Background: an optimization exercise with open tools, aiming at small area and a short achievable clock period. Do not read the settings as production practice.
At most, simulation tests tie the RTL to the original design; equivalence was not proved.
Not every run is shown, and edits may drop behaviour that the tests do not exercise.
No functional check of the RTL was part of runs 2 to 4 and 8 to 10.
Power figures rest on the tool's default switching activity, not on a simulated workload.

Fig. 1: run 1, placed cells, one colour a class
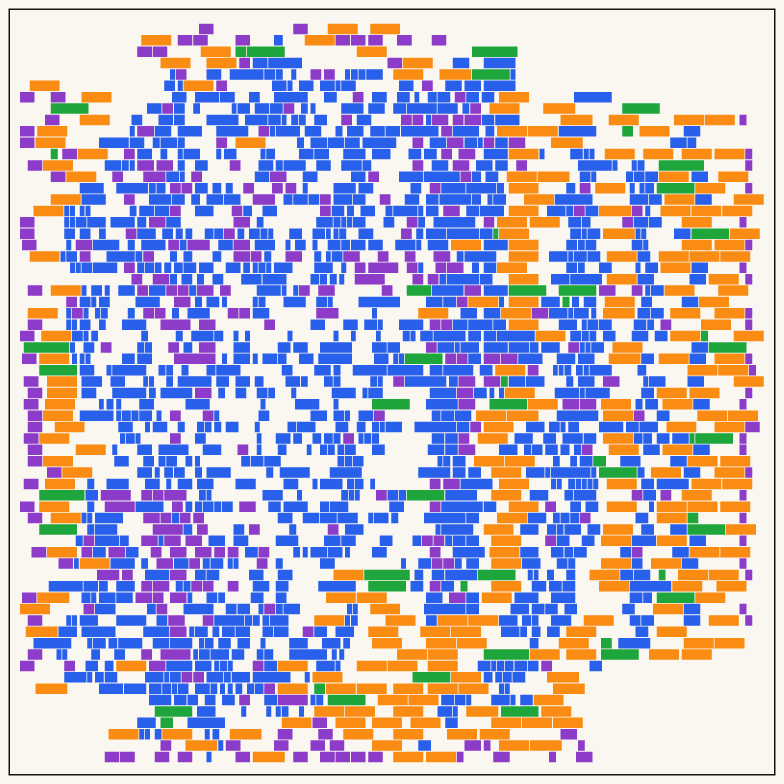
Fig. 2: run 1, where the registers sit
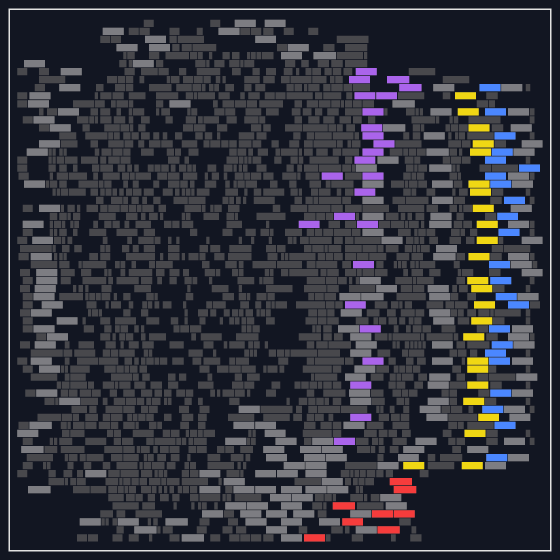
Fig. 3: run 1, placement view
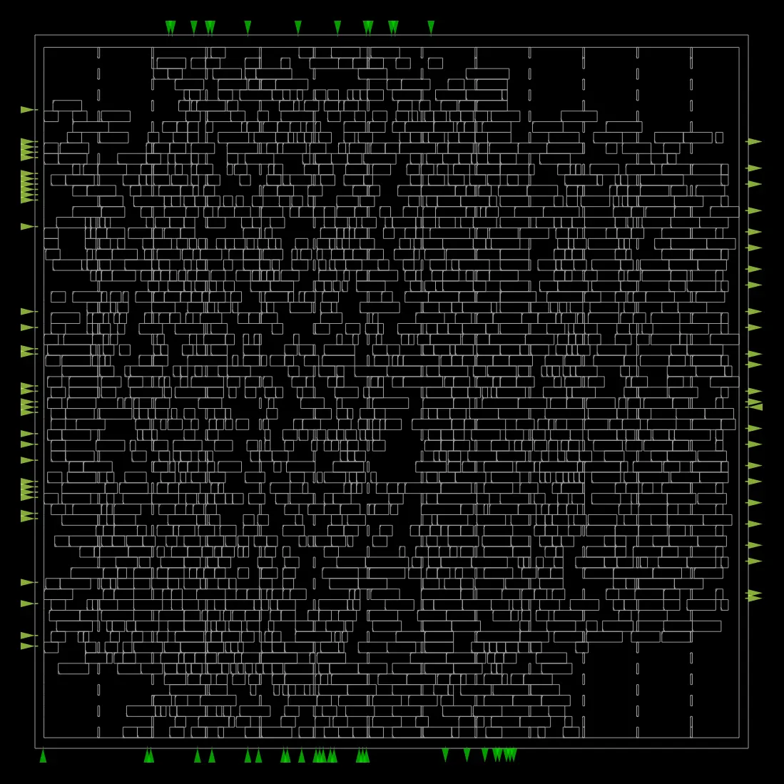
==> flow/design.v <==
module unpack(
    input [31:0] A,
    input [31:0] B,
    output sign_A,          
    output sign_B,
    output [7:0] exp_A,     
    output [7:0] exp_B,
    output [23:0] mant_A,   
    output [23:0] mant_B
);
    assign sign_A = A[31];
    assign sign_B = B[31];
    assign exp_A = A[30:23];
    assign exp_B = B[30:23];
    assign mant_A = {1'b1, A[22:0]};
    assign mant_B = {1'b1, B[22:0]};
endmodule
module alignment(
    input sign_A,
    input sign_B,
    input [7:0] exp_A,     
    input [7:0] exp_B,
    input [23:0] mant_A,   
    input [23:0] mant_B,
    output [24:0] mant_A_align,
    output [24:0] mant_B_align,
    output [7:0] exp_common,
    output round_bit
);
    wire [7:0] exp_diff = (exp_A > exp_B) ? (exp_A - exp_B) : (exp_B - exp_A);
    assign round_bit = (exp_A > exp_B) ? mant_B[exp_diff-1] : mant_A[exp_diff-1];
    wire [23:0] mant_A_shifted = (exp_A > exp_B) ? mant_A : (mant_A >> exp_diff);
    wire [23:0] mant_B_shifted = (exp_A > exp_B) ? (mant_B >> exp_diff) : mant_B;
    assign mant_A_align = (sign_A) ? -mant_A_shifted : mant_A_shifted;  
    assign mant_B_align = (sign_B) ? -mant_B_shifted : mant_B_shifted;
    assign exp_common = (exp_A > exp_B) ? exp_A : exp_B;
endmodule
module addition(
    input sign_A,
    input sign_B,
    input [24:0] mant_A_align,
    input [24:0] mant_B_align,
    output [24:0] mant_sum
);
    assign mant_sum = mant_A_align + mant_B_align;
endmodule
module conversion(
    input [24:0] mant_sum,
    output [23:0] mant_conv,
    output sign_norm
);
    assign sign_norm = mant_sum[24];
    assign mant_conv = (mant_sum[24]) ? (-mant_sum[23:0]) : (mant_sum[23:0]);
endmodule
module normalization(
    input [23:0] mant_conv,
    input [7:0] exp_common,
    output reg [23:0] mant_norm,
    output reg [7:0] exp_norm
);
    always @(*) begin
        if (mant_conv[23] == 1) begin
            mant_norm = mant_conv;  
            exp_norm = exp_common;
        end else begin
            mant_norm = mant_conv << 1;
            exp_norm = exp_common - 1;
        end
    end
endmodule
module rounding(
    input [23:0] mant_norm,
    input round_bit,
    output [23:0] mant_rounded
);
    assign mant_rounded = (round_bit === 1) ? mant_norm + 1 : mant_norm;
endmodule
module packing(
    input sign_norm,
    input [7:0] exp_norm,
    input [23:0] mant_rounded,
    output [31:0] sum
);
    assign sum = {sign_norm, exp_norm, mant_rounded[22:0]};
endmodule
module FLP_adder(
    input [31:0] A,
    input [31:0] B,
    output [31:0] sum
);
    wire sign_A, sign_B;
    wire [7:0] exp_A, exp_B, exp_common, exp_norm;
    wire [23:0] mant_A, mant_B;
    wire [24:0] mant_A_align, mant_B_align;
    wire [24:0] mant_sum;
    wire [23:0] mant_conv, mant_rounded;
    wire round_bit, sign_norm;
    unpack unpackAB(
        .A(A), .B(B), .sign_A(sign_A), .sign_B(sign_B), .exp_A(exp_A), .exp_B(exp_B), .mant_A(mant_A), .mant_B(mant_B)
    );
    alignment alignAB(
        .sign_A(sign_A), .sign_B(sign_B), .exp_A(exp_A), .exp_B(exp_B), .mant_A(mant_A), .mant_B(mant_B),
        .mant_A_align(mant_A_align), .mant_B_align(mant_B_align), .exp_common(exp_common), .round_bit(round_bit)
    );
    addition addAB(
        .sign_A(sign_A), .sign_B(sign_B), .mant_A_align(mant_A_align), .mant_B_align(mant_B_align), .mant_sum(mant_sum)
    );
    conversion conv(
        .mant_sum(mant_sum), .mant_conv(mant_conv), .sign_norm(sign_norm)
    );
    wire [23:0] mant_norm;
    normalization normAB(
        .mant_conv(mant_conv), .exp_common(exp_common), .mant_norm(mant_norm), .exp_norm(exp_norm)
    );
    wire [23:0] mant_result = mant_norm;
    wire [7:0] exp_result = exp_norm;
    rounding roundAB(
        .mant_norm(mant_result), .round_bit(round_bit), .mant_rounded(mant_rounded)
    );
    packing packAB(
        .sign_norm(sign_norm), .exp_norm(exp_result), .mant_rounded(mant_rounded), .sum(sum)
    );
endmodule
module D_FF_unpack(
    input sign_A,          
    input sign_B,
    input [7:0] exp_A,     
    input [7:0] exp_B,
    input [23:0] mant_A,   
    input [23:0] mant_B,
    input clk,
    output reg sign_A_out,          
    output reg sign_B_out,
    output reg [7:0] exp_A_out,     
    output reg [7:0] exp_B_out,
    output reg [23:0] mant_A_out,   
    output reg [23:0] mant_B_out
);
    always @( posedge clk) begin
        sign_A_out <= sign_A;
        sign_B_out <= sign_B;
        mant_A_out <= mant_A;
        mant_B_out <= mant_B;
        exp_A_out <= exp_A;
        exp_B_out <= exp_B;
    end
endmodule
module D_FF_align(
    input sign_A,          
    input sign_B,
    input [7:0] exp_common,     
    input [24:0] mant_A_align,   
    input [24:0] mant_B_align,
    input clk,
    output reg sign_A_out,          
    output reg sign_B_out,
    output reg [7:0] exp_common_out,     
    output reg [24:0] mant_A_align_out,   
    output reg [24:0] mant_B_align_out
);
    always @( posedge clk ) begin
        sign_A_out <= sign_A;
        sign_B_out <= sign_B;
        exp_common_out <= exp_common;
        mant_A_align_out <= mant_A_align;
        mant_B_align_out <= mant_B_align;
    end
endmodule
module D_FF_add(
    input sign_A,          
    input sign_B,
    input [7:0] exp_common,     
    input [24:0] mant_sum,   
    input clk,
    output reg sign_A_out,          
    output reg sign_B_out,
    output reg [7:0] exp_common_out,     
    output reg [24:0] mant_sum_out
);
    always @( posedge clk ) begin
        sign_A_out <= sign_A;
        sign_B_out <= sign_B;
        exp_common_out <= exp_common;
        mant_sum_out <= mant_sum;
    end
endmodule
module D_FF_conv (
    input sign_norm,
    input [23:0] mant_conv,
    input [7:0] exp_common,
    input clk,
    output reg sign_norm_out,
    output reg [23:0] mant_conv_out,
    output reg [7:0] exp_common_out
);
    always @( posedge clk ) begin
        sign_norm_out <= sign_norm;
        exp_common_out <= exp_common;
        mant_conv_out <= mant_conv;
    end
endmodule
module D_FF_norm(
    input [23:0] mant_norm,
    input [7:0] exp_norm,
    input sign_norm,
    input clk,
    output reg [23:0] mant_norm_out,
    output reg [7:0] exp_norm_out,
    output reg sign_norm_out
);
    always @( posedge clk ) begin
        mant_norm_out <= mant_norm;
        sign_norm_out <= sign_norm;
        exp_norm_out <= exp_norm;
    end
endmodule
module D_FF_rounding(
    input [23:0] mant_rounded,
    input [7:0] exp_norm,
    input sign_norm,
    input clk,
    output reg [23:0] mant_rounded_out,
    output reg [7:0] exp_norm_out,
    output reg sign_norm_out
);
    always @( posedge clk ) begin
        mant_rounded_out <= mant_rounded;
        sign_norm_out <= sign_norm;
        exp_norm_out <= exp_norm;
    end
endmodule
module FLP_adder_7(
    input [31:0] A,
    input [31:0] B,
    input rst,
    input clk,
    output [31:0] sum
);
    wire sign_A, sign_B;
    wire [7:0] exp_A, exp_B, exp_common, exp_norm, exp_A_out, exp_B_out;
    wire [23:0] mant_A, mant_B;
    wire [24:0] mant_A_align, mant_B_align;
    wire [24:0] mant_sum;
    wire [23:0] mant_conv, mant_rounded, mant_rounded_out;
    wire round_bit, sign_norm;
    wire sign_A_out, sign_B_out;
    wire [23:0] mant_A_out, mant_B_out;
    wire [7:0] exp_common_out, exp_norm_out, exp_common_out_2, exp_common_out_3, exp_norm_out_2;
    wire [24:0] mant_A_align_out, mant_B_align_out;
    wire [23:0] mant_conv_out, mant_norm_out;
    wire sign_norm_out, sign_norm_out_2, sign_norm_out_3;
    wire [24:0] mant_sum_out;
    unpack unpackAB(
        .A(A), .B(B), 
        .sign_A(sign_A), .sign_B(sign_B), .exp_A(exp_A), .exp_B(exp_B), .mant_A(mant_A), .mant_B(mant_B)
    );
    D_FF_unpack pipe1(.sign_A(sign_A), .sign_B(sign_B), .exp_A(exp_A), .exp_B(exp_B), .mant_A(mant_A), .mant_B(mant_B),.clk(clk),
        .sign_A_out(sign_A_out), .sign_B_out(sign_B_out), .exp_A_out(exp_A_out), .exp_B_out(exp_B_out), .mant_A_out(mant_A_out), .mant_B_out(mant_B_out)
    );
    alignment alignAB(
        .sign_A(sign_A_out), .sign_B(sign_B_out), .exp_A(exp_A_out), .exp_B(exp_B_out), .mant_A(mant_A_out), .mant_B(mant_B_out),
        .mant_A_align(mant_A_align), .mant_B_align(mant_B_align), .exp_common(exp_common)
    );
    wire sign_A_out_2, sign_B_out_2;
    D_FF_align pipe2(
        .sign_A(sign_A_out), .sign_B(sign_B_out), .exp_common(exp_common), .mant_A_align(mant_A_align), .mant_B_align(mant_B_align),.clk(clk),
        .sign_A_out(sign_A_out_2), .sign_B_out(sign_B_out_2), .exp_common_out(exp_common_out), .mant_A_align_out(mant_A_align_out), .mant_B_align_out(mant_B_align_out)
    );
    addition addAB(
        .sign_A(sign_A_out_2), .sign_B(sign_B_out_2), .mant_A_align(mant_A_align_out), .mant_B_align(mant_B_align_out), 
        .mant_sum(mant_sum)
    );
    wire sign_A_out_3, sign_B_out_3;
    D_FF_add pipe3(
        .sign_A(sign_A_out_2), .sign_B(sign_B_out_2),.exp_common(exp_common_out),.mant_sum(mant_sum), .clk(clk),
        .sign_A_out(sign_A_out_3), .sign_B_out(sign_B_out_3), .exp_common_out(exp_common_out_2), .mant_sum_out(mant_sum_out)
    );
    conversion conv(
        .mant_sum(mant_sum_out), 
        .mant_conv(mant_conv), .sign_norm(sign_norm)
    );
    wire [23:0] mant_norm;
    D_FF_conv pipe4(
        .sign_norm(sign_norm), .mant_conv(mant_conv), .exp_common(exp_common_out_2), .clk(clk),
        .sign_norm_out(sign_norm_out), .mant_conv_out(mant_conv_out), .exp_common_out(exp_common_out_3)
    );
    normalization normAB(
        .mant_conv(mant_conv_out), .exp_common(exp_common_out_3), 
        .mant_norm(mant_norm), .exp_norm(exp_norm)
    );
    D_FF_norm pipe5(
        .mant_norm(mant_norm), .exp_norm(exp_norm), .sign_norm(sign_norm_out), .clk(clk),
        .mant_norm_out( mant_norm_out), .exp_norm_out(exp_norm_out), .sign_norm_out(sign_norm_out_2)
    );
    wire [23:0] mant_result = mant_norm_out;
    wire [7:0] exp_result = exp_norm_out;
    rounding roundAB(
        .mant_norm(mant_result), .round_bit(1'b0),
        .mant_rounded(mant_rounded)
    );
    D_FF_rounding pipe6(
        .mant_rounded(mant_rounded), .exp_norm(exp_norm_out), .sign_norm(sign_norm_out_2), .clk(clk),
        .mant_rounded_out(mant_rounded_out), .exp_norm_out(exp_norm_out_2), .sign_norm_out(sign_norm_out_3)
    );
    packing packAB(
        .sign_norm(sign_norm_out_3), .exp_norm(exp_norm_out_2), .mant_rounded(mant_rounded_out), 
        .sum(sum)
    );
endmodule
==> flow/run.sh <==
#!/bin/bash
# synth_recipe.tcl (not shown) runs the flow's synth.tcl, then flattens the netlist and writes it again
# the make line also repeats each setting of config.mk as NAME=value (left out here)
make -C /OpenROAD-flow-scripts/flow DESIGN_CONFIG=/design/flow/config.mk WORK_HOME=/design/flow/orfs CLKGATE_MAP_FILE= SYNTH_SCRIPT=/design/flow/synth_recipe.tcl finish
==> flow/config.mk <==
export PLATFORM = sky130hd
export DESIGN_NAME = FLP_adder_7
export DESIGN_NICKNAME = FLP_adder_7
export VERILOG_FILES = /design/flow/design.v
export SDC_FILE = /design/flow/constraint.sdc
export NUM_CORES = 4
export LEC_CHECK = 0
export CAP_MARGIN = 20
export CORE_MARGIN = 2
export CORE_UTILIZATION = 40
export SETUP_SLACK_MARGIN = 3.0
export SLEW_MARGIN = 20
==> flow/constraint.sdc <==
create_clock -name core_clock -period 5.0 [get_ports {clk}]
set_input_delay 1.0000 -clock core_clock [delete_from_list [all_inputs] [get_ports {clk}]]
set_output_delay 1.0000 -clock core_clock [all_outputs]
set_load 0.01 [all_outputs]
==> run notes, run 1 <==
Iteration-0 DRC Markers - 909
largest family of logic cells by synthesized area - compound AO/OA/AOI/OAI gates
routed wl met3 - 2510 um
cell with the most instances after synthesis - dfxtp_1
heaviest power group - combinational logic
synth top area cells - dfxtp_1 39%, xnor2_1 4.9%, mux2i_1 4.7%
CTS root buffer - clkbuf_16
Num CTS Buffers - 26
Ports - 98
multi-input logic area - 9089 um2
CP Launch Type - flip-flop
# hold bufs at CTS - 0
vias in the first global route - 11,040
post-synth top area cell - dfxtp_1
slew margin rel. - 29.13%
met1 usage - 30.31%
Clock transition at path regs - 0.07 ns
number of multi-input logic gates - 1,001
busiest grt layer - met2
Syn Inst Count - 1,364
Synth Register Bits - 252
hold path start - pipe5.mant_norm_out[2]
number of antenna violations at the first check in global routing - 0
Avg Cell Area, Syn - 9.364 um2
Power Internal - 5.803 mW
synth warn - 7
Remaining DRCs - 0
element type at the critical path end - flip-flop
final worst slack - 0.3408 ns
Top FF cell, synth - dfxtp_1
Hold Path Class - flip-flop to flip-flop
CTS tree - done
synthesized-area fraction occupied by adder cells - 4.683%
CP Cell Sequence - inv_2 -> ha_4 -> fa_2 -> nand2b_4 -> a211o_4 -> a21oi_4 -> buf_12 -> a21oi_4 -> buf_4 -> o21ai_4 -> a31oi_4 -> o32ai_2 -> o21a_2 -> ha_4 -> inv_2 -> a221o_1 -> a211o_1 -> or4_4 -> nand3b_4 -> o41a_1
mux contribution to synthesized area - 10.17%
area fraction of the dominant cell type after synthesis - 39.50%
Setup crit end - pipe2.mant_A_align_out[24]
Vias per Instance - 5.722
CP max FO - 7
Final #Nets - 1,758
CP max stage delay - 0.44 ns
synthesis-to-finish area growth - 46.14%
multi-input gate share of total cell area - 48.69%
wire per inst - 19.94 um
status - complete, no violations
Synth Area in Compound Gates - 19.84%
Tot Pwr - 8.888 mW
final worst-path cycle share - 93.18%
Sequential Area - 5070 um2
Critical-path top delay cell - or4_4
RSZ-0062 raised after global routing - true
Clock-cell share - 5.034%
sw power - 3.085 mW
switching share of power - 34.71%
Clock Buffer Count - 28
xor/xnor cell area share of the yosys netlist - 6.720%
max frequency - 214.6 MHz
Worst path depth - 20
CP top delay family - compound AO/OA/AOI/OAI gates
asr flop ratio synth - 0%
Buf/Inv on CP - 4
combinational fraction of design power - 42.7%
Post-synth EDFFs - 0
post_cts resized - 197
routed vias - 11,840
die area - 33,380 um2
buffering overhead - 15.48%
Post-synth top cells - 252 x dfxtp_1, 122 x nand2_1, 88 x o21ai_0
skew final - 0.01112 ns
pre-CTS WS - -0.004683 ns
worst hold slack - 0.3241 ns
die boundary width - 182.7 um
max layer used - met4
final slew viol count - 0
Worst-Margin Slew - 1.062 ns
routability cong. - 0.9561
total of max-cap violations - 0
met3 usage - 2.934%
largest net degree at the start of global routing - 33
clk latency of the worst-skew pair - 0.54 ns
inverter count - 45
H-tree levels - 1
worst r2r dst - pipe2.mant_A_align_out[24]
post-placement cell area - 15,060 um2
CP Data Arrival Time - 5.09 ns
TAP cells - 402
starting density of the core - 40.58%
Detail Route Antenna Nets - 0
Hold EP - pipe6.mant_rounded_out[2]
antenna cells - 1
bufs w/o clock - 320
first-pass GRT wire length - 61,080 um
Comb. pwr - 3.79 mW
share of total power in sequential cells - 33.9%
Post-Syn Area - 12,770 um2
## Picture notes: Fig. 1
legend:
  clock drivers and dummy loads:
    colour: green
    cells: 48
  sequential cells:
    colour: orange
    cells: 252
  remaining buffers and delay cells:
    colour: purple
    cells: 320
  combinational and other logic:
    colour: blue
    cells: 1,046
Finished Cell Area: 18,670 um2
core box area: 31,470 um2

## Picture notes: Fig. 2
legend:
  `pipe5.mant_norm_out`:
    colour: blue
    flops: 23
  `pipe4.mant_conv_out`:
    colour: yellow
    flops: 24
  `pipe2.mant_A_align_out`:
    colour: purple
    flops: 25
  `pipe6.exp_norm_out`:
    colour: red
    flops: 8
fin util: 59.30%
Seq/total area: 27.16%
sequential power: 3.01 mW

## Picture notes: Fig. 3
Cell Count, Final, Fillers Out: 2,069
# fillers: 2,606

==> inputs of run 2 (changes only) <==
==> flow/design.v (replaced) <==
module FLP_adder(
    input  [31:0] A,
    input  [31:0] B,
    output [31:0] sum
);
    wire        gt   = A[30:23] > B[30:23];
    wire [7:0]  d    = gt ? A[30:23] - B[30:23] : B[30:23] - A[30:23];
    wire [23:0] big  = gt ? {1'b1, A[22:0]} : {1'b1, B[22:0]};
    wire [23:0] sml  = gt ? {1'b1, B[22:0]} : {1'b1, A[22:0]};
    wire        sbig = gt ? A[31] : B[31];
    wire        sub  = A[31] ^ B[31];
    wire [7:0]  ec   = gt ? A[30:23] : B[30:23];
    wire [23:0] shd  = (d > 8'd23) ? 24'd0 : (sml >> d[4:0]);
    wire [24:0] X    = {1'b0, big} + ({1'b0, shd} ^ {25{sub}}) + {24'd0, sub};
    wire        nz   = |X[23:0];
    wire        sgn  = sbig ? (sub ? (~X[24] & nz) : ~(X[24] & nz)) : X[24];
    wire [23:0] C    = X[24] ? (24'd0 - X[23:0]) : X[23:0];
    wire [22:0] M    = C[23] ? C[22:0] : {C[21:0], 1'b0};
    wire [7:0]  e    = C[23] ? ec : ec - 8'd1;
    assign sum = {sgn, e, M};
endmodule
module FLP_adder_7(
    input  [31:0] A,
    input  [31:0] B,
    input         rst,
    input         clk,
    output [31:0] sum
);
    reg [31:0] a1, b1;
    always @(posedge clk) begin
        a1 <= A;
        b1 <= B;
    end
    wire        gt   = a1[30:23] > b1[30:23];
    wire [7:0]  d    = gt ? a1[30:23] - b1[30:23] : b1[30:23] - a1[30:23];
    wire [23:0] sml  = gt ? {1'b1, b1[22:0]} : {1'b1, a1[22:0]};
    wire [23:0] shd  = (d > 8'd23) ? 24'd0 : (sml >> d[4:0]);
    reg [22:0] big2;
    reg [23:0] shd2;
    reg        sbig2, sub2;
    reg [7:0]  ec2;
    always @(posedge clk) begin
        big2  <= gt ? a1[22:0] : b1[22:0];
        shd2  <= shd;
        sbig2 <= gt ? a1[31] : b1[31];
        sub2  <= a1[31] ^ b1[31];
        ec2   <= gt ? a1[30:23] : b1[30:23];
    end
    wire [24:0] X   = {2'b01, big2} + ({1'b0, shd2} ^ {25{sub2}}) + {24'd0, sub2};
    wire        nz  = |X[23:0];
    wire        sgn = sbig2 ? (sub2 ? (~X[24] & nz) : ~(X[24] & nz)) : X[24];
    wire [23:0] C   = X[24] ? (24'd0 - X[23:0]) : X[23:0];
    wire [22:0] M   = C[23] ? C[22:0] : {C[21:0], 1'b0};
    wire [7:0]  e   = C[23] ? ec2 : ec2 - 8'd1;
    reg [31:0] r3, r4, r5, r6;
    always @(posedge clk) begin
        r3 <= {sgn, e, M};
        r4 <= r3;
        r5 <= r4;
        r6 <= r5;
    end
    assign sum = r6;
endmodule
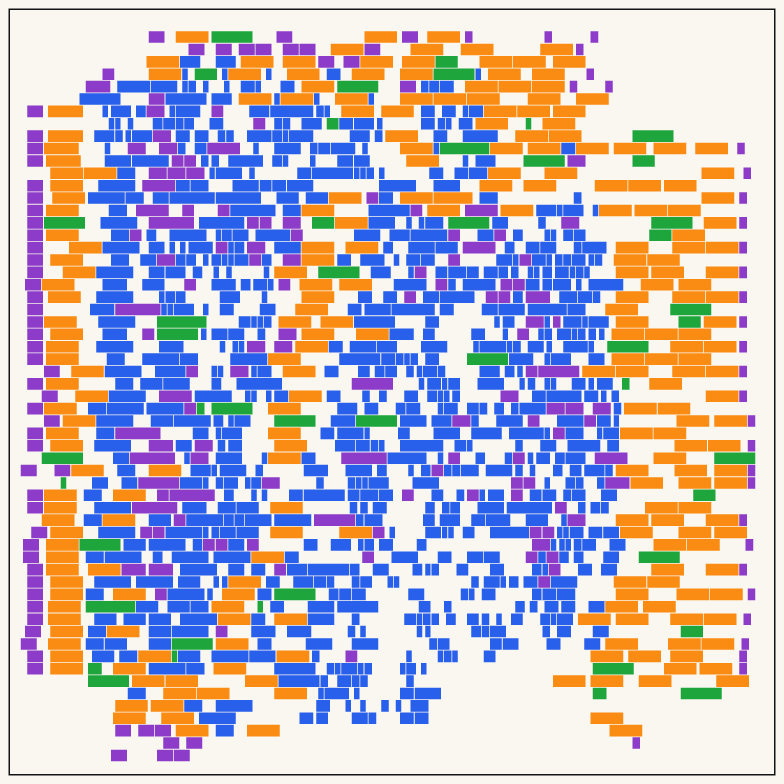
Fig. 4. Placed cells, one colour a class (run 2).
legend:
  remaining buffers and delay cells:
    colour: purple
    cells: 212
  clock drivers and dummy loads:
    colour: green
    cells: 45
  sequential cells:
    colour: orange
    cells: 249
  combinational and other logic:
    colour: blue
    cells: 740
placement row count: 59
Finished Cell Area: 15,450 um2

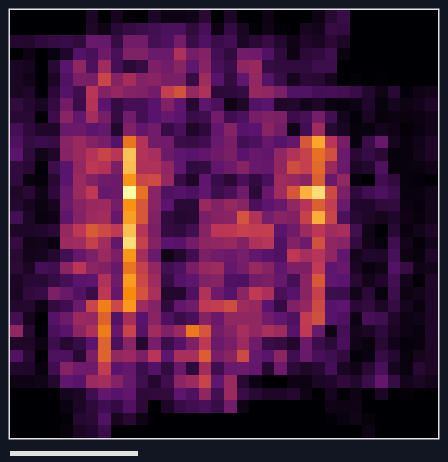
Fig. 5. Signal metal coverage by tile (run 2).
The bar under the picture is 50 um long. 34 x 34 tiles, from black (low) to pale yellow (high), scaled to the fullest tile. Values are wire area over tile area, all layers added.
densest ninth of the die: middle left
fullest tile: 0.72
nearly empty tiles: 16%
mean over tiles: 0.15
tiles over half the peak: 7.0%
wire per inst: 16.56 um
GRT Util Overall: 17.54%
routed vias: 8,044
wirelength, routed: 26,180 um

==> run 2 against run 1 <==
Register-to-register slack improved by 0.67 ns. Sequential share of layout area rose by 5.1 points. Cell count fell by 24%. Highest routed layer unchanged.
==> run notes, run 2 <==
CTS tree - done
Setup crit end - r3[8]
post_cts resized - 323 (+64%)
element type at the critical path end - flip-flop
synth top area cells - dfxtp_1 46%, mux2i_1 6.6%, ha_1 4.7%
Power Internal - 5.346 mW (-7.9%)
CP max FO - 7 (unchanged)
Clock-cell share - 5.667% (+0.63 points)
mux contribution to synthesized area - 12.19% (+2.0 points)
skew final - 0.01652 ns (+0.005400 ns)
buffering overhead - 13.71% (-1.8 points)
Num CTS Buffers - 25 (-3.8%)
met1 usage - 21.60% (-8.7 points)
final worst slack - 1.012 ns (+0.6715 ns)
hold path start - r3[20]
Hold Path Class - flip-flop to flip-flop
Post-synth EDFFs - 0 (unchanged)
commonest non-fill, non-tap cells in the layout - 244 x dfxtp_1, 75 x nand2_1, 64 x clkdlybuf4s50_1, 64 x buf_4, 54 x nor2_1
Worst-Margin Slew - 0.8669 ns (-0.1947 ns)
synth warn - 1 (-6)
die area - 28,150 um2 (-16%)
sw power - 2.711 mW (-12%)
clk sinks - 249
CP max stage delay - 0.60 ns (+0.16 ns)
CP Cell Sequence - buf_12 -> xor2_2 -> ha_2 -> o21ai_0 -> a211oi_2 -> o21a_1 -> buf_4 -> o21ai_0 -> o211ai_1 -> nand4bb_4 -> or4b_4 -> buf_6 -> a21oi_4 -> buf_6 -> nor3_2 -> a211oi_2 -> o21ai_1
bufs w/o clock - 212 (-34%)
final slew viol count - 0 (unchanged)
cell with the most instances after synthesis - dfxtp_1
Tot Pwr - 8.058 mW (-9.3%)
VDD IR max - 0.0002896 V
Mapped Nets - 1,143
Buf/Inv on CP - 4 (unchanged)
routability cong. - 0.8926 (-6.6%)
status - complete, no violations
# hold bufs at CTS - 0 (unchanged)
Post-Syn Area - 10,730 um2 (-16%)
Iteration-0 DRC Markers - 526 (-42%)
Worst path depth - 17 (-15%)
# fillers - 2,141 (-18%)
asr flop ratio synth - 0% (unchanged)
Clock Buffer Count - 37 (+32%)
first-pass GRT wire length - 40,280 um (-34%)
clk latency of the worst-skew pair - 0.52 ns (-0.02 ns)
H-tree levels - 1 (unchanged)
CP Launch Type - flip-flop
core box area - 26,210 um2 (-17%)
CTS root buffer - clkbuf_16
Top FF cell, synth - dfxtp_1
largest family of logic cells by synthesized area - compound AO/OA/AOI/OAI gates
synthesized-area fraction occupied by adder cells - 5.224% (+0.54 points)
flop-to-flop setup slack - 1.01 ns
CP top delay family - compound AO/OA/AOI/OAI gates
max frequency - 250.8 MHz (+17%)
combinational fraction of design power - 42.8% (about the same)
RSZ-0062 raised after global routing - true
Critical-path top delay cell - or4b_4
area fraction of the dominant cell type after synthesis - 46.46% (+7.0 points)
Avg Cell Area, Syn - 10.38 um2 (+11%)
CP Data Arrival Time - 4.38 ns (-0.71 ns)
Syn Inst Count - 1,034 (-24%)
Detail Route Antenna Nets - 0 (unchanged)
vias in the first global route - 7,905 (-28%)
multi-input gate share of total cell area - 44.75% (-3.9 points)
switching share of power - 33.65% (-1.1 points)
Ports - 98 (unchanged)
Cell Count, Final, Fillers Out - 1,581 (-24%)
multi-input logic area - 6915 um2 (-24%)
Seq cells - 249
worst r2r dst - r3[8]
total of max-cap violations - 0 (unchanged)
busiest grt layer - met2
starting density of the core - 40.95% (+0.36 points)
Vias per Instance - 5.088 (-11%)
number of multi-input logic gates - 705 (-30%)
die boundary width - 167.8 um (-8.2%)
DP HPWL - 16,680 um
worst hold slack - 0.3204 ns (-0.003683 ns)
synthesis-to-finish area growth - 44.03%
TAP cells - 335 (-17%)
routed wl met3 - 982 um (-61%)
share of cells above drive strength 1 - 38.28%
max layer used - met4
inverter count - 35 (-22%)
antenna cells - 0 (-1)
number of antenna violations at the first check in global routing - 0 (unchanged)
Final #Nets - 1,337 (-24%)
Synth Area in Compound Gates - 13.29% (-6.5 points)
post-placement cell area - 12,220 um2 (-19%)
slew margin rel. - 42.01% (+13 points)
Hold EP - r4[20]
Synth Register Bits - 249 (-1.2%)
xor/xnor cell area share of the yosys netlist - 5.865% (-0.86 points)
Clock transition at path regs - 0.06 ns (about the same)
share of total power in sequential cells - 33.3% (-0.6 points)
post-synth top area cell - dfxtp_1
met3 usage - 2.539% (-0.39 points)
pre-CTS WS - 0.6040 ns (+0.6087 ns)
largest net degree at the start of global routing - 21 (-36%)
Comb. pwr - 3.45 mW (-9.0%)
Remaining DRCs - 0 (unchanged)
heaviest power group - combinational logic
clock group share of total power - 23.9%
leading cell type in the layout, fill and taps excluded - dfxtp_1
final worst-path cycle share - 79.75% (-13 points)
Post-synth top cells - 249 x dfxtp_1, 85 x nand2_1, 71 x mux2i_1
Seq/total area - 32.31% (+5.1 points)
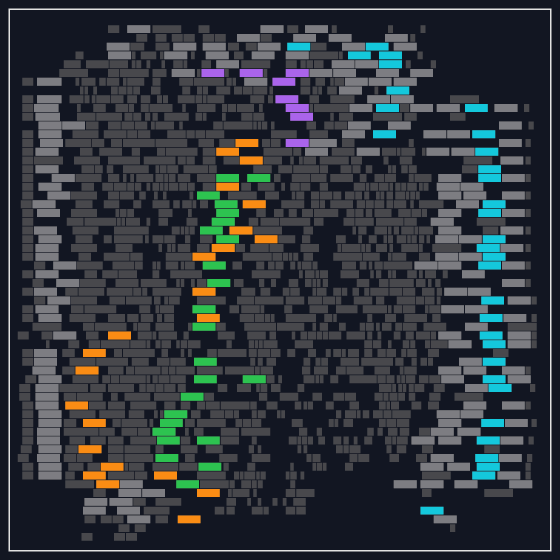
Fig. 6. Where the registers sit (run 2).
legend:
  `big2`:
    colour: orange
    flops: 23
  `r5`:
    colour: cyan
    flops: 32
    where: a column on the right
  `ec2`:
    colour: purple
    flops: 8
    where: top centre
  `shd2`:
    colour: green
    flops: 24
not coloured: 162
fin util: 58.97%
Sequential Area: 4994 um2
sequential power: 2.69 mW

==> inputs of run 3 (changes only) <==
--- a/flow/design.v
+++ b/flow/design.v
@@ -26,36 +26,51 @@
     input         clk,
     output [31:0] sum
 );
-    reg [31:0] a1, b1;
+    wire        gt = A[30:23] > B[30:23];
+    wire [7:0]  d  = gt ? A[30:23] - B[30:23] : B[30:23] - A[30:23];
+    reg [22:0] big1, sml1;
+    reg [4:0]  sh1;
+    reg        z1, sbig1, sub1;
+    reg [7:0]  ec1;
     always @(posedge clk) begin
-        a1 <= A;
-        b1 <= B;
+        big1  <= gt ? A[22:0] : B[22:0];
+        sml1  <= gt ? B[22:0] : A[22:0];
+        sh1   <= d[4:0];
+        z1    <= d > 8'd23;
+        sbig1 <= gt ? A[31] : B[31];
+        sub1  <= A[31] ^ B[31];
+        ec1   <= gt ? A[30:23] : B[30:23];
     end
-    wire        gt   = a1[30:23] > b1[30:23];
-    wire [7:0]  d    = gt ? a1[30:23] - b1[30:23] : b1[30:23] - a1[30:23];
-    wire [23:0] sml  = gt ? {1'b1, b1[22:0]} : {1'b1, a1[22:0]};
-    wire [23:0] shd  = (d > 8'd23) ? 24'd0 : (sml >> d[4:0]);
+    wire [23:0] shd = z1 ? 24'd0 : ({1'b1, sml1} >> sh1);
     reg [22:0] big2;
     reg [23:0] shd2;
     reg        sbig2, sub2;
     reg [7:0]  ec2;
     always @(posedge clk) begin
-        big2  <= gt ? a1[22:0] : b1[22:0];
+        big2  <= big1;
         shd2  <= shd;
-        sbig2 <= gt ? a1[31] : b1[31];
-        sub2  <= a1[31] ^ b1[31];
-        ec2   <= gt ? a1[30:23] : b1[30:23];
+        sbig2 <= sbig1;
+        sub2  <= sub1;
+        ec2   <= ec1;
     end
-    wire [24:0] X   = {2'b01, big2} + ({1'b0, shd2} ^ {25{sub2}}) + {24'd0, sub2};
-    wire        nz  = |X[23:0];
-    wire        sgn = sbig2 ? (sub2 ? (~X[24] & nz) : ~(X[24] & nz)) : X[24];
-    wire [23:0] C   = X[24] ? (24'd0 - X[23:0]) : X[23:0];
+    wire [24:0] X = {2'b01, big2} + ({1'b0, shd2} ^ {25{sub2}}) + {24'd0, sub2};
+    reg [24:0] X3;
+    reg        sbig3, sub3;
+    reg [7:0]  ec3;
+    always @(posedge clk) begin
+        X3    <= X;
+        sbig3 <= sbig2;
+        sub3  <= sub2;
+        ec3   <= ec2;
+    end
+    wire        nz  = |X3[23:0];
+    wire        sgn = sbig3 ? (sub3 ? (~X3[24] & nz) : ~(X3[24] & nz)) : X3[24];
+    wire [23:0] C   = X3[24] ? (24'd0 - X3[23:0]) : X3[23:0];
     wire [22:0] M   = C[23] ? C[22:0] : {C[21:0], 1'b0};
-    wire [7:0]  e   = C[23] ? ec2 : ec2 - 8'd1;
-    reg [31:0] r3, r4, r5, r6;
+    wire [7:0]  e   = C[23] ? ec3 : ec3 - 8'd1;
+    reg [31:0] r4, r5, r6;
     always @(posedge clk) begin
-        r3 <= {sgn, e, M};
-        r4 <= r3;
+        r4 <= {sgn, e, M};
         r5 <= r4;
         r6 <= r5;
     end
--- a/flow/config.mk
+++ b/flow/config.mk
@@ -8,5 +8,5 @@
 export CAP_MARGIN = 20
 export CORE_MARGIN = 2
 export CORE_UTILIZATION = 40
-export SETUP_SLACK_MARGIN = 3.0
+export SETUP_SLACK_MARGIN = 0
 export SLEW_MARGIN = 20
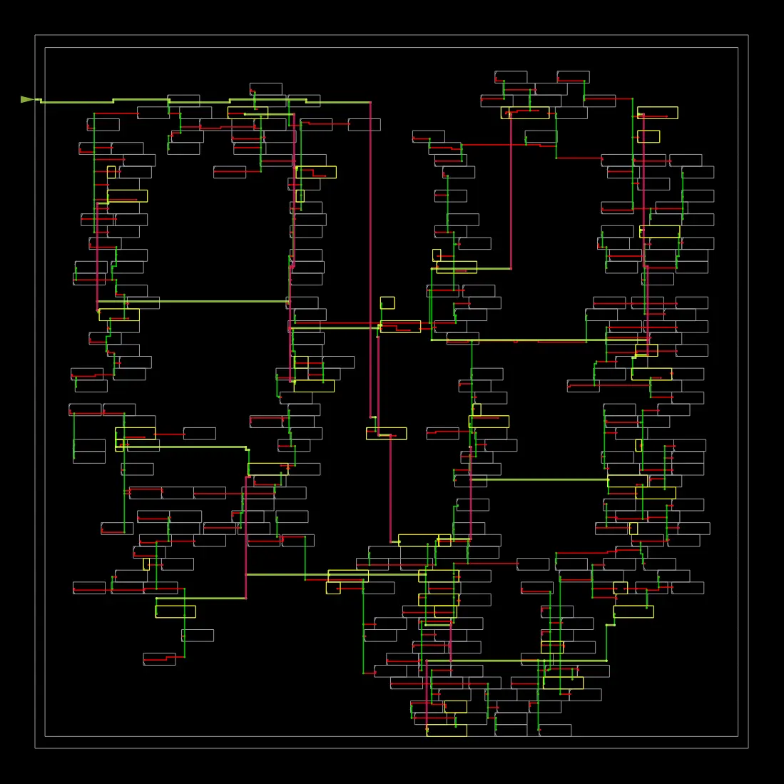
Fig. 7. Clock routing (run 3).
Num CTS Buffers: 25
Clock Buffer Count: 32
clk sinks: 250
clk latency of the worst-skew pair: 0.53 ns
Seq cells: 250

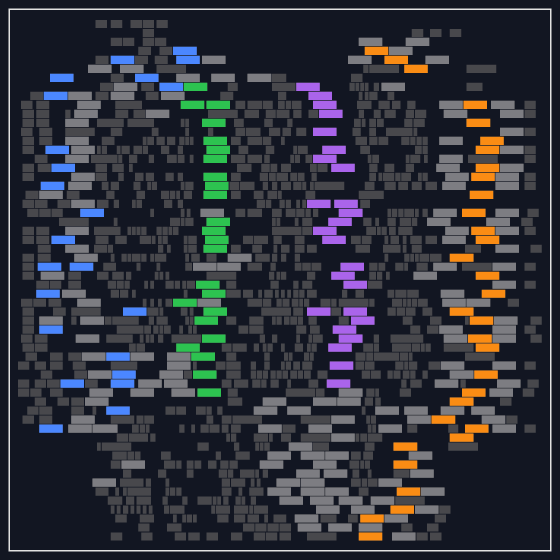
Fig. 8. Where the registers sit (run 3).
legend:
  `shd2`:
    colour: green
    flops: 24
  `X3`:
    colour: purple
    flops: 25
  `big1`:
    colour: blue
    flops: 23
  `r5`:
    colour: orange
    flops: 32
    where: a column on the right
sequential power: 2.94 mW
Sequential Area: 5006 um2
fin util: 48.59%
Seq/total area: 41.15%

==> run 3 against run 2 <==
First-iteration DRC count shrank 36%. Via count shrank 17%. Hold slack lost 0.0097 ns. Area after synthesis shrank 5.3%. Synthesized cell count shrank 5.9%. Sequential share of layout area grew 8.8 points. Flip-flop and latch count grew 1. Critical path type is now primary input to flip-flop. Critical endpoint is now z1. Largest cell class is now flip-flops and latches. Highest routed layer unchanged.
==> run notes, run 3 <==
area fraction of the dominant cell type after synthesis - 49.27% (+2.8 points)
mux contribution to synthesized area - 11.81% (-0.37 points)
multi-input gate share of total cell area - 39.50% (-5.2 points)
clock group share of total power - 26.5% (+2.6 points)
number of multi-input logic gates - 630 (-11%)
# hold bufs at CTS - 0 (unchanged)
synthesized-area fraction occupied by adder cells - 5.395% (+0.17 points)
Final #Nets - 1,153 (-14%)
status - complete, no violations
RSZ-0062 raised after global routing - false
pre-CTS WS - 0.9246 ns (+0.3206 ns)
synth top area cells - dfxtp_1 49%, mux2_2 6.1%, ha_1 4.8%
post-synth top area cell - dfxtp_1
met3 usage - 2.285% (-0.25 points)
routability cong. - 0.8364 (-6.3%)
element type at the critical path end - flip-flop
Comb. pwr - 1.88 mW (-46%)
total of max-cap violations - 0 (unchanged)
CP Cell Sequence - clkdlybuf4s50_1 -> inv_1 -> ha_1 -> a21oi_1 -> o21ai_0 -> o21ai_4 -> a2111oi_0 -> a21oi_1 -> xor2_1 -> a211o_1
first-pass GRT wire length - 30,850 um (-23%)
vias in the first global route - 6,393 (-19%)
CP max stage delay - 0.51 ns (-0.09 ns)
wirelength, routed - 18,390 um (-30%)
switching share of power - 30.81% (-2.8 points)
cell with the most instances after synthesis - dfxtp_1
CP Data Arrival Time - 3.98 ns (-0.40 ns)
slew margin rel. - 42.60% (+0.59 points)
Remaining DRCs - 0 (unchanged)
Setup crit end - z1
heaviest power group - registers
xor/xnor cell area share of the yosys netlist - 6.713% (+0.85 points)
Detail Route Antenna Nets - 0 (unchanged)
Syn Inst Count - 973 (-5.9%)
Avg Cell Area, Syn - 10.44 um2 (+0.59%)
Clock transition at path regs - 0.06 ns (about the same)
hold path start - r5[15]
share of cells above drive strength 1 - 12.62% (-26 points)
Vias per Instance - 4.808 (-5.5%)
Post-synth top cells - 250 x dfxtp_1, 70 x nand2_1, 63 x a21oi_1
Hold EP - r6[15]
inverter count - 34 (-2.9%)
number of antenna violations at the first check in global routing - 0 (unchanged)
Iteration-0 DRC Markers - 335 (-36%)
final worst slack - 1.429 ns (+0.4171 ns)
Tot Pwr - 6.552 mW (-19%)
Post-Syn Area - 10,160 um2 (-5.3%)
VDD IR max - 0.0002700 V (-6.8%)
met1 usage - 18.98% (-2.6 points)
CTS tree - done
commonest non-fill, non-tap cells in the layout - 249 x dfxtp_1, 96 x clkdlybuf4s50_1, 70 x nand2_1
buffering overhead - 8.496% (-5.2 points)
max layer used - met4
largest net degree at the start of global routing - 47 (+120%)
max frequency - 280.1 MHz (+12%)
H-tree levels - 1 (unchanged)
wire per inst - 13.21 um (-20%)
Clock-cell share - 6.408% (+0.74 points)
routed vias - 6,693 (-17%)
starting density of the core - 40.57% (-0.38 points)
final slew viol count - 0 (unchanged)
flop-to-flop setup slack - 1.67 ns (+0.66 ns)
post_cts resized - 0 (-100%)
Buf/Inv on CP - 2 (-2)
Hold Path Class - flip-flop to flip-flop
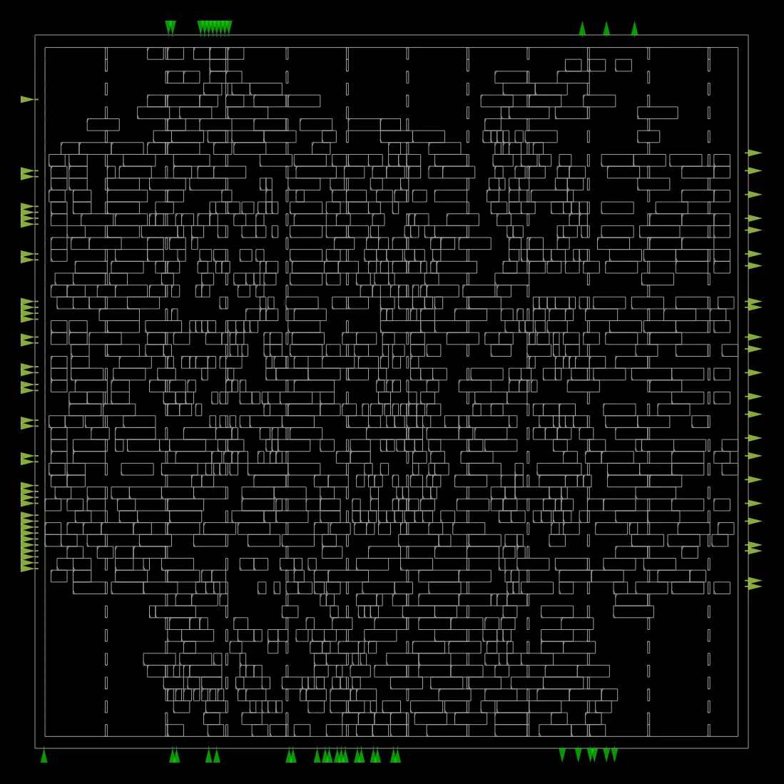
Fig. 9. Placement view (run 3).
# fillers: 2,359
TAP cells: 330
Cell Count, Final, Fillers Out: 1,392
placement row count: 58
core box area: 25,040 um2

==> inputs of run 4 (changes only) <==
--- a/flow/config.mk
+++ b/flow/config.mk
@@ -8,5 +8,5 @@
 export CAP_MARGIN = 20
 export CORE_MARGIN = 2
 export CORE_UTILIZATION = 40
-export SETUP_SLACK_MARGIN = 0
+export SETUP_SLACK_MARGIN = 3.0
 export SLEW_MARGIN = 20
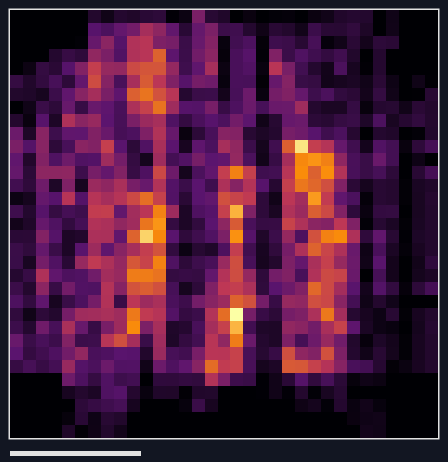
Fig. 10. Signal metal coverage by tile (run 4).
The bar under the picture is 50 um long. 33 x 33 tiles, from black (low) to pale yellow (high), scaled to the fullest tile. Values are wire area over tile area, all layers added.
nearly empty tiles: 17%
tiles over half the peak: 9.5%
emptiest ninth of the die: upper right
fullest tile: 0.60
routed vias: 7,344
GRT Util Overall: 15.69%
wire per inst: 14.59 um

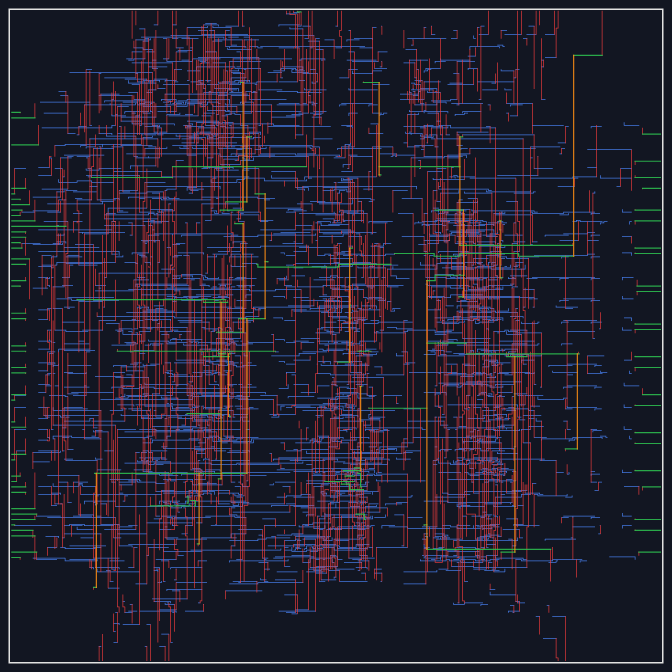
Fig. 11. Signal wires by layer (run 4).
legend:
  metal 1:
    colour: blue
    wire_length: 9,650 um
  metal 3:
    colour: green
    wire_length: 830 um
  metal 4:
    colour: orange
    wire_length: 578 um
  metal 2:
    colour: red
    wire_length: 10,900 um
wirelength, routed: 21,990 um

==> run 4 against run 3 <==
Area after synthesis unchanged. Hold slack improved by 0.0079 ns. First-iteration DRC count decreased by 14%. Cell count increased by 8.3%. Design area increased by 19%.
==> run notes, run 4 <==
heaviest power group - registers
mux contribution to synthesized area - 11.81% (unchanged)
CTS tree - done
Die Span Y - 163.4 um
CP max FO - 4
routability cong. - 0.8611 (+3.0%)
xor/xnor cell area share of the yosys netlist - 6.713% (unchanged)
reg2reg start - sub2
number of multi-input logic gates - 633 (+0.48%)
Detail Route Antenna Nets - 0 (unchanged)
H-tree levels - 1 (unchanged)
synth top area cells - dfxtp_1 49%, mux2_2 6.1%, ha_1 4.8%
Yosys cell types - 66
largest net degree at the start of global routing - 42 (-11%)
DR pass1 iterations - 5
# hold bufs at CTS - 0 (unchanged)
largest cell class by area - multi-input combinational cells
# fillers - 2,077 (-12%)
Post-Syn Area - 10,160 um2 (unchanged)
met1 usage - 19.59% (+0.61 points)
CP top delay family - compound AO/OA/AOI/OAI gates
Seq/Total Area, Yosys - 49.27%
Seq cells - 250 (unchanged)
share of cells above drive strength 1 - 36.62% (+24 points)
multi-input gate share of total cell area - 40.13% (+0.63 points)
sequential power - 3.01 mW (+2%)
Post-synth EDFFs - 0
antenna cells - 0
Vias per Instance - 4.873 (+1.4%)
Finished Cell Area - 14,510 um2
core box area - 25,040 um2 (unchanged)
count of input and output buffers - 96
multi-input logic area - 5822 um2
first-pass GRT wire length - 34,340 um (+11%)
final worst slack - 2.285 ns (+0.8555 ns)
post_cts resized - 321 (+321)
Cell Count, Final, Fillers Out - 1,507 (+8.3%)
asr flop ratio synth - 0%
met3 usage - 2.387% (+0.10 points)
sw power - 2.433 mW
final setup TNS - 0 ns
Hold Path Class - flip-flop to flip-flop
final worst-path cycle share - 54.30%
starting density of the core - 40.57% (unchanged)
dpl cells - 1,345
P_clk - 1.98 mW
Seq/total area - 34.85% (-6.3 points)
element type at the critical path end - flip-flop
R2R cell count - 11
status - complete, no violations
number of antenna violations at the first check in global routing - 0 (unchanged)
cell with the most instances after synthesis - dfxtp_1
buffering overhead - 14.77% (+6.3 points)
clk sinks - 250 (unchanged)
met2 wire length - 10,920 um
hold path start - ec1[2]
slew margin rel. - 46.94% (+4.3 points)
largest family of logic cells by synthesized area - compound AO/OA/AOI/OAI gates
switching share of power - 31.37% (+0.55 points)
post-synth top area cell - dfxtp_1
final hold vios - 0
area fraction of the dominant cell type after synthesis - 49.27% (unchanged)
Remaining DRCs - 0 (unchanged)
Hold EP - ec2[2]
DP HPWL - 13,530 um
Post-synth top cells - 250 x dfxtp_1, 70 x nand2_1, 63 x a21oi_1
RSZ-0062 raised after global routing - true
bufs w/o clock - 215
combinational fraction of design power - 35.7%
CP Data Arrival Time - 3.12 ns (-0.86 ns)
post-placement cell area - 11,740 um2
Tot Pwr - 7.755 mW (+18%)
VDD IR max - 0.0002893 V (+7.2%)
vias in the first global route - 6,970 (+9.0%)
final slew viol count - 0 (unchanged)
pre-CTS WS - 1.184 ns (+0.2598 ns)
synthesized-area fraction occupied by adder cells - 5.395% (unchanged)
inverter count - 34 (unchanged)
fin util - 57.94% (+9.4 points)
commonest non-fill, non-tap cells in the layout - 231 x dfxtp_1, 62 x buf_4, 60 x nand2_1
CP max stage delay - 0.35 ns (-0.16 ns)
synthesis-to-finish area growth - 42.82%
placement row count - 58 (unchanged)
share of total power in sequential cells - 38.8%
Final #Nets - 1,269 (+10%)
total of max-cap violations - 0 (unchanged)
Cells on Worst Hold Path - 0
Comb. pwr - 2.77 mW (+47%)
flop-to-flop setup slack - 2.28 ns (+0.61 ns)
Synth Area in Compound Gates - 13.35%
max frequency - 368.3 MHz (+32%)
Buf/Inv on CP - 3 (+1)
Clock-cell share - 6.210% (-0.20 points)
TAP cells - 330 (unchanged)
GRT met2 Usage - 27.83%
CP Cell Sequence - buf_12 -> mux2_4 -> fa_2 -> a211o_1 -> buf_6 -> a211oi_4 -> o221ai_2 -> a31oi_2 -> o21ai_2 -> buf_4 -> xor2_1
die boundary width - 163.4 um
Clock Buffer Count - 32 (unchanged)
clock group share of total power - 25.5% (-1.0 points)
Worst path depth - 11
routed wl met3 - 830 um
CP Launch Type - flip-flop
Clock transition at path regs - 0.06 ns (about the same)
Iteration-0 DRC Markers - 289 (-14%)
max layer used - met4
Sequential Area - 5056 um2 (+1.0%)
Setup crit end - X3[18]
Syn Inst Count - 973 (unchanged)
Avg Cell Area, Syn - 10.44 um2 (unchanged)
Mapped Nets - 1,081
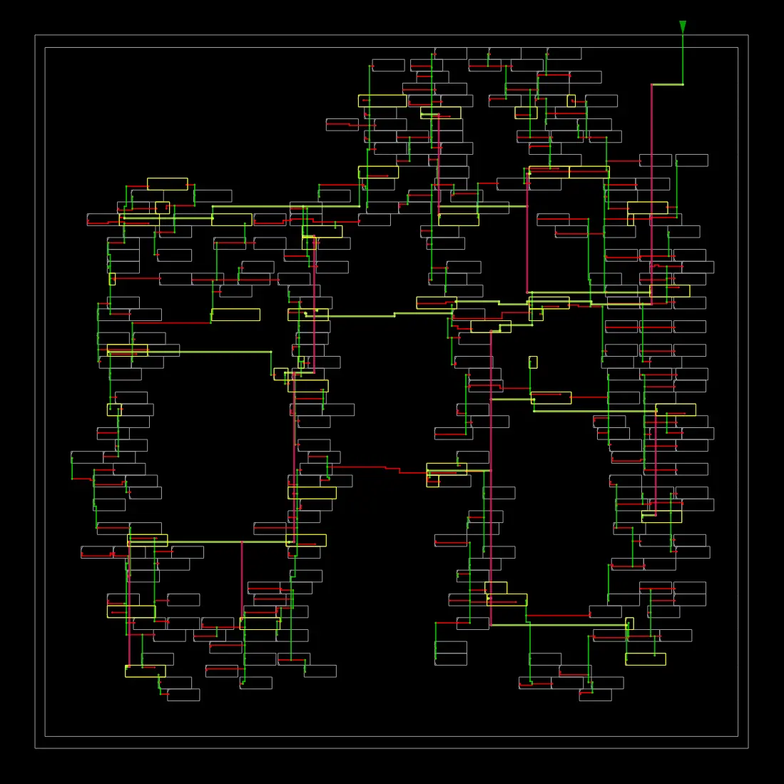
Fig. 12. Clock routing (run 4).
Num CTS Buffers: 27
clk latency of the worst-skew pair: 0.52 ns
skew final: 0.01353 ns

==> inputs of run 5 (changes only) <==
--- a/flow/design.v
+++ b/flow/design.v
@@ -28,32 +28,35 @@
 );
     wire        gt = A[30:23] > B[30:23];
     wire [7:0]  d  = gt ? A[30:23] - B[30:23] : B[30:23] - A[30:23];
-    reg [22:0] big1, sml1;
+    reg [22:0] ma1, mb1;
+    reg        sa1, sb1, gt1, z1;
     reg [4:0]  sh1;
-    reg        z1, sbig1, sub1;
     reg [7:0]  ec1;
     always @(posedge clk) begin
-        big1  <= gt ? A[22:0] : B[22:0];
-        sml1  <= gt ? B[22:0] : A[22:0];
-        sh1   <= d[4:0];
-        z1    <= d > 8'd23;
-        sbig1 <= gt ? A[31] : B[31];
-        sub1  <= A[31] ^ B[31];
-        ec1   <= gt ? A[30:23] : B[30:23];
+        ma1 <= A[22:0];
+        mb1 <= B[22:0];
+        sa1 <= A[31];
+        sb1 <= B[31];
+        gt1 <= gt;
+        z1  <= d > 8'd23;
+        sh1 <= d[4:0];
+        ec1 <= gt ? A[30:23] : B[30:23];
     end
-    wire [23:0] shd = z1 ? 24'd0 : ({1'b1, sml1} >> sh1);
+    wire        sub = sa1 ^ sb1;
+    wire [23:0] sml = gt1 ? {1'b1, mb1} : {1'b1, ma1};
+    wire [23:0] shd = z1 ? 24'd0 : (sml >> sh1);
     reg [22:0] big2;
-    reg [23:0] shd2;
+    reg [23:0] shx2;
     reg        sbig2, sub2;
     reg [7:0]  ec2;
     always @(posedge clk) begin
-        big2  <= big1;
-        shd2  <= shd;
-        sbig2 <= sbig1;
-        sub2  <= sub1;
+        big2  <= gt1 ? ma1 : mb1;
+        shx2  <= shd ^ {24{sub}};
+        sbig2 <= gt1 ? sa1 : sb1;
+        sub2  <= sub;
         ec2   <= ec1;
     end
-    wire [24:0] X = {2'b01, big2} + ({1'b0, shd2} ^ {25{sub2}}) + {24'd0, sub2};
+    wire [24:0] X = {2'b01, big2} + {sub2, shx2} + {24'd0, sub2};
     reg [24:0] X3;
     reg        sbig3, sub3;
     reg [7:0]  ec3;
--- a/flow/config.mk
+++ b/flow/config.mk
@@ -5,6 +5,7 @@
 export SDC_FILE = /design/flow/constraint.sdc
 export NUM_CORES = 4
 export LEC_CHECK = 0
+export ABC_CLOCK_PERIOD_IN_PS = 1400
 export CAP_MARGIN = 20
 export CORE_MARGIN = 2
 export CORE_UTILIZATION = 40
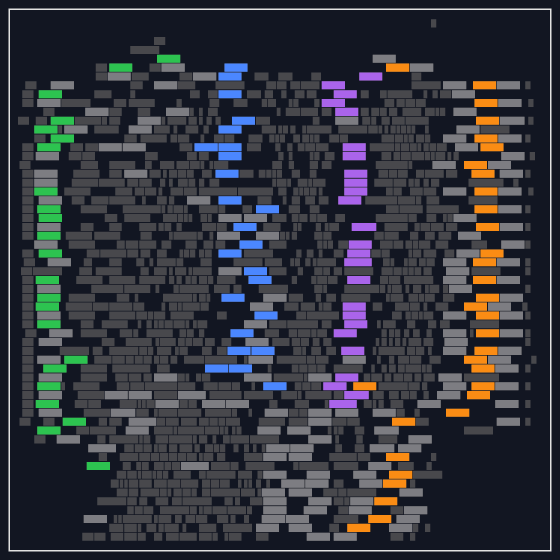
Fig. 13. Where the registers sit (run 5).
legend:
  `X3`:
    colour: purple
    flops: 25
  `r5`:
    colour: orange
    flops: 32
    where: a column on the right
  `shx2`:
    colour: blue
    flops: 24
  `ma1`:
    colour: green
    flops: 23
not coloured: 147
Sequential Area: 5060 um2
sequential power: 2.95 mW
fin util: 56.73%

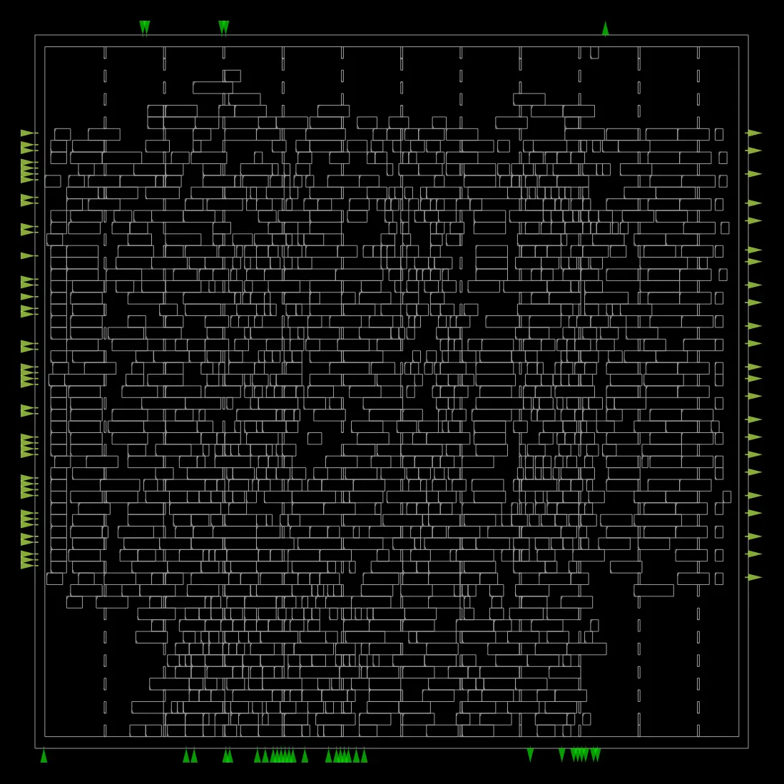
Fig. 14. Placement view (run 5).
Seq cells: 251
Cell Count, Final, Fillers Out: 1,531
# fillers: 2,156
Seq/total area: 34.42%
placement row count: 59

==> run 5 against run 4 <==
Hold slack lost 0.00076 ns. Critical path depth down 2. Largest cell class unchanged. Highest routed layer unchanged. Clock skew rose by 0.0014 ns. Sequential share of layout area down 0.43 points. Flip-flop and latch count rose by 1. Sequential power shrank 2%. Cell count rose by 1.6%. Global-route usage is 0.94 points higher. Synthesized cell count is 2.3% higher. Via count is 6.3% higher. Design area increased by 1.3%.
==> run notes, run 5 <==
max layer used - met4
synthesis-to-finish area growth - 40.11%
Die Span Y - 166.0 um (+1.6%)
Comb. pwr - 3.07 mW (+11%)
die boundary width - 166.0 um (+1.6%)
Post-synth EDFFs - 0 (unchanged)
CTS tree - done
routed vias - 7,808 (+6.3%)
R2R cell count - 9 (-2)
count of input and output buffers - 96 (unchanged)
Synth Area in Compound Gates - 12.69% (-0.66 points)
vias in the first global route - 7,497 (+7.6%)
synthesized-area fraction occupied by adder cells - 5.414% (+0.019 points)
clock group share of total power - 24.9% (-0.6 points)
heaviest power group - combinational logic
largest net degree at the start of global routing - 39 (-7.1%)
Clock Buffer Count - 33 (+3.1%)
xor/xnor cell area share of the yosys netlist - 5.999% (-0.71 points)
CP max stage delay - 0.54 ns (+0.19 ns)
Final #Nets - 1,285 (+1.3%)
Detail Route Antenna Nets - 0 (unchanged)
buffering overhead - 14.10% (-0.67 points)
total of max-cap violations - 0 (unchanged)
Post-synth top cells - 251 x dfxtp_1, 73 x nand2_1, 67 x a21oi_1
Mapped Nets - 1,104 (+2.1%)
cell with the most instances after synthesis - dfxtp_1
wire per inst - 16.05 um (+10%)
dpl cells - 1,375 (+2.2%)
element type at the critical path end - flip-flop
# hold bufs at CTS - 0 (unchanged)
core box area - 25,910 um2 (+3.5%)
combinational fraction of design power - 38.3% (+2.6 points)
first-pass GRT wire length - 38,120 um (+11%)
clk sinks - 251 (+0.40%)
post-synth top area cell - dfxtp_1
CP Launch Type - flip-flop
pre-CTS WS - 1.321 ns (+0.1364 ns)
skew final - 0.01497 ns (+0.001438 ns)
Hold EP - r6[27]
number of antenna violations at the first check in global routing - 0 (unchanged)
CP top delay family - simple AND/OR/NAND/NOR gates
Yosys cell types - 64 (-3.0%)
Vias per Instance - 5.100 (+4.7%)
multi-input logic area - 6068 um2 (+4.2%)
met2 wire length - 11,780 um (+7.8%)
flop-to-flop setup slack - 2.43 ns (+0.15 ns)
TAP cells - 335 (+1.5%)
clk latency of the worst-skew pair - 0.53 ns (about the same)
Remaining DRCs - 0 (unchanged)
post_cts resized - 361 (+12%)
largest cell class by area - multi-input combinational cells
bufs w/o clock - 211 (-1.9%)
Tot Pwr - 8.013 mW (+3.3%)
asr flop ratio synth - 0% (unchanged)
area fraction of the dominant cell type after synthesis - 47.90% (-1.4 points)
Syn Inst Count - 995 (+2.3%)
synth top area cells - dfxtp_1 48%, mux4_2 7.3%, ha_1 4.7%
CP Cell Sequence - or4_4 -> or3_4 -> o31ai_4 -> buf_12 -> xor2_4 -> buf_12 -> or3_1 -> a21oi_2 -> a211oi_1
hold path start - r5[27]
largest family of logic cells by synthesized area - multiplexers
share of cells above drive strength 1 - 38.88% (+2.3 points)
multi-input gate share of total cell area - 41.28% (+1.2 points)
met1 usage - 21.44% (+1.8 points)
final hold vios - 0 (unchanged)
reg2reg start - X3[13]
RSZ-0062 raised after global routing - true
Seq/Total Area, Yosys - 47.90% (-1.4 points)
Post-Syn Area - 10,490 um2 (+3.3%)
Buf/Inv on CP - 2 (-1)
CP max FO - 5 (+1)
H-tree levels - 1 (unchanged)
routability cong. - 0.8657 (+0.53%)
status - complete, no violations
met3 usage - 2.431% (+0.044 points)
antenna cells - 0 (unchanged)
post-placement cell area - 11,980 um2 (+2.0%)
sw power - 2.581 mW (+6.1%)
routed wl met3 - 1070 um (+29%)
switching share of power - 32.22% (+0.85 points)
Num CTS Buffers - 26 (-3.7%)
Clock-cell share - 6.205% (about the same)
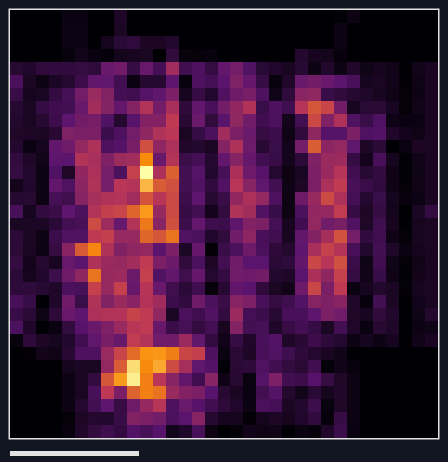
Fig. 15. Signal metal coverage by tile (run 5).
The bar under the picture is 50 um long. 33 x 33 tiles, from black (low) to pale yellow (high), scaled to the fullest tile. Values are wire area over tile area, all layers added.
mean over tiles: 0.14
nearly empty tiles: 19%
tiles over half the peak: 6.3%
wirelength, routed: 24,580 um
GRT Util Overall: 16.64%

==> inputs of run 6 (changes only) <==
--- a/flow/config.mk
+++ b/flow/config.mk
@@ -5,9 +5,9 @@
 export SDC_FILE = /design/flow/constraint.sdc
 export NUM_CORES = 4
 export LEC_CHECK = 0
-export ABC_CLOCK_PERIOD_IN_PS = 1400
 export CAP_MARGIN = 20
 export CORE_MARGIN = 2
 export CORE_UTILIZATION = 40
 export SETUP_SLACK_MARGIN = 3.0
 export SLEW_MARGIN = 20
+export TNS_END_PERCENT = 10
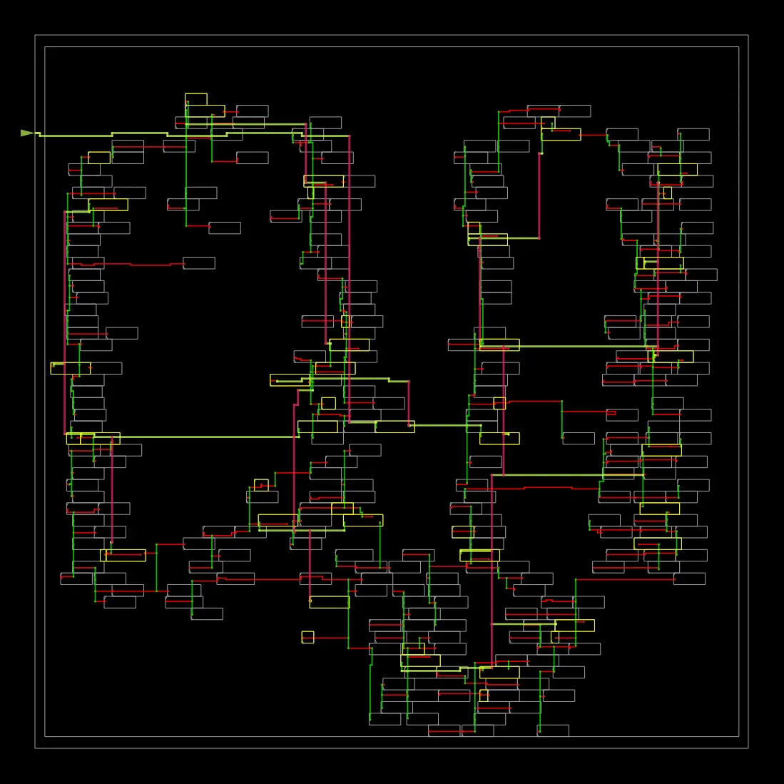
Fig. 16. Clock routing (run 6).
skew final: 0.009565 ns
P_clk: 1.88 mW
Num CTS Buffers: 26

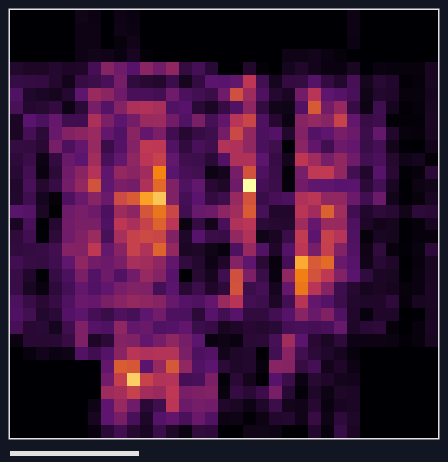
Fig. 17. Signal metal coverage by tile (run 6).
The bar under the picture is 50 um long. 33 x 33 tiles, from black (low) to pale yellow (high), scaled to the fullest tile. Values are wire area over tile area, all layers added.
emptiest ninth of the die: lower right
mean over tiles: 0.13
tiles over half the peak: 4.8%
nearly empty tiles: 23%
fullest tile: 0.74
GRT Util Overall: 15.21%
routed vias: 7,500
wirelength, routed: 22,090 um

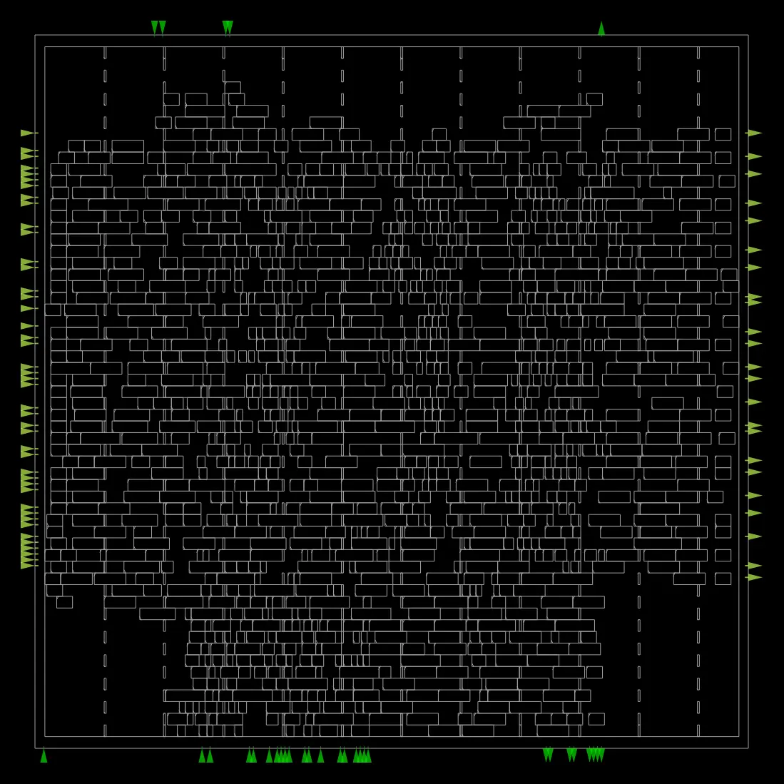
Fig. 18. Placement view (run 6).
# fillers: 2,311
core box area: 25,910 um2

==> run 6 against run 5 <==
Still clean. Clock skew is 0.0054 ns lower. Worst setup slack better by 0.035 ns. First-iteration DRC count is 3.4% lower. Via count is 3.9% lower. Combinational power is 11% lower. Cell count is 2.4% lower. Register-to-register slack better by 0.04 ns. Fmax is 1.4% higher. Critical path depth is 1 higher. Largest cell class unchanged.
==> run notes, run 6 <==
largest family of logic cells by synthesized area - multiplexers
Seq/Total Area, Yosys - 47.90% (unchanged)
clk sinks - 251 (unchanged)
CP max FO - 5 (unchanged)
Die Span Y - 166.0 um (unchanged)
Seq/total area - 36.58% (+2.2 points)
clk latency of the worst-skew pair - 0.52 ns (about the same)
synthesized-area fraction occupied by adder cells - 5.414% (unchanged)
fin util - 53.25% (-3.5 points)
vias in the first global route - 7,058 (-5.9%)
synthesis-to-finish area growth - 31.52%
heaviest power group - registers
post_cts resized - 146 (-60%)
met3 usage - 2.526% (+0.095 points)
Post-synth top cells - 251 x dfxtp_1, 73 x nand2_1, 67 x a21oi_1
combinational fraction of design power - 36.0% (-2.3 points)
post-synth top area cell - dfxtp_1
Mapped Nets - 1,104 (unchanged)
synth top area cells - dfxtp_1 48%, mux4_2 7.3%, ha_1 4.7%
Post-Syn Area - 10,490 um2 (unchanged)
final hold vios - 0 (unchanged)
CP top delay family - simple AND/OR/NAND/NOR gates
max layer used - met4
clock group share of total power - 24.9% (about the same)
number of antenna violations at the first check in global routing - 0 (unchanged)
CTS tree - done
Buf/Inv on CP - 3 (+1)
Post-synth EDFFs - 0 (unchanged)
Seq cells - 251 (unchanged)
Synth Area in Compound Gates - 12.69% (unchanged)
met2 wire length - 9908 um (-16%)
first-pass GRT wire length - 34,970 um (-8.3%)
Tot Pwr - 7.543 mW (-5.9%)
TAP cells - 335 (unchanged)
Yosys cell types - 64 (unchanged)
reg2reg start - X3[11]
die boundary width - 166.0 um (unchanged)
Remaining DRCs - 0 (unchanged)
total of max-cap violations - 0 (unchanged)
Clock-cell share - 6.293% (+0.088 points)
dpl cells - 1,377 (+0.15%)
area fraction of the dominant cell type after synthesis - 47.90% (unchanged)
Syn Inst Count - 995 (unchanged)
Detail Route Antenna Nets - 0 (unchanged)
cell with the most instances after synthesis - dfxtp_1
sequential power - 2.95 mW (about the same)
buffering overhead - 12.49% (-1.6 points)
Sequential Area - 5047 um2 (-0.25%)
hold path start - r5[27]
status - complete, no violations
antenna cells - 0 (unchanged)
placement row count - 59 (unchanged)
bufs w/o clock - 176 (-17%)
CP Launch Type - flip-flop
Vias per Instance - 5.017 (-1.6%)
largest net degree at the start of global routing - 45 (+15%)
multi-input gate share of total cell area - 40.47% (-0.81 points)
RSZ-0062 raised after global routing - true
Comb. pwr - 2.72 mW (-11%)
share of cells above drive strength 1 - 26.55% (-12 points)
post-placement cell area - 11,820 um2 (-1.4%)
largest cell class by area - multi-input combinational cells
asr flop ratio synth - 0% (unchanged)
switching share of power - 31.51% (-0.71 points)
sw power - 2.376 mW (-7.9%)
H-tree levels - 1 (unchanged)
Hold EP - r6[27]
Cell Count, Final, Fillers Out - 1,495 (-2.4%)
==> inputs of run 7 (changes only) <==
--- a/flow/config.mk
+++ b/flow/config.mk
@@ -5,9 +5,9 @@
 export SDC_FILE = /design/flow/constraint.sdc
 export NUM_CORES = 4
 export LEC_CHECK = 0
+export ABC_CLOCK_PERIOD_IN_PS = 2000
 export CAP_MARGIN = 20
 export CORE_MARGIN = 2
 export CORE_UTILIZATION = 40
 export SETUP_SLACK_MARGIN = 3.0
 export SLEW_MARGIN = 20
-export TNS_END_PERCENT = 10
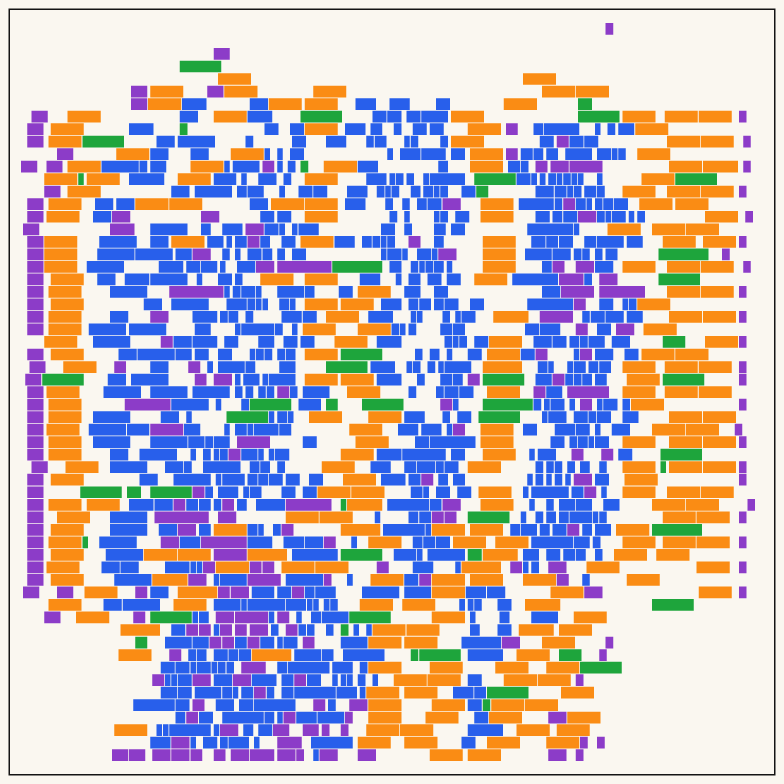
Fig. 19. Placed cells, one colour a class (run 7).
legend:
  remaining buffers and delay cells:
    colour: purple
    cells: 211
  combinational and other logic:
    colour: blue
    cells: 686
  clock drivers and dummy loads:
    colour: green
    cells: 48
  sequential cells:
    colour: orange
    cells: 251
Finished Cell Area: 14,700 um2

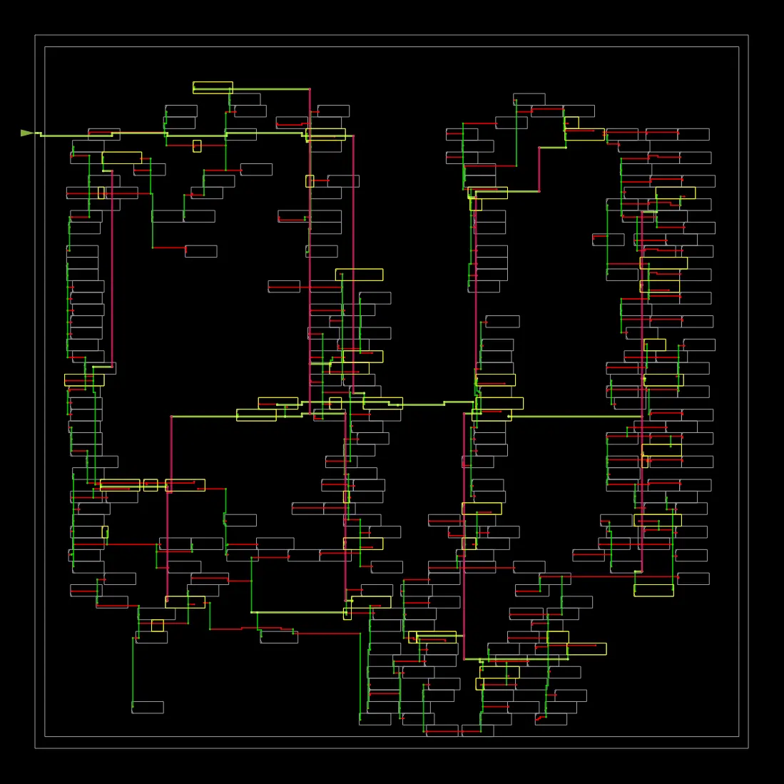
Fig. 20. Clock routing (run 7).
clk sinks: 251
Clock Buffer Count: 33

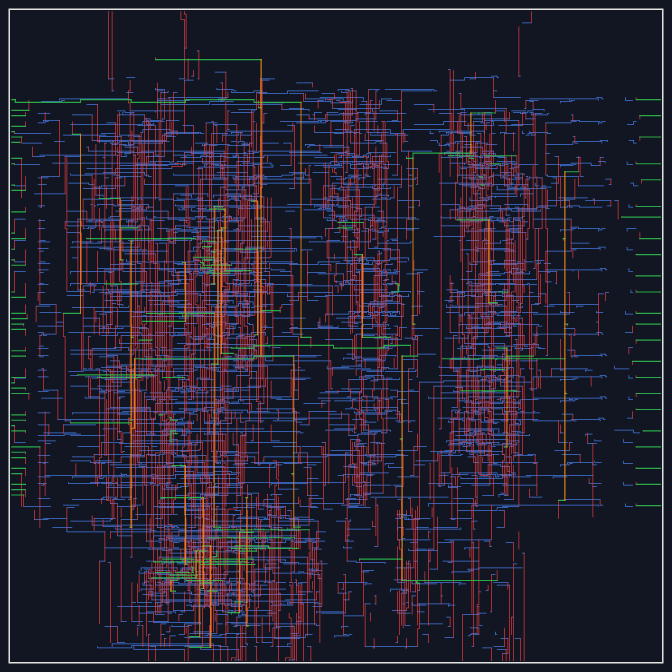
Fig. 21. Signal wires by layer (run 7).
legend:
  metal 3:
    colour: green
    wire_length: 1,070 um
  metal 1:
    colour: blue
    wire_length: 10,800 um
  metal 2:
    colour: red
    wire_length: 11,800 um
  metal 4:
    colour: orange
    wire_length: 955 um
routed vias: 7,808
wirelength, routed: 24,580 um
GRT Util Overall: 16.64%
wire per inst: 16.05 um

==> run 7 against run 6 <==
Still clean. Area after synthesis stayed put. Via count is 4.1% higher. Core utilization is 3.5 points higher. Global-route usage is 1.4 points higher. Cell count is 2.4% higher. Flip-flop and latch count stayed put. Fmax is 1.4% lower. Clock power is 6% higher. Total power is 6.2% higher. Worst setup slack worse by 0.035 ns. Combinational power is 13% higher. Critical endpoint unchanged. Largest cell class unchanged. Largest power group is now combinational logic.
==> run notes, run 7 <==
flop-to-flop setup slack - 2.43 ns
clk latency of the worst-skew pair - 0.53 ns (about the same)
share of total power in sequential cells - 36.8%
area fraction of the dominant cell type after synthesis - 47.90% (unchanged)
post-synth top area cell - dfxtp_1
buffering overhead - 14.10% (+1.6 points)
GRT Residual Overflow - 0
skew final - 0.01497 ns (+0.005406 ns)
CP Data Arrival Time - 2.95 ns
busiest grt layer - met2
reg2reg start - X3[13]
count of input and output buffers - 96
multi-input logic area - 6068 um2
synthesis-to-finish area growth - 40.11%
Seq/Total Area, Yosys - 47.90% (unchanged)
Post-Syn Area - 10,490 um2 (unchanged)
inverter count - 37
Remaining DRCs - 0 (unchanged)
synthesized-area fraction occupied by adder cells - 5.414% (unchanged)
CP Launch Type - flip-flop
largest family of logic cells by synthesized area - multiplexers
Power Internal - 5.432 mW
final worst slack - 2.430 ns
sequential power - 2.95 mW (about the same)
first-pass GRT wire length - 38,120 um (+9.0%)
Seq cells - 251 (unchanged)
synth top area cells - dfxtp_1 48%, mux4_2 7.3%, ha_1 4.7%
final worst-path cycle share - 51.40%
Sequential Area - 5060 um2 (+0.25%)
routed length on met1 - 10,780 um
largest cell class by area - multi-input combinational cells
P_clk - 1.99 mW (+6%)
Clock-cell share - 6.205% (-0.088 points)
vias in the first global route - 7,497 (+6.2%)
max layer used - met4
multi-input gate share of total cell area - 41.28% (+0.81 points)
CP max FO - 5 (unchanged)
die boundary width - 166.0 um (unchanged)
final hold vios - 0 (unchanged)
WS Path Type - flip-flop to flip-flop
share of cells above drive strength 1 - 38.88% (+12 points)
post-placement cell area - 11,980 um2 (+1.4%)
Post-synth EDFFs - 0 (unchanged)
Vias per Instance - 5.100 (+1.7%)
heaviest power group - combinational logic
total of max-cap violations - 0 (unchanged)
sw power - 2.581 mW (+8.6%)
PwrDens - 545.1 nW/um2
Simple-Gate Fraction of Synth Area - 9.934%
# fillers - 2,156 (-6.7%)
CP Cell Sequence - or4_4 -> or3_4 -> o31ai_4 -> buf_12 -> xor2_4 -> buf_12 -> or3_1 -> a21oi_2 -> a211oi_1
antenna cells - 0 (unchanged)
hold path start - r5[27]
met3 usage - 2.431% (-0.095 points)
dpl cells - 1,375 (-0.15%)
Tmin final - 2.570 ns
Cell Count, Final, Fillers Out - 1,531 (+2.4%)
status - complete, no violations
Post-synth top cells - 251 x dfxtp_1, 73 x nand2_1, 67 x a21oi_1
CTS tree - done
xor/xnor cell area share of the yosys netlist - 5.999%
cell with the most instances after synthesis - dfxtp_1
switching share of power - 32.22% (+0.71 points)
fin util - 56.73% (+3.5 points)
CP top delay family - simple AND/OR/NAND/NOR gates
Num CTS Buffers - 26 (unchanged)
bufs w/o clock - 211 (+20%)
Die Span Y - 166.0 um (unchanged)
post_cts resized - 361 (+150%)
TAP cells - 335 (unchanged)
# hold bufs at CTS - 0
met1 usage - 21.44%
largest net degree at the start of global routing - 39 (-13%)
Mapped Nets - 1,104 (unchanged)
asr flop ratio synth - 0% (unchanged)
Comb. pwr - 3.07 mW (+13%)
clock group share of total power - 24.9% (about the same)
Most common cell on crit path - buf_12
commonest non-fill, non-tap cells in the layout - 237 x dfxtp_1, 68 x buf_4, 67 x nand2_1
Tot Pwr - 8.013 mW (+6.2%)
Iteration-0 DRC Markers - 468
combinational fraction of design power - 38.3% (+2.3 points)
CTS root buffer - clkbuf_16
Hold EP - r6[27]
Detail Route Antenna Nets - 0 (unchanged)
placement row count - 59 (unchanged)
Syn Inst Count - 995 (unchanged)
Seq/total area - 34.42% (-2.2 points)
Synth Area in Compound Gates - 12.69% (unchanged)
Buf/Inv on CP - 2 (-1)
RSZ-0062 raised after global routing - true
Hold Path Class - flip-flop to flip-flop
number of antenna violations at the first check in global routing - 0 (unchanged)
Setup crit end - r4[11]
H-tree levels - 1 (unchanged)
met2 wire length - 11,780 um (+19%)
core box area - 25,910 um2 (unchanged)
Yosys cell types - 64 (unchanged)
==> inputs of run 8 (changes only) <==
--- a/flow/design.v
+++ b/flow/design.v
@@ -1,3 +1,33 @@
+module pfx_add #(parameter W = 25) (
+    input  [W-1:0] a,
+    input  [W-1:0] b,
+    input          cin,
+    output [W-1:0] s,
+    output         cout
+);
+    localparam L = $clog2(W + 1);
+    wire [W:0] g [0:L];
+    wire [W:0] p [0:L];
+    assign g[0] = {a & b, cin};
+    assign p[0] = {a ^ b, 1'b0};
+    genvar l, i;
+    generate
+        for (l = 0; l < L; l = l + 1) begin : lvl
+            for (i = 0; i <= W; i = i + 1) begin : bt
+                if ((i >> l) & 1) begin : comb
+                    localparam integer J = ((i >> l) << l) - 1;
+                    assign g[l+1][i] = g[l][i] | (p[l][i] & g[l][J]);
+                    assign p[l+1][i] = p[l][i] & p[l][J];
+                end else begin : pass
+                    assign g[l+1][i] = g[l][i];
+                    assign p[l+1][i] = p[l][i];
+                end
+            end
+        end
+    endgenerate
+    assign s    = p[0][W:1] ^ g[L][W-1:0];
+    assign cout = g[L][W];
+endmodule
 module FLP_adder(
     input  [31:0] A,
     input  [31:0] B,
@@ -26,8 +56,12 @@
     input         clk,
     output [31:0] sum
 );
-    wire        gt = A[30:23] > B[30:23];
-    wire [7:0]  d  = gt ? A[30:23] - B[30:23] : B[30:23] - A[30:23];
+    wire [7:0] dab, dba;
+    wire       ge, le;    
+    pfx_add #(8) sab (.a(A[30:23]), .b(~B[30:23]), .cin(1'b1), .s(dab), .cout(ge));
+    pfx_add #(8) sba (.a(B[30:23]), .b(~A[30:23]), .cin(1'b1), .s(dba), .cout(le));
+    wire       gt = ~le;
+    wire [7:0] d  = gt ? dab : dba;
     reg [22:0] ma1, mb1;
     reg        sa1, sb1, gt1, z1;
     reg [4:0]  sh1;
@@ -38,7 +72,7 @@
         sa1 <= A[31];
         sb1 <= B[31];
         gt1 <= gt;
-        z1  <= d > 8'd23;
+        z1  <= (|d[7:5]) | (d[4] & d[3]);
         sh1 <= d[4:0];
         ec1 <= gt ? A[30:23] : B[30:23];
     end
@@ -56,7 +90,8 @@
         sub2  <= sub;
         ec2   <= ec1;
     end
-    wire [24:0] X = {2'b01, big2} + {sub2, shx2} + {24'd0, sub2};
+    wire [24:0] X;
+    pfx_add #(25) add (.a({2'b01, big2}), .b({sub2, shx2}), .cin(sub2), .s(X), .cout());
     reg [24:0] X3;
     reg        sbig3, sub3;
     reg [7:0]  ec3;
@@ -66,9 +101,17 @@
         sub3  <= sub2;
         ec3   <= ec2;
     end
-    wire        nz  = |X3[23:0];
+    wire [23:0] lo;       
+    assign lo[0] = 1'b0;
+    genvar i;
+    generate
+        for (i = 1; i < 24; i = i + 1) begin : orl
+            assign lo[i] = |X3[i-1:0];
+        end
+    endgenerate
+    wire        nz  = lo[23] | X3[23];
     wire        sgn = sbig3 ? (sub3 ? (~X3[24] & nz) : ~(X3[24] & nz)) : X3[24];
-    wire [23:0] C   = X3[24] ? (24'd0 - X3[23:0]) : X3[23:0];
+    wire [23:0] C   = X3[23:0] ^ (lo & {24{X3[24]}});
     wire [22:0] M   = C[23] ? C[22:0] : {C[21:0], 1'b0};
     wire [7:0]  e   = C[23] ? ec3 : ec3 - 8'd1;
     reg [31:0] r4, r5, r6;
--- a/flow/config.mk
+++ b/flow/config.mk
@@ -5,7 +5,6 @@
 export SDC_FILE = /design/flow/constraint.sdc
 export NUM_CORES = 4
 export LEC_CHECK = 0
-export ABC_CLOCK_PERIOD_IN_PS = 2000
 export CAP_MARGIN = 20
 export CORE_MARGIN = 2
 export CORE_UTILIZATION = 40
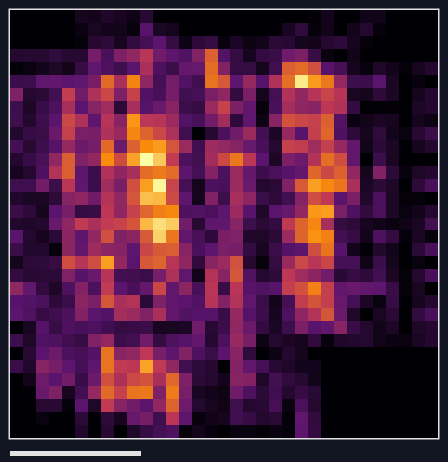
Fig. 22. Signal metal coverage by tile (run 8).
The bar under the picture is 50 um long. 33 x 33 tiles, from black (low) to pale yellow (high), scaled to the fullest tile. Values are wire area over tile area, all layers added.
tiles over half the peak: 12%
emptiest ninth of the die: lower right
mean over tiles: 0.13
nearly empty tiles: 17%
routed vias: 7,470
wire per inst: 14.43 um
wirelength, routed: 21,780 um

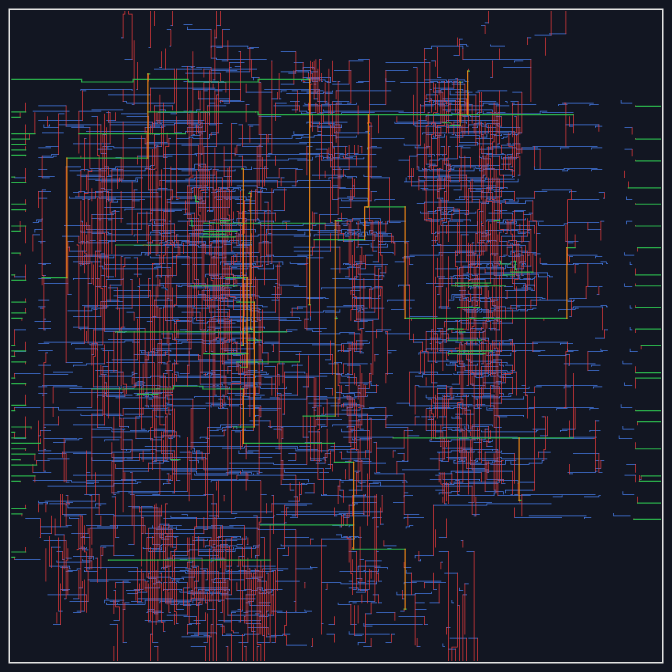
Fig. 23. Signal wires by layer (run 8).
legend:
  metal 1:
    colour: blue
    wire_length: 9,900 um
  metal 2:
    colour: red
    wire_length: 10,400 um
  metal 4:
    colour: orange
    wire_length: 454 um
  metal 3:
    colour: green
    wire_length: 1,010 um
GRT Util Overall: 15.80%

==> run 8 against run 7 <==
Routed wire length fell by 11%. Critical path depth is 5 higher. Clock power is 5% lower. Hold slack better by 0.0048 ns. Critical endpoint is now z1. Highest routed layer unchanged.
==> run notes, run 8 <==
WS Path Type - primary input to flip-flop
CP Data Arrival Time - 3.33 ns (+0.38 ns)
multi-input logic area - 5707 um2 (-6.0%)
P_clk - 1.89 mW (-5%)
sequential power - 2.97 mW (about the same)
met3 usage - 2.616% (+0.18 points)
Simple-Gate Fraction of Synth Area - 10.91% (+0.98 points)
synthesized-area fraction occupied by adder cells - 6.467% (+1.1 points)
Seq cells - 251 (unchanged)
synthesis-to-finish area growth - 40.49%
Vias per Instance - 4.950 (-2.9%)
# hold bufs at CTS - 0 (unchanged)
CTS tree - done
GRT met2 Usage - 26.52%
GRT Residual Overflow - 0 (unchanged)
leading cell type in the layout, fill and taps excluded - dfxtp_1
Post-Syn Area - 10,140 um2 (-3.4%)
Clock-cell share - 6.052% (-0.15 points)
Die Span Y - 163.2 um (-1.7%)
reg2reg start - X3[19]
clk latency of the worst-skew pair - 0.52 ns (about the same)
Most common cell on crit path - buf_4
clock group share of total power - 25.8% (+0.9 points)
Cells on Worst Hold Path - 0
Tot Pwr - 7.327 mW (-8.6%)
met2 wire length - 10,410 um (-12%)
post-synth top area cell - dfxtp_1
area fraction of the dominant cell type after synthesis - 49.56% (+1.7 points)
Clock Path Buffers - 3
post_cts resized - 297 (-18%)
RSZ-0062 raised after global routing - true
CP top delay family - buffers and inverters
synth top area cells - dfxtp_1 50%, mux4_2 5.6%, ha_1 4.7%
die area - 26,640 um2
Post-synth top cells - 251 x dfxtp_1, 86 x nand2_1, 53 x o21ai_0
xor/xnor cell area share of the yosys netlist - 4.838% (-1.2 points)
final worst slack - 2.069 ns (-0.3616 ns)
Worst-Margin Slew - 0.8109 ns
CP Launch Type - primary input
mux contribution to synthesized area - 12.58%
CTS root buffer - clkbuf_16
total of max-cap violations - 0 (unchanged)
fin util - 56.89% (+0.16 points)
count of input and output buffers - 96 (unchanged)
CP max stage delay - 0.47 ns
PwrDens - 514.4 nW/um2 (-5.6%)
final hold vios - 0 (unchanged)
registers with the most flip-flops - r4 x32, r5 x32, r6 x32
Synth Register Bits - 251
routed length on met1 - 9899 um (-8.1%)
multi-input gate share of total cell area - 40.06% (-1.2 points)
routed wl met3 - 1013 um
starting density of the core - 40.49%
cell with the most instances after synthesis - dfxtp_1
pre-CTS WS - 0.5675 ns
Hold Path Class - flip-flop to flip-flop
Clock transition at path regs - 0.06 ns
Seq/Total Area, Yosys - 49.56% (+1.7 points)
Clock Buffer Count - 36 (+9.1%)
status - complete, no violations
Hold EP - r5[3]
met1 usage - 20.93% (-0.50 points)
CP Cell Sequence - clkdlybuf4s50_1 -> ha_4 -> o21ai_2 -> buf_4 -> buf_4 -> buf_4 -> buf_4 -> buf_4 -> buf_4 -> buf_4 -> buf_4 -> a32oi_1 -> mux2i_1 -> o211ai_1
Yosys cell types - 66 (+3.1%)
R2R cell count - 9
placement row count - 58 (-1.7%)
first-pass GRT wire length - 34,240 um (-10%)
share of total power in sequential cells - 40.5% (+3.7 points)
slew margin rel. - 45.74%
setup violators final - 0
combinational fraction of design power - 33.7% (-4.6 points)
Post-synth EDFFs - 0 (unchanged)
Tmin final - 2.931 ns (+0.3616 ns)
Cell Count, Final, Fillers Out - 1,509 (-1.4%)
Setup crit end - z1
Mapped Nets - 1,069 (-3.2%)
final slew viol count - 0
worst r2r dst - r4[28]
buffering overhead - 14.09% (-0.015 points)
Top FF cell, synth - dfxtp_1
LEAKAGE - 5.935 nW
DP HPWL - 14,090 um
worst hold slack - 0.3227 ns
die boundary width - 163.2 um (-1.7%)
clk sinks - 251 (unchanged)
Critical-path top delay cell - clkdlybuf4s50_1
H-tree levels - 1 (unchanged)
post-CTS setup repair buffer count - 85
antenna cells - 0 (unchanged)
routability cong. - 0.8518
skew final - 0.01085 ns (-0.004124 ns)
max layer used - met4
hold path start - r4[3]
element type at the critical path end - flip-flop
DR pass1 iterations - 4
asr flop ratio synth - 0% (unchanged)
sw power - 2.363 mW (-8.5%)
commonest non-fill, non-tap cells in the layout - 235 x dfxtp_1, 75 x buf_4, 59 x nand2_1
VDD IR max - 0.0002645 V
Remaining DRCs - 0 (unchanged)
heaviest power group - registers
Num CTS Buffers - 26 (unchanged)
TAP cells - 330 (-1.5%)
Critical Path RT - 5.40 ns
share of cells above drive strength 1 - 37.91% (-0.97 points)
number of antenna violations at the first check in global routing - 0 (unchanged)
Finished Cell Area - 14,240 um2 (-3.1%)
busiest grt layer - met2
Detail Route Antenna Nets - 0 (unchanged)
synth warn - 3
final worst-path cycle share - 58.63% (+7.2 points)
Iteration-0 DRC Markers - 299 (-36%)
vias in the first global route - 6,927 (-7.6%)
flop-to-flop setup slack - 2.72 ns (+0.29 ns)
largest net degree at the start of global routing - 54 (+38%)
Synth Area in Compound Gates - 12.06% (-0.63 points)
switching share of power - 32.25% (+0.034 points)
Power Internal - 4.964 mW (-8.6%)
number of multi-input logic gates - 613
dpl cells - 1,346 (-2.1%)
core box area - 25,040 um2 (-3.4%)
# fillers - 2,133 (-1.1%)
Buf/Inv on CP - 9 (+7)
Worst path depth - 14
bufs w/o clock - 223 (+5.7%)
Avg Cell Area, Syn - 10.61 um2
CP max FO - 2 (-3)
Comb. pwr - 2.47 mW (-20%)
Ports - 98
Final #Nets - 1,274
largest family of logic cells by synthesized area - multiplexers
Syn Inst Count - 956 (-3.9%)
crit path from - B[27]
final setup TNS - 0 ns
post-placement cell area - 11,680 um2 (-2.5%)
inverter count - 46 (+24%)
largest cell class by area - multi-input combinational cells
max frequency - 341.1 MHz
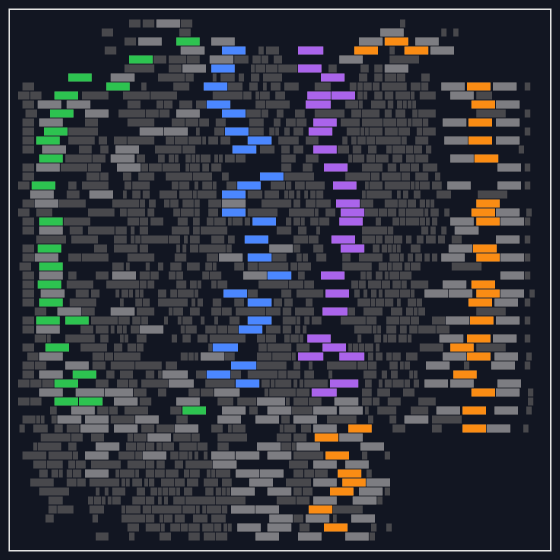
Fig. 24. Where the registers sit (run 8).
legend:
  `shx2`:
    colour: blue
    flops: 24
  `ma1`:
    colour: green
    flops: 23
  `X3`:
    colour: purple
    flops: 25
  `r5`:
    colour: orange
    flops: 32
not coloured: 147
Sequential Area: 5057 um2
Seq/total area: 35.51%

Fig. 25: run 8, placement view
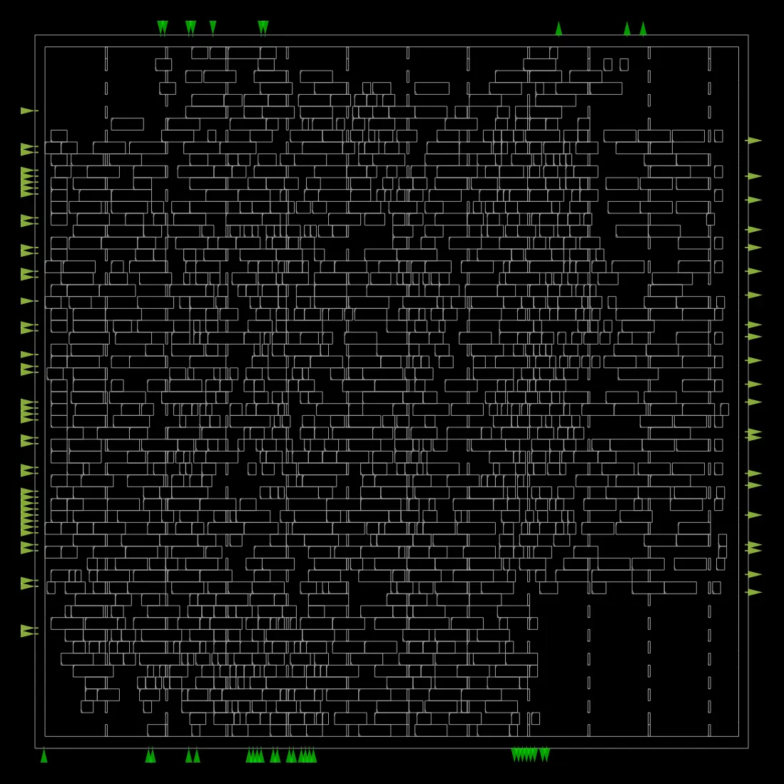

==> inputs of run 9 (changes only) <==
--- a/flow/design.v
+++ b/flow/design.v
@@ -56,68 +56,68 @@
     input         clk,
     output [31:0] sum
 );
-    wire [7:0] dab, dba;
-    wire       ge, le;    
-    pfx_add #(8) sab (.a(A[30:23]), .b(~B[30:23]), .cin(1'b1), .s(dab), .cout(ge));
-    pfx_add #(8) sba (.a(B[30:23]), .b(~A[30:23]), .cin(1'b1), .s(dba), .cout(le));
-    wire       gt = ~le;
-    wire [7:0] d  = gt ? dab : dba;
-    reg [22:0] ma1, mb1;
-    reg        sa1, sb1, gt1, z1;
-    reg [4:0]  sh1;
-    reg [7:0]  ec1;
+    reg [31:0] a1, b1;
+    reg        ge1;
     always @(posedge clk) begin
-        ma1 <= A[22:0];
-        mb1 <= B[22:0];
-        sa1 <= A[31];
-        sb1 <= B[31];
-        gt1 <= gt;
-        z1  <= (|d[7:5]) | (d[4] & d[3]);
-        sh1 <= d[4:0];
-        ec1 <= gt ? A[30:23] : B[30:23];
+        a1  <= A;
+        b1  <= B;
+        ge1 <= A[30:23] >= B[30:23];
     end
-    wire        sub = sa1 ^ sb1;
-    wire [23:0] sml = gt1 ? {1'b1, mb1} : {1'b1, ma1};
-    wire [23:0] shd = z1 ? 24'd0 : (sml >> sh1);
-    reg [22:0] big2;
-    reg [23:0] shx2;
+    wire [7:0] ebig = ge1 ? a1[30:23] : b1[30:23];
+    wire [7:0] esml = ge1 ? b1[30:23] : a1[30:23];
+    wire [7:0] d    = ebig - esml;
+    reg [22:0] big2, sml2;
+    reg [7:0]  d2;
     reg        sbig2, sub2;
     reg [7:0]  ec2;
     always @(posedge clk) begin
-        big2  <= gt1 ? ma1 : mb1;
-        shx2  <= shd ^ {24{sub}};
-        sbig2 <= gt1 ? sa1 : sb1;
-        sub2  <= sub;
-        ec2   <= ec1;
+        big2  <= ge1 ? a1[22:0] : b1[22:0];
+        sml2  <= ge1 ? b1[22:0] : a1[22:0];
+        d2    <= d;
+        sbig2 <= ge1 ? a1[31] : b1[31];
+        sub2  <= a1[31] ^ b1[31];
+        ec2   <= ebig;
     end
-    wire [24:0] X;
-    pfx_add #(25) add (.a({2'b01, big2}), .b({sub2, shx2}), .cin(sub2), .s(X), .cout());
-    reg [24:0] X3;
+    wire        z2  = (|d2[7:5]) | (d2[4] & d2[3]);
+    wire [23:0] shd = z2 ? 24'd0 : ({1'b1, sml2} >> d2[4:0]);
+    reg [22:0] big3;
+    reg [23:0] shx3;
     reg        sbig3, sub3;
     reg [7:0]  ec3;
     always @(posedge clk) begin
-        X3    <= X;
+        big3  <= big2;
+        shx3  <= shd ^ {24{sub2}};
         sbig3 <= sbig2;
         sub3  <= sub2;
         ec3   <= ec2;
+    end
+    wire [24:0] X;
+    pfx_add #(25) add (.a({2'b01, big3}), .b({sub3, shx3}), .cin(sub3), .s(X), .cout());
+    reg [24:0] X4;
+    reg        sbig4, sub4;
+    reg [7:0]  ec4;
+    always @(posedge clk) begin
+        X4    <= X;
+        sbig4 <= sbig3;
+        sub4  <= sub3;
+        ec4   <= ec3;
     end
     wire [23:0] lo;       
     assign lo[0] = 1'b0;
     genvar i;
     generate
         for (i = 1; i < 24; i = i + 1) begin : orl
-            assign lo[i] = |X3[i-1:0];
+            assign lo[i] = |X4[i-1:0];
         end
     endgenerate
-    wire        nz  = lo[23] | X3[23];
-    wire        sgn = sbig3 ? (sub3 ? (~X3[24] & nz) : ~(X3[24] & nz)) : X3[24];
-    wire [23:0] C   = X3[23:0] ^ (lo & {24{X3[24]}});
+    wire        nz  = lo[23] | X4[23];
+    wire        sgn = sbig4 ? (sub4 ? (~X4[24] & nz) : ~(X4[24] & nz)) : X4[24];
+    wire [23:0] C   = X4[23:0] ^ (lo & {24{X4[24]}});
     wire [22:0] M   = C[23] ? C[22:0] : {C[21:0], 1'b0};
-    wire [7:0]  e   = C[23] ? ec3 : ec3 - 8'd1;
-    reg [31:0] r4, r5, r6;
+    wire [7:0]  e   = C[23] ? ec4 : ec4 - 8'd1;
+    reg [31:0] r5, r6;
     always @(posedge clk) begin
-        r4 <= {sgn, e, M};
-        r5 <= r4;
+        r5 <= {sgn, e, M};
         r6 <= r5;
     end
     assign sum = r6;
--- a/flow/config.mk
+++ b/flow/config.mk
@@ -10,3 +10,4 @@
 export CORE_UTILIZATION = 40
 export SETUP_SLACK_MARGIN = 3.0
 export SLEW_MARGIN = 20
+export TNS_END_PERCENT = 10
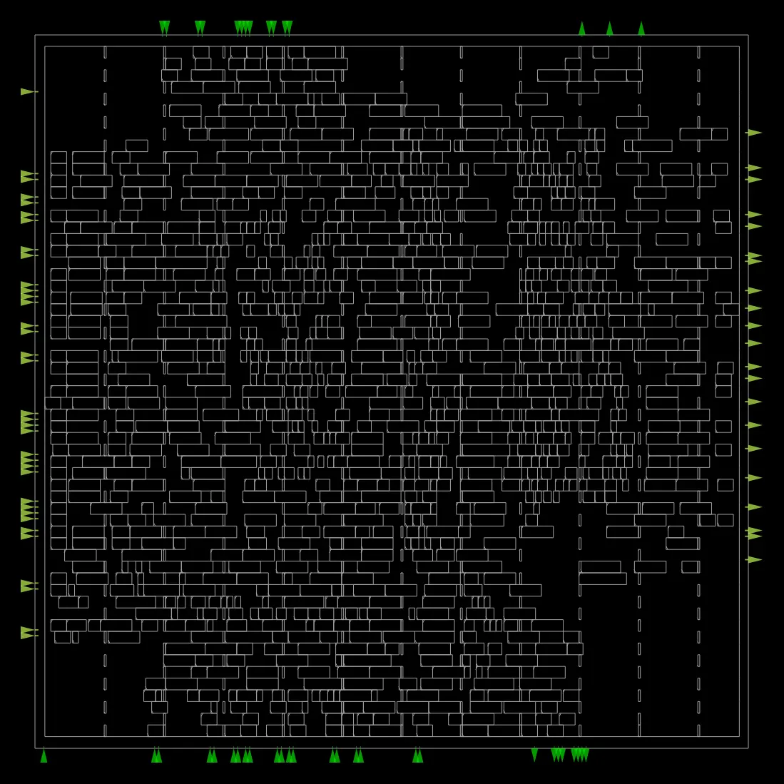
Fig. 26. Placement view (run 9).
Cell Count, Final, Fillers Out: 1,439
# fillers: 2,321
fin util: 51.48%
Seq/total area: 42.88%

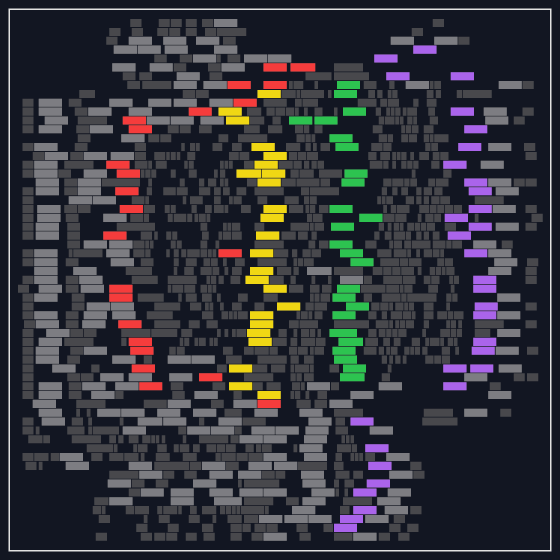
Fig. 27. Where the registers sit (run 9).
legend:
  `big3`:
    colour: red
    flops: 23
  `X4`:
    colour: green
    flops: 25
  `r5`:
    colour: purple
    flops: 32
    where: a column on the right
  `shx3`:
    colour: yellow
    flops: 24
sequential power: 3.22 mW
Sequential Area: 5720 um2

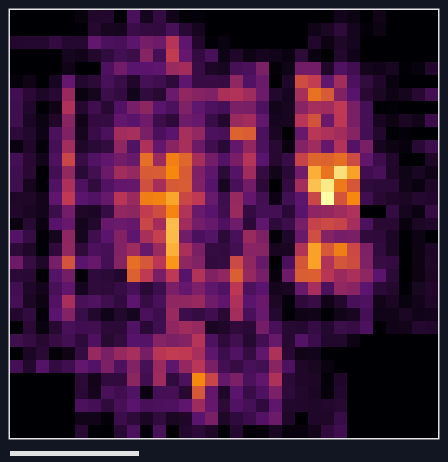
Fig. 28. Signal metal coverage by tile (run 9).
The bar under the picture is 50 um long. 33 x 33 tiles, from black (low) to pale yellow (high), scaled to the fullest tile. Values are wire area over tile area, all layers added.
tiles over half the peak: 7.3%
fullest tile: 0.58
mean over tiles: 0.11
emptiest ninth of the die: lower right
nearly empty tiles: 20%
routed vias: 6,799
wirelength, routed: 19,350 um

==> run 9 against run 8 <==
Die area is 3.3% higher. Routed wire length is 11% lower. Fmax is 12% higher. Worst setup slack better by 0.32 ns. Global-route usage is 2.2 points lower. Critical endpoint is now r5[30]. Clock-buffer cell count is 2 higher. First-iteration DRC count is 2.0% higher. Critical path type is now flip-flop to flip-flop. Flip-flop and latch count is 34 higher. Critical path depth is 5 lower. Sequential power is 8.4% higher. Via count is 9.0% lower.
==> run notes, run 9 <==
status - complete, no violations
synthesis-to-finish area growth - 27.31%
clk sinks - 285 (+14%)
asr flop ratio synth - 0% (unchanged)
P_clk - 2.22 mW (+17%)
Clock Path Buffers - 3 (unchanged)
Vias per Instance - 4.725 (-4.6%)
PwrDens - 584.4 nW/um2 (+14%)
first-pass GRT wire length - 31,280 um (-8.6%)
Simple-Gate Fraction of Synth Area - 8.955% (-2.0 points)
core box area - 25,910 um2 (+3.5%)
Hold Path Class - flip-flop to flip-flop
placement row count - 59 (+1.7%)
RSZ-0062 raised after global routing - true
post-placement cell area - 11,790 um2 (+0.99%)
final slew viol count - 0 (unchanged)
heaviest power group - registers
sw power - 2.380 mW (+0.73%)
Mapped Nets - 1,072 (+0.28%)
Synth Register Bits - 285 (+14%)
GRT Residual Overflow - 0 (unchanged)
Most common cell on crit path - or4_4
largest family of logic cells by synthesized area - multiplexers
DR pass1 iterations - 5 (+1)
Seq cells - 285 (+14%)
synth top area cells - dfxtp_1 54%, mux2_2 7.2%, ha_1 4.5%
final worst slack - 2.391 ns (+0.3223 ns)
flop-to-flop setup slack - 2.39 ns (-0.33 ns)
die area - 27,510 um2 (+3.3%)
Post-synth EDFFs - 0 (unchanged)
number of multi-input logic gates - 595 (-2.9%)
die boundary width - 165.9 um (+1.6%)
final hold vios - 0 (unchanged)
dpl cells - 1,356 (+0.74%)
synth warn - 2 (-1)
combinational fraction of design power - 30.2% (-3.5 points)
Worst path depth - 9 (-5)
Iteration-0 DRC Markers - 305 (+2.0%)
H-tree levels - 1 (unchanged)
DP HPWL - 13,030 um (-7.5%)
buffering overhead - 10.31% (-3.8 points)
GRT Util Overall - 13.57% (-2.2 points)
WS Path Type - flip-flop to flip-flop
area fraction of the dominant cell type after synthesis - 54.45% (+4.9 points)
Avg Cell Area, Syn - 10.88 um2 (+2.6%)
slew margin rel. - 40.74% (-5.0 points)
inverter count - 37 (-20%)
VDD IR max - 0.0002892 V (+9.3%)
share of cells above drive strength 1 - 19.38% (-19 points)
largest cell class by area - flip-flops and latches
final worst-path cycle share - 52.18% (-6.4 points)
Yosys cell types - 57 (-14%)
post-synth top area cell - dfxtp_1
R2R cell count - 9 (unchanged)
Clock Buffer Count - 38 (+5.6%)
GRT met2 Usage - 23.16% (-3.4 points)
skew final - 0.01666 ns (+0.005811 ns)
wire per inst - 13.45 um (-6.8%)
leading cell type in the layout, fill and taps excluded - dfxtp_1
CTS root buffer - clkbuf_16
starting density of the core - 40.44% (-0.053 points)
Post-synth top cells - 285 x dfxtp_1, 68 x nand2_1, 67 x mux2_2
CP Data Arrival Time - 3.04 ns (-0.29 ns)
Power Internal - 5.416 mW (+9.1%)
switching share of power - 30.53% (-1.7 points)
CP Cell Sequence - or4_4 -> or4_4 -> o31ai_4 -> xnor2_2 -> buf_6 -> or3_4 -> nor3_4 -> nand2_1 -> xnor2_1
met2 wire length - 9100 um (-13%)
worst hold slack - 0.3212 ns (-0.001526 ns)
CTS tree - done
xor/xnor cell area share of the yosys netlist - 4.931% (+0.094 points)
Num CTS Buffers - 28 (+7.7%)
Syn Inst Count - 963 (+0.73%)
met1 usage - 17.51% (-3.4 points)
post_cts resized - 36 (-88%)
final setup TNS - 0 ns (unchanged)
Final #Nets - 1,193 (-6.4%)
Top FF cell, synth - dfxtp_1
total of max-cap violations - 0 (unchanged)
Critical Path RT - 5.43 ns (+0.03 ns)
routability cong. - 0.8715 (+2.3%)
Setup crit end - r5[30]
bufs w/o clock - 137 (-39%)
pre-CTS WS - 1.980 ns (+1.412 ns)
cell with the most instances after synthesis - dfxtp_1
max layer used - met4
multi-input logic area - 4690 um2 (-18%)
mux contribution to synthesized area - 11.95% (-0.62 points)
LEAKAGE - 5.453 nW (-8.1%)
==> inputs of run 10 (changes only) <==
==> flow/flow/run.sh (new file) <==
#!/bin/bash
# Standard ORFS layout with smaller input-port buffers and a clock tree
# without dummy loads. Each tool's output goes to its own log under
# orfs/logs; make's output goes to make.log.
set -euo pipefail
here=$(pwd)
bash standard.sh \
  POST_GLOBAL_PLACE_TCL="$here/flow/inbuf.tcl" \
  CTS_ARGS="-sink_clustering_enable -repair_clock_nets -dont_use_dummy_load -sink_clustering_size 24 -sink_clustering_max_diameter 100" \
  finish > make.log 2>&1
==> flow/flow/inbuf.tcl (new file) <==
# After global placement: drive each input port through the smallest buffer.
foreach inst [get_cells input*] {
  replace_cell $inst sky130_fd_sc_hd__buf_1
}
==> flow/standard.sh (new file) <==
#!/bin/bash
# synth_recipe.tcl (not shown) runs the flow's synth.tcl, then flattens the netlist and writes it again
# the make line also repeats each setting of config.mk as NAME=value (left out here)
make -C /OpenROAD-flow-scripts/flow DESIGN_CONFIG=/design/flow/config.mk WORK_HOME=/design/flow/orfs CLKGATE_MAP_FILE= SYNTH_SCRIPT=/design/flow/synth_recipe.tcl "${@:-finish}"
removed: flow/run.sh
==> run 10 against run 9 <==
Still clean on timing, DRC and antenna. Clock skew is 0.0038 ns higher. Area after synthesis unchanged. Die area unchanged. Cell count down 2.6%. Fmax shrank 0.14%. Worst setup slack got worse by 0.0037 ns. Register-to-register slack barely moved. Design area is 8.4% lower. Flip-flop and latch count unchanged. Core utilization shrank 4.3 points. Critical endpoint unchanged.
==> run notes, run 10 <==
antenna cells - 0
Post-synth EDFFs - 0 (unchanged)
post_cts resized - 23 (-36%)
P_clk - 1.19 mW (-46%)
Clock Buffer Count - 15 (-61%)
Setup crit end - r5[30]
largest cell class by area - flip-flops and latches
Iteration-0 DRC Markers - 256 (-16%)
met3 usage - 2.050%
largest net degree at the start of global routing - 49
Detail Route Antenna Nets - 0
Final #Nets - 1,178 (-1.3%)
die area - 27,510 um2 (unchanged)
Most common cell on crit path - or4_4
Post-Syn Area - 10,480 um2
busiest grt layer - met2
buffering overhead - 7.556% (-2.8 points)
Hold Path Class - flip-flop to flip-flop
routed length on met1 - 8775 um
sw power - 2.148 mW (-9.8%)
CTS tree - done
DR pass1 iterations - 4 (-1)
Num CTS Buffers - 15 (-46%)
share of cells above drive strength 1 - 16.03% (-3.4 points)
combinational fraction of design power - 34.1% (+3.9 points)
Clock Path Buffers - 3 (unchanged)
Top FF cell, synth - dfxtp_1
met2 wire length - 8506 um (-6.5%)
VDD IR max - 0.0002805 V (-3.0%)
largest family of logic cells by synthesized area - multiplexers
number of antenna violations at the first check in global routing - 0
synth top area cells - dfxtp_1 54%, mux2_2 7.2%, ha_1 4.5%
Die Span Y - 165.9 um
CP Launch Type - flip-flop
CP max stage delay - 0.51 ns
routed wl met3 - 816 um
Tmin final - 2.613 ns
pre-CTS WS - 2.068 ns (+0.08888 ns)
number of multi-input logic gates - 595 (unchanged)
Simple-Gate Fraction of Synth Area - 8.955% (unchanged)
TAP cells - 335
heaviest power group - registers
leading cell type in the layout, fill and taps excluded - dfxtp_1
share of total power in sequential cells - 48.0%
Seq/Total Area, Yosys - 54.45%
synthesis-to-finish area growth - 16.62%
Synth Area in Compound Gates - 11.19%
Sequential Area - 5719 um2 (about the same)
Clock-cell share - 3.072%
core box area - 25,910 um2 (unchanged)
Worst-Margin Slew - 0.9339 ns
mux contribution to synthesized area - 11.95% (unchanged)
CP top delay family - simple AND/OR/NAND/NOR gates
placement row count - 59 (unchanged)
# fillers - 2,437 (+5.0%)
DP HPWL - 13,090 um (+0.46%)
first-pass GRT wire length - 30,660 um (-2.0%)
Ports - 98
cell with the most instances after synthesis - dfxtp_1
max layer used - met4
Hold EP - big3[18]
clk sinks - 285 (unchanged)
switching share of power - 32.22% (+1.7 points)
final setup TNS - 0 ns (unchanged)
RSZ-0062 raised after global routing - true
dpl cells - 1,356 (unchanged)
Synth Register Bits - 285 (unchanged)
final worst-path cycle share - 52.26% (+0.073 points)
status - complete, no violations
Yosys cell types - 57 (unchanged)
skew final - 0.02047 ns (+0.003811 ns)
clk latency of the worst-skew pair - 0.48 ns
post-CTS setup repair buffer count - 22
multi-input gate share of total cell area - 38.01%
Vias per Instance - 4.722 (about the same)
total of max-cap violations - 0 (unchanged)
Avg Cell Area, Syn - 10.88 um2 (unchanged)
crit path from - X4[16]
Worst path depth - 9 (unchanged)
Comb. pwr - 2.28 mW
Clock transition at path regs - 0.09 ns
Cells on Worst Hold Path - 0
PwrDens - 545.5 nW/um2 (-6.7%)
Cell Count, Final, Fillers Out - 1,402 (-2.6%)
Syn Inst Count - 963 (unchanged)
final hold vios - 0 (unchanged)
bufs w/o clock - 135 (-1.5%)
CP max FO - 3
vias in the first global route - 6,227
R2R cell count - 9 (unchanged)
flop-to-flop setup slack - 2.39 ns (about the same)
area fraction of the dominant cell type after synthesis - 54.45% (unchanged)
Mapped Nets - 1,072 (unchanged)
die boundary width - 165.9 um (unchanged)
CP Data Arrival Time - 2.97 ns (-0.07 ns)
Finished Cell Area - 12,220 um2
worst r2r dst - r5[30]
GRT met2 Usage - 22.03% (-1.1 points)
Post-synth top cells - 285 x dfxtp_1, 68 x nand2_1, 67 x mux2_2
slew margin rel. - 37.62% (-3.1 points)
GRT Residual Overflow - 0 (unchanged)
H-tree levels - 1 (unchanged)
CTS root buffer - clkbuf_16
# hold bufs at CTS - 0
Seq cells - 285 (unchanged)
clock group share of total power - 17.8%
final slew viol count - 0 (unchanged)
LEAKAGE - 4.957 nW (-9.1%)
Tot Pwr - 6.666 mW
multi-input logic area - 4644 um2 (-0.96%)
post-placement cell area - 11,390 um2 (-3.4%)
element type at the critical path end - flip-flop
worst hold slack - 0.3099 ns (-0.01125 ns)
WS Path Type - flip-flop to flip-flop
met1 usage - 17.82% (+0.31 points)
post-synth top area cell - dfxtp_1
Buf/Inv on CP - 1
Critical-path top delay cell - or4_4
commonest non-fill, non-tap cells in the layout - 278 x dfxtp_1, 66 x mux2_2, 65 x nand2_1
Remaining DRCs - 0
reg2reg start - X4[16]
inverter count - 37 (unchanged)
Power Internal - 4.518 mW (-17%)
synthesized-area fraction occupied by adder cells - 5.493%
count of input and output buffers - 96
final worst slack - 2.387 ns (-0.003660 ns)
asr flop ratio synth - 0% (unchanged)
max frequency - 382.7 MHz
synth warn - 2 (unchanged)
CP Cell Sequence - or4_4 -> or4_4 -> o31ai_4 -> xnor2_2 -> buf_6 -> or3_4 -> nor3_4 -> nand2_1 -> xnor2_1
Critical Path RT - 5.36 ns (-0.07 ns)
hold path start - big2[18]
xor/xnor cell area share of the yosys netlist - 4.931% (unchanged)
setup violators final - 0
starting density of the core - 40.44% (unchanged)
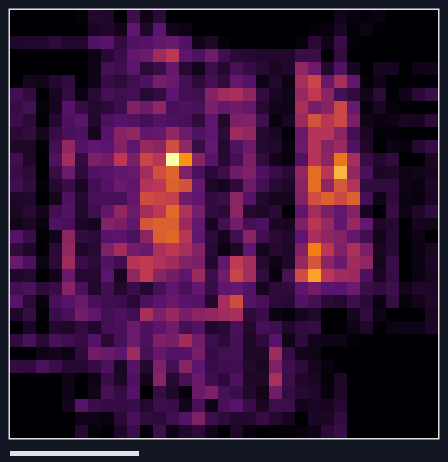
Fig. 29. Signal metal coverage by tile (run 10).
The bar under the picture is 50 um long. 33 x 33 tiles, from black (low) to pale yellow (high), scaled to the fullest tile. Values are wire area over tile area, all layers added.
nearly empty tiles: 21%
emptiest ninth of the die: lower right
fullest tile: 0.65
tiles over half the peak: 3.7%
wirelength, routed: 18,530 um
routed vias: 6,620
wire per inst: 13.22 um

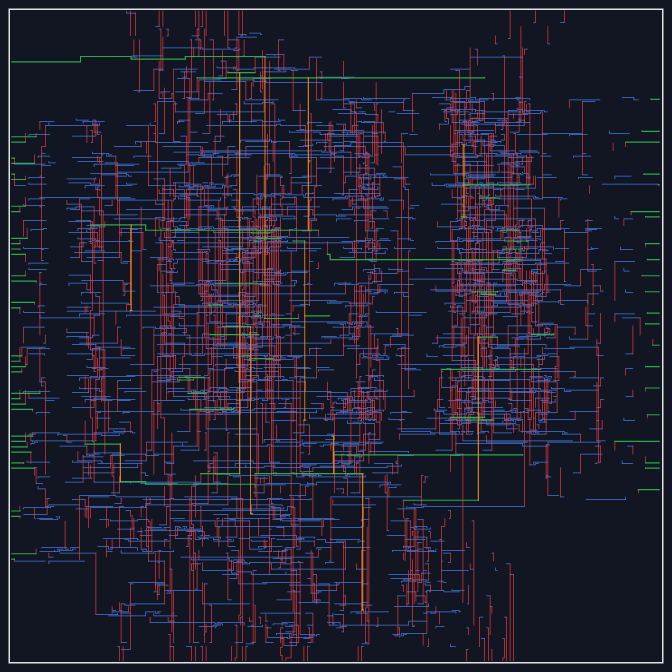
Fig. 30. Signal wires by layer (run 10).
legend:
  metal 3:
    colour: green
    wire_length: 817 um
  metal 2:
    colour: red
    wire_length: 8,510 um
  metal 4:
    colour: orange
    wire_length: 436 um
  metal 1:
    colour: blue
    wire_length: 8,780 um
GRT Util Overall: 13.26%

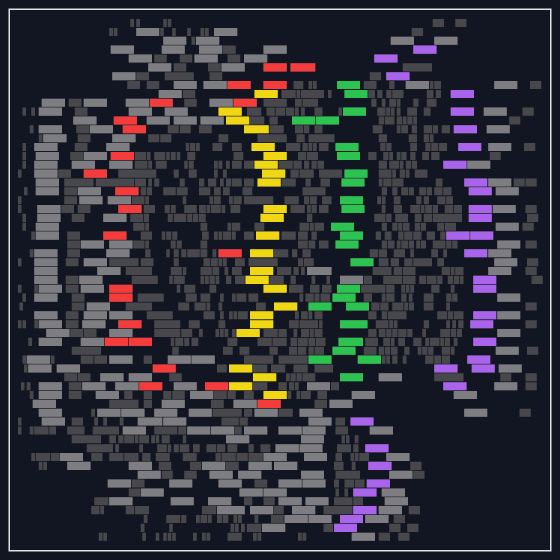
Fig. 31. Where the registers sit (run 10).
legend:
  `X4`:
    colour: green
    flops: 25
  `r5`:
    colour: purple
    flops: 32
    where: a column on the right
  `big3`:
    colour: red
    flops: 23
  `shx3`:
    colour: yellow
    flops: 24
not coloured: 181
sequential power: 3.20 mW
fin util: 47.16%
Seq/total area: 46.80%


## Gallery

Placed cells, one colour a class.
image #1
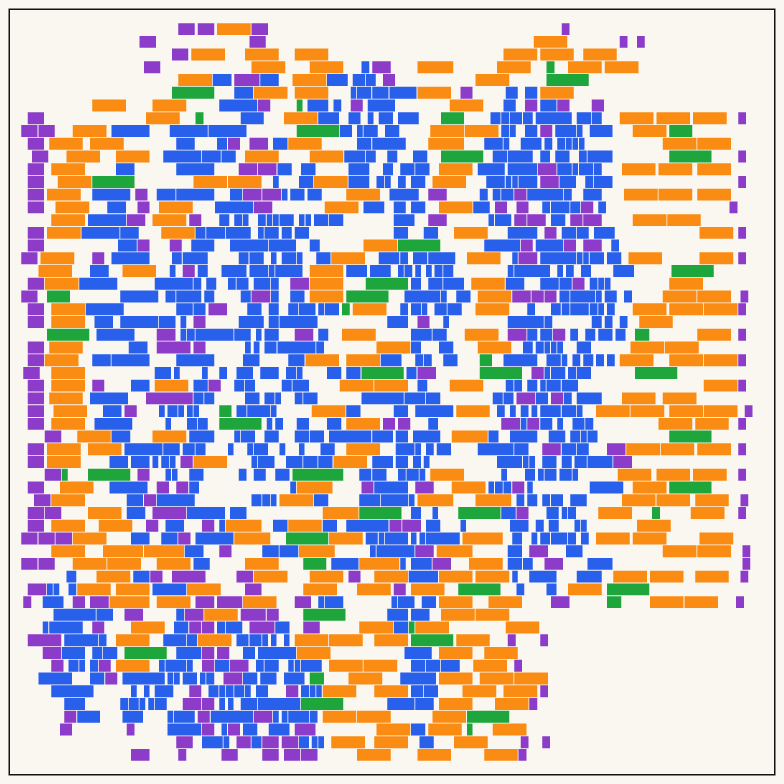
image #2
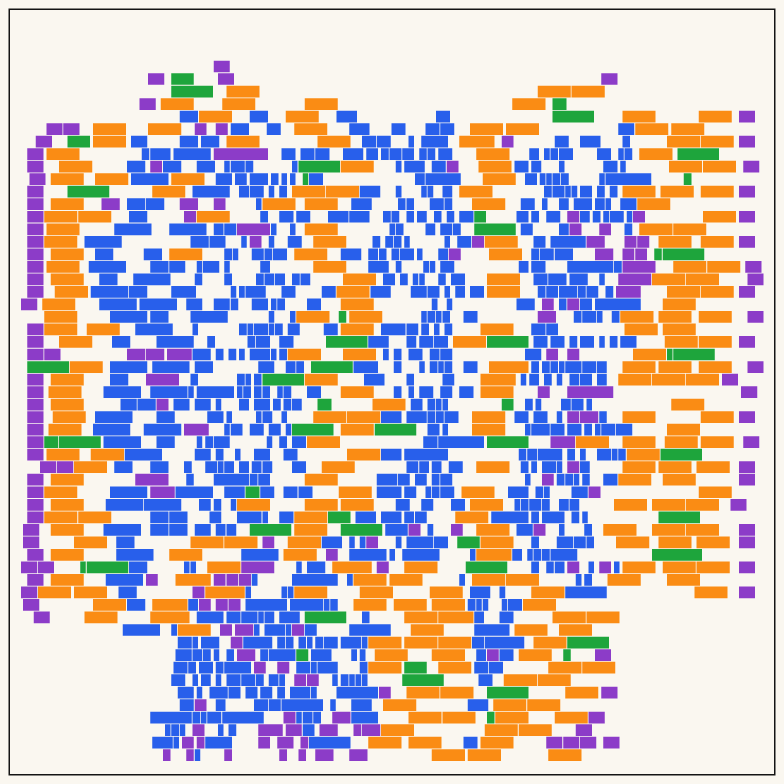
image #3
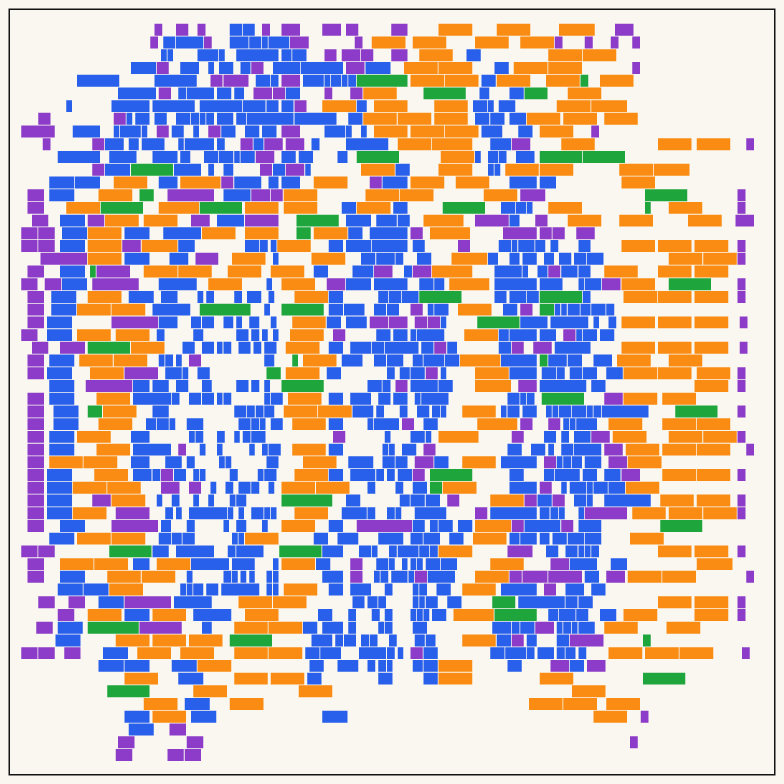
image #1: run 8
image #2: run 6
image #3: run 4

Key to image #3:
legend:
  clock drivers and dummy loads:
    colour: green
    cells: 45
  sequential cells:
    colour: orange
    cells: 250
  remaining buffers and delay cells:
    colour: purple
    cells: 215
  combinational and other logic:
    colour: blue
    cells: 667

## static timing again, ports no longer ideal
The results above use ideal ports. As a check the final layouts listed here were re-extracted and re-timed, cells and wires unchanged.
Step 1: set_driving_cell puts a clkbuf_16 on clk and a buf_2 on each other input, an assumption about the parent block.
Step 2, shift: input delay + t, output delay - t, t = (earliest + latest rising clock arrival at the registers) / 2. This alone moves slack from input paths to output paths.
a / b / c = ideal ports / drivers / drivers and shift; a / b = the first two.
run | shift t [ns] | setup slack, ns | worst setup path after step 2 | worst data-port slew with drivers (ns) | cell pins on the clock port's net
run 1 | 0.593 | 0.341 / 0.341 / 0.341 | register to register | 0.03 | 1
run 2 | 0.559 | 1.012 / 1.012 / 1.012 | register to register | 0.03 | 1
run 3 | 0.565 | 1.429 / 1.449 / 0.884 | input to register | 0.03 | 1
run 4 | 0.558 | 2.285 / 2.285 / 1.923 | input to register | 0.06 | 1
run 5 | 0.562 | 2.430 / 2.430 / 1.967 | input to register | 0.05 | 1
run 6 | 0.560 | 2.465 / 2.465 / 2.021 | input to register | 0.05 | 1
run 7 | 0.562 | 2.430 / 2.430 / 1.967 | input to register | 0.05 | 1
run 8 | 0.562 | 2.069 / 2.063 / 1.501 | input to register | 0.06 | 1
run 9 | 0.581 | 2.391 / 2.391 / 1.956 | input to register | 0.03 | 1
run 10 | 0.518 | 2.387 / 2.387 / 2.379 | input to register | 0.03 | 1
After both steps setup and hold are still met in every run listed. For run 8, which loses most, drivers alone change the setup slack by -0.006 ns; drivers and shift together by -0.568 ns.
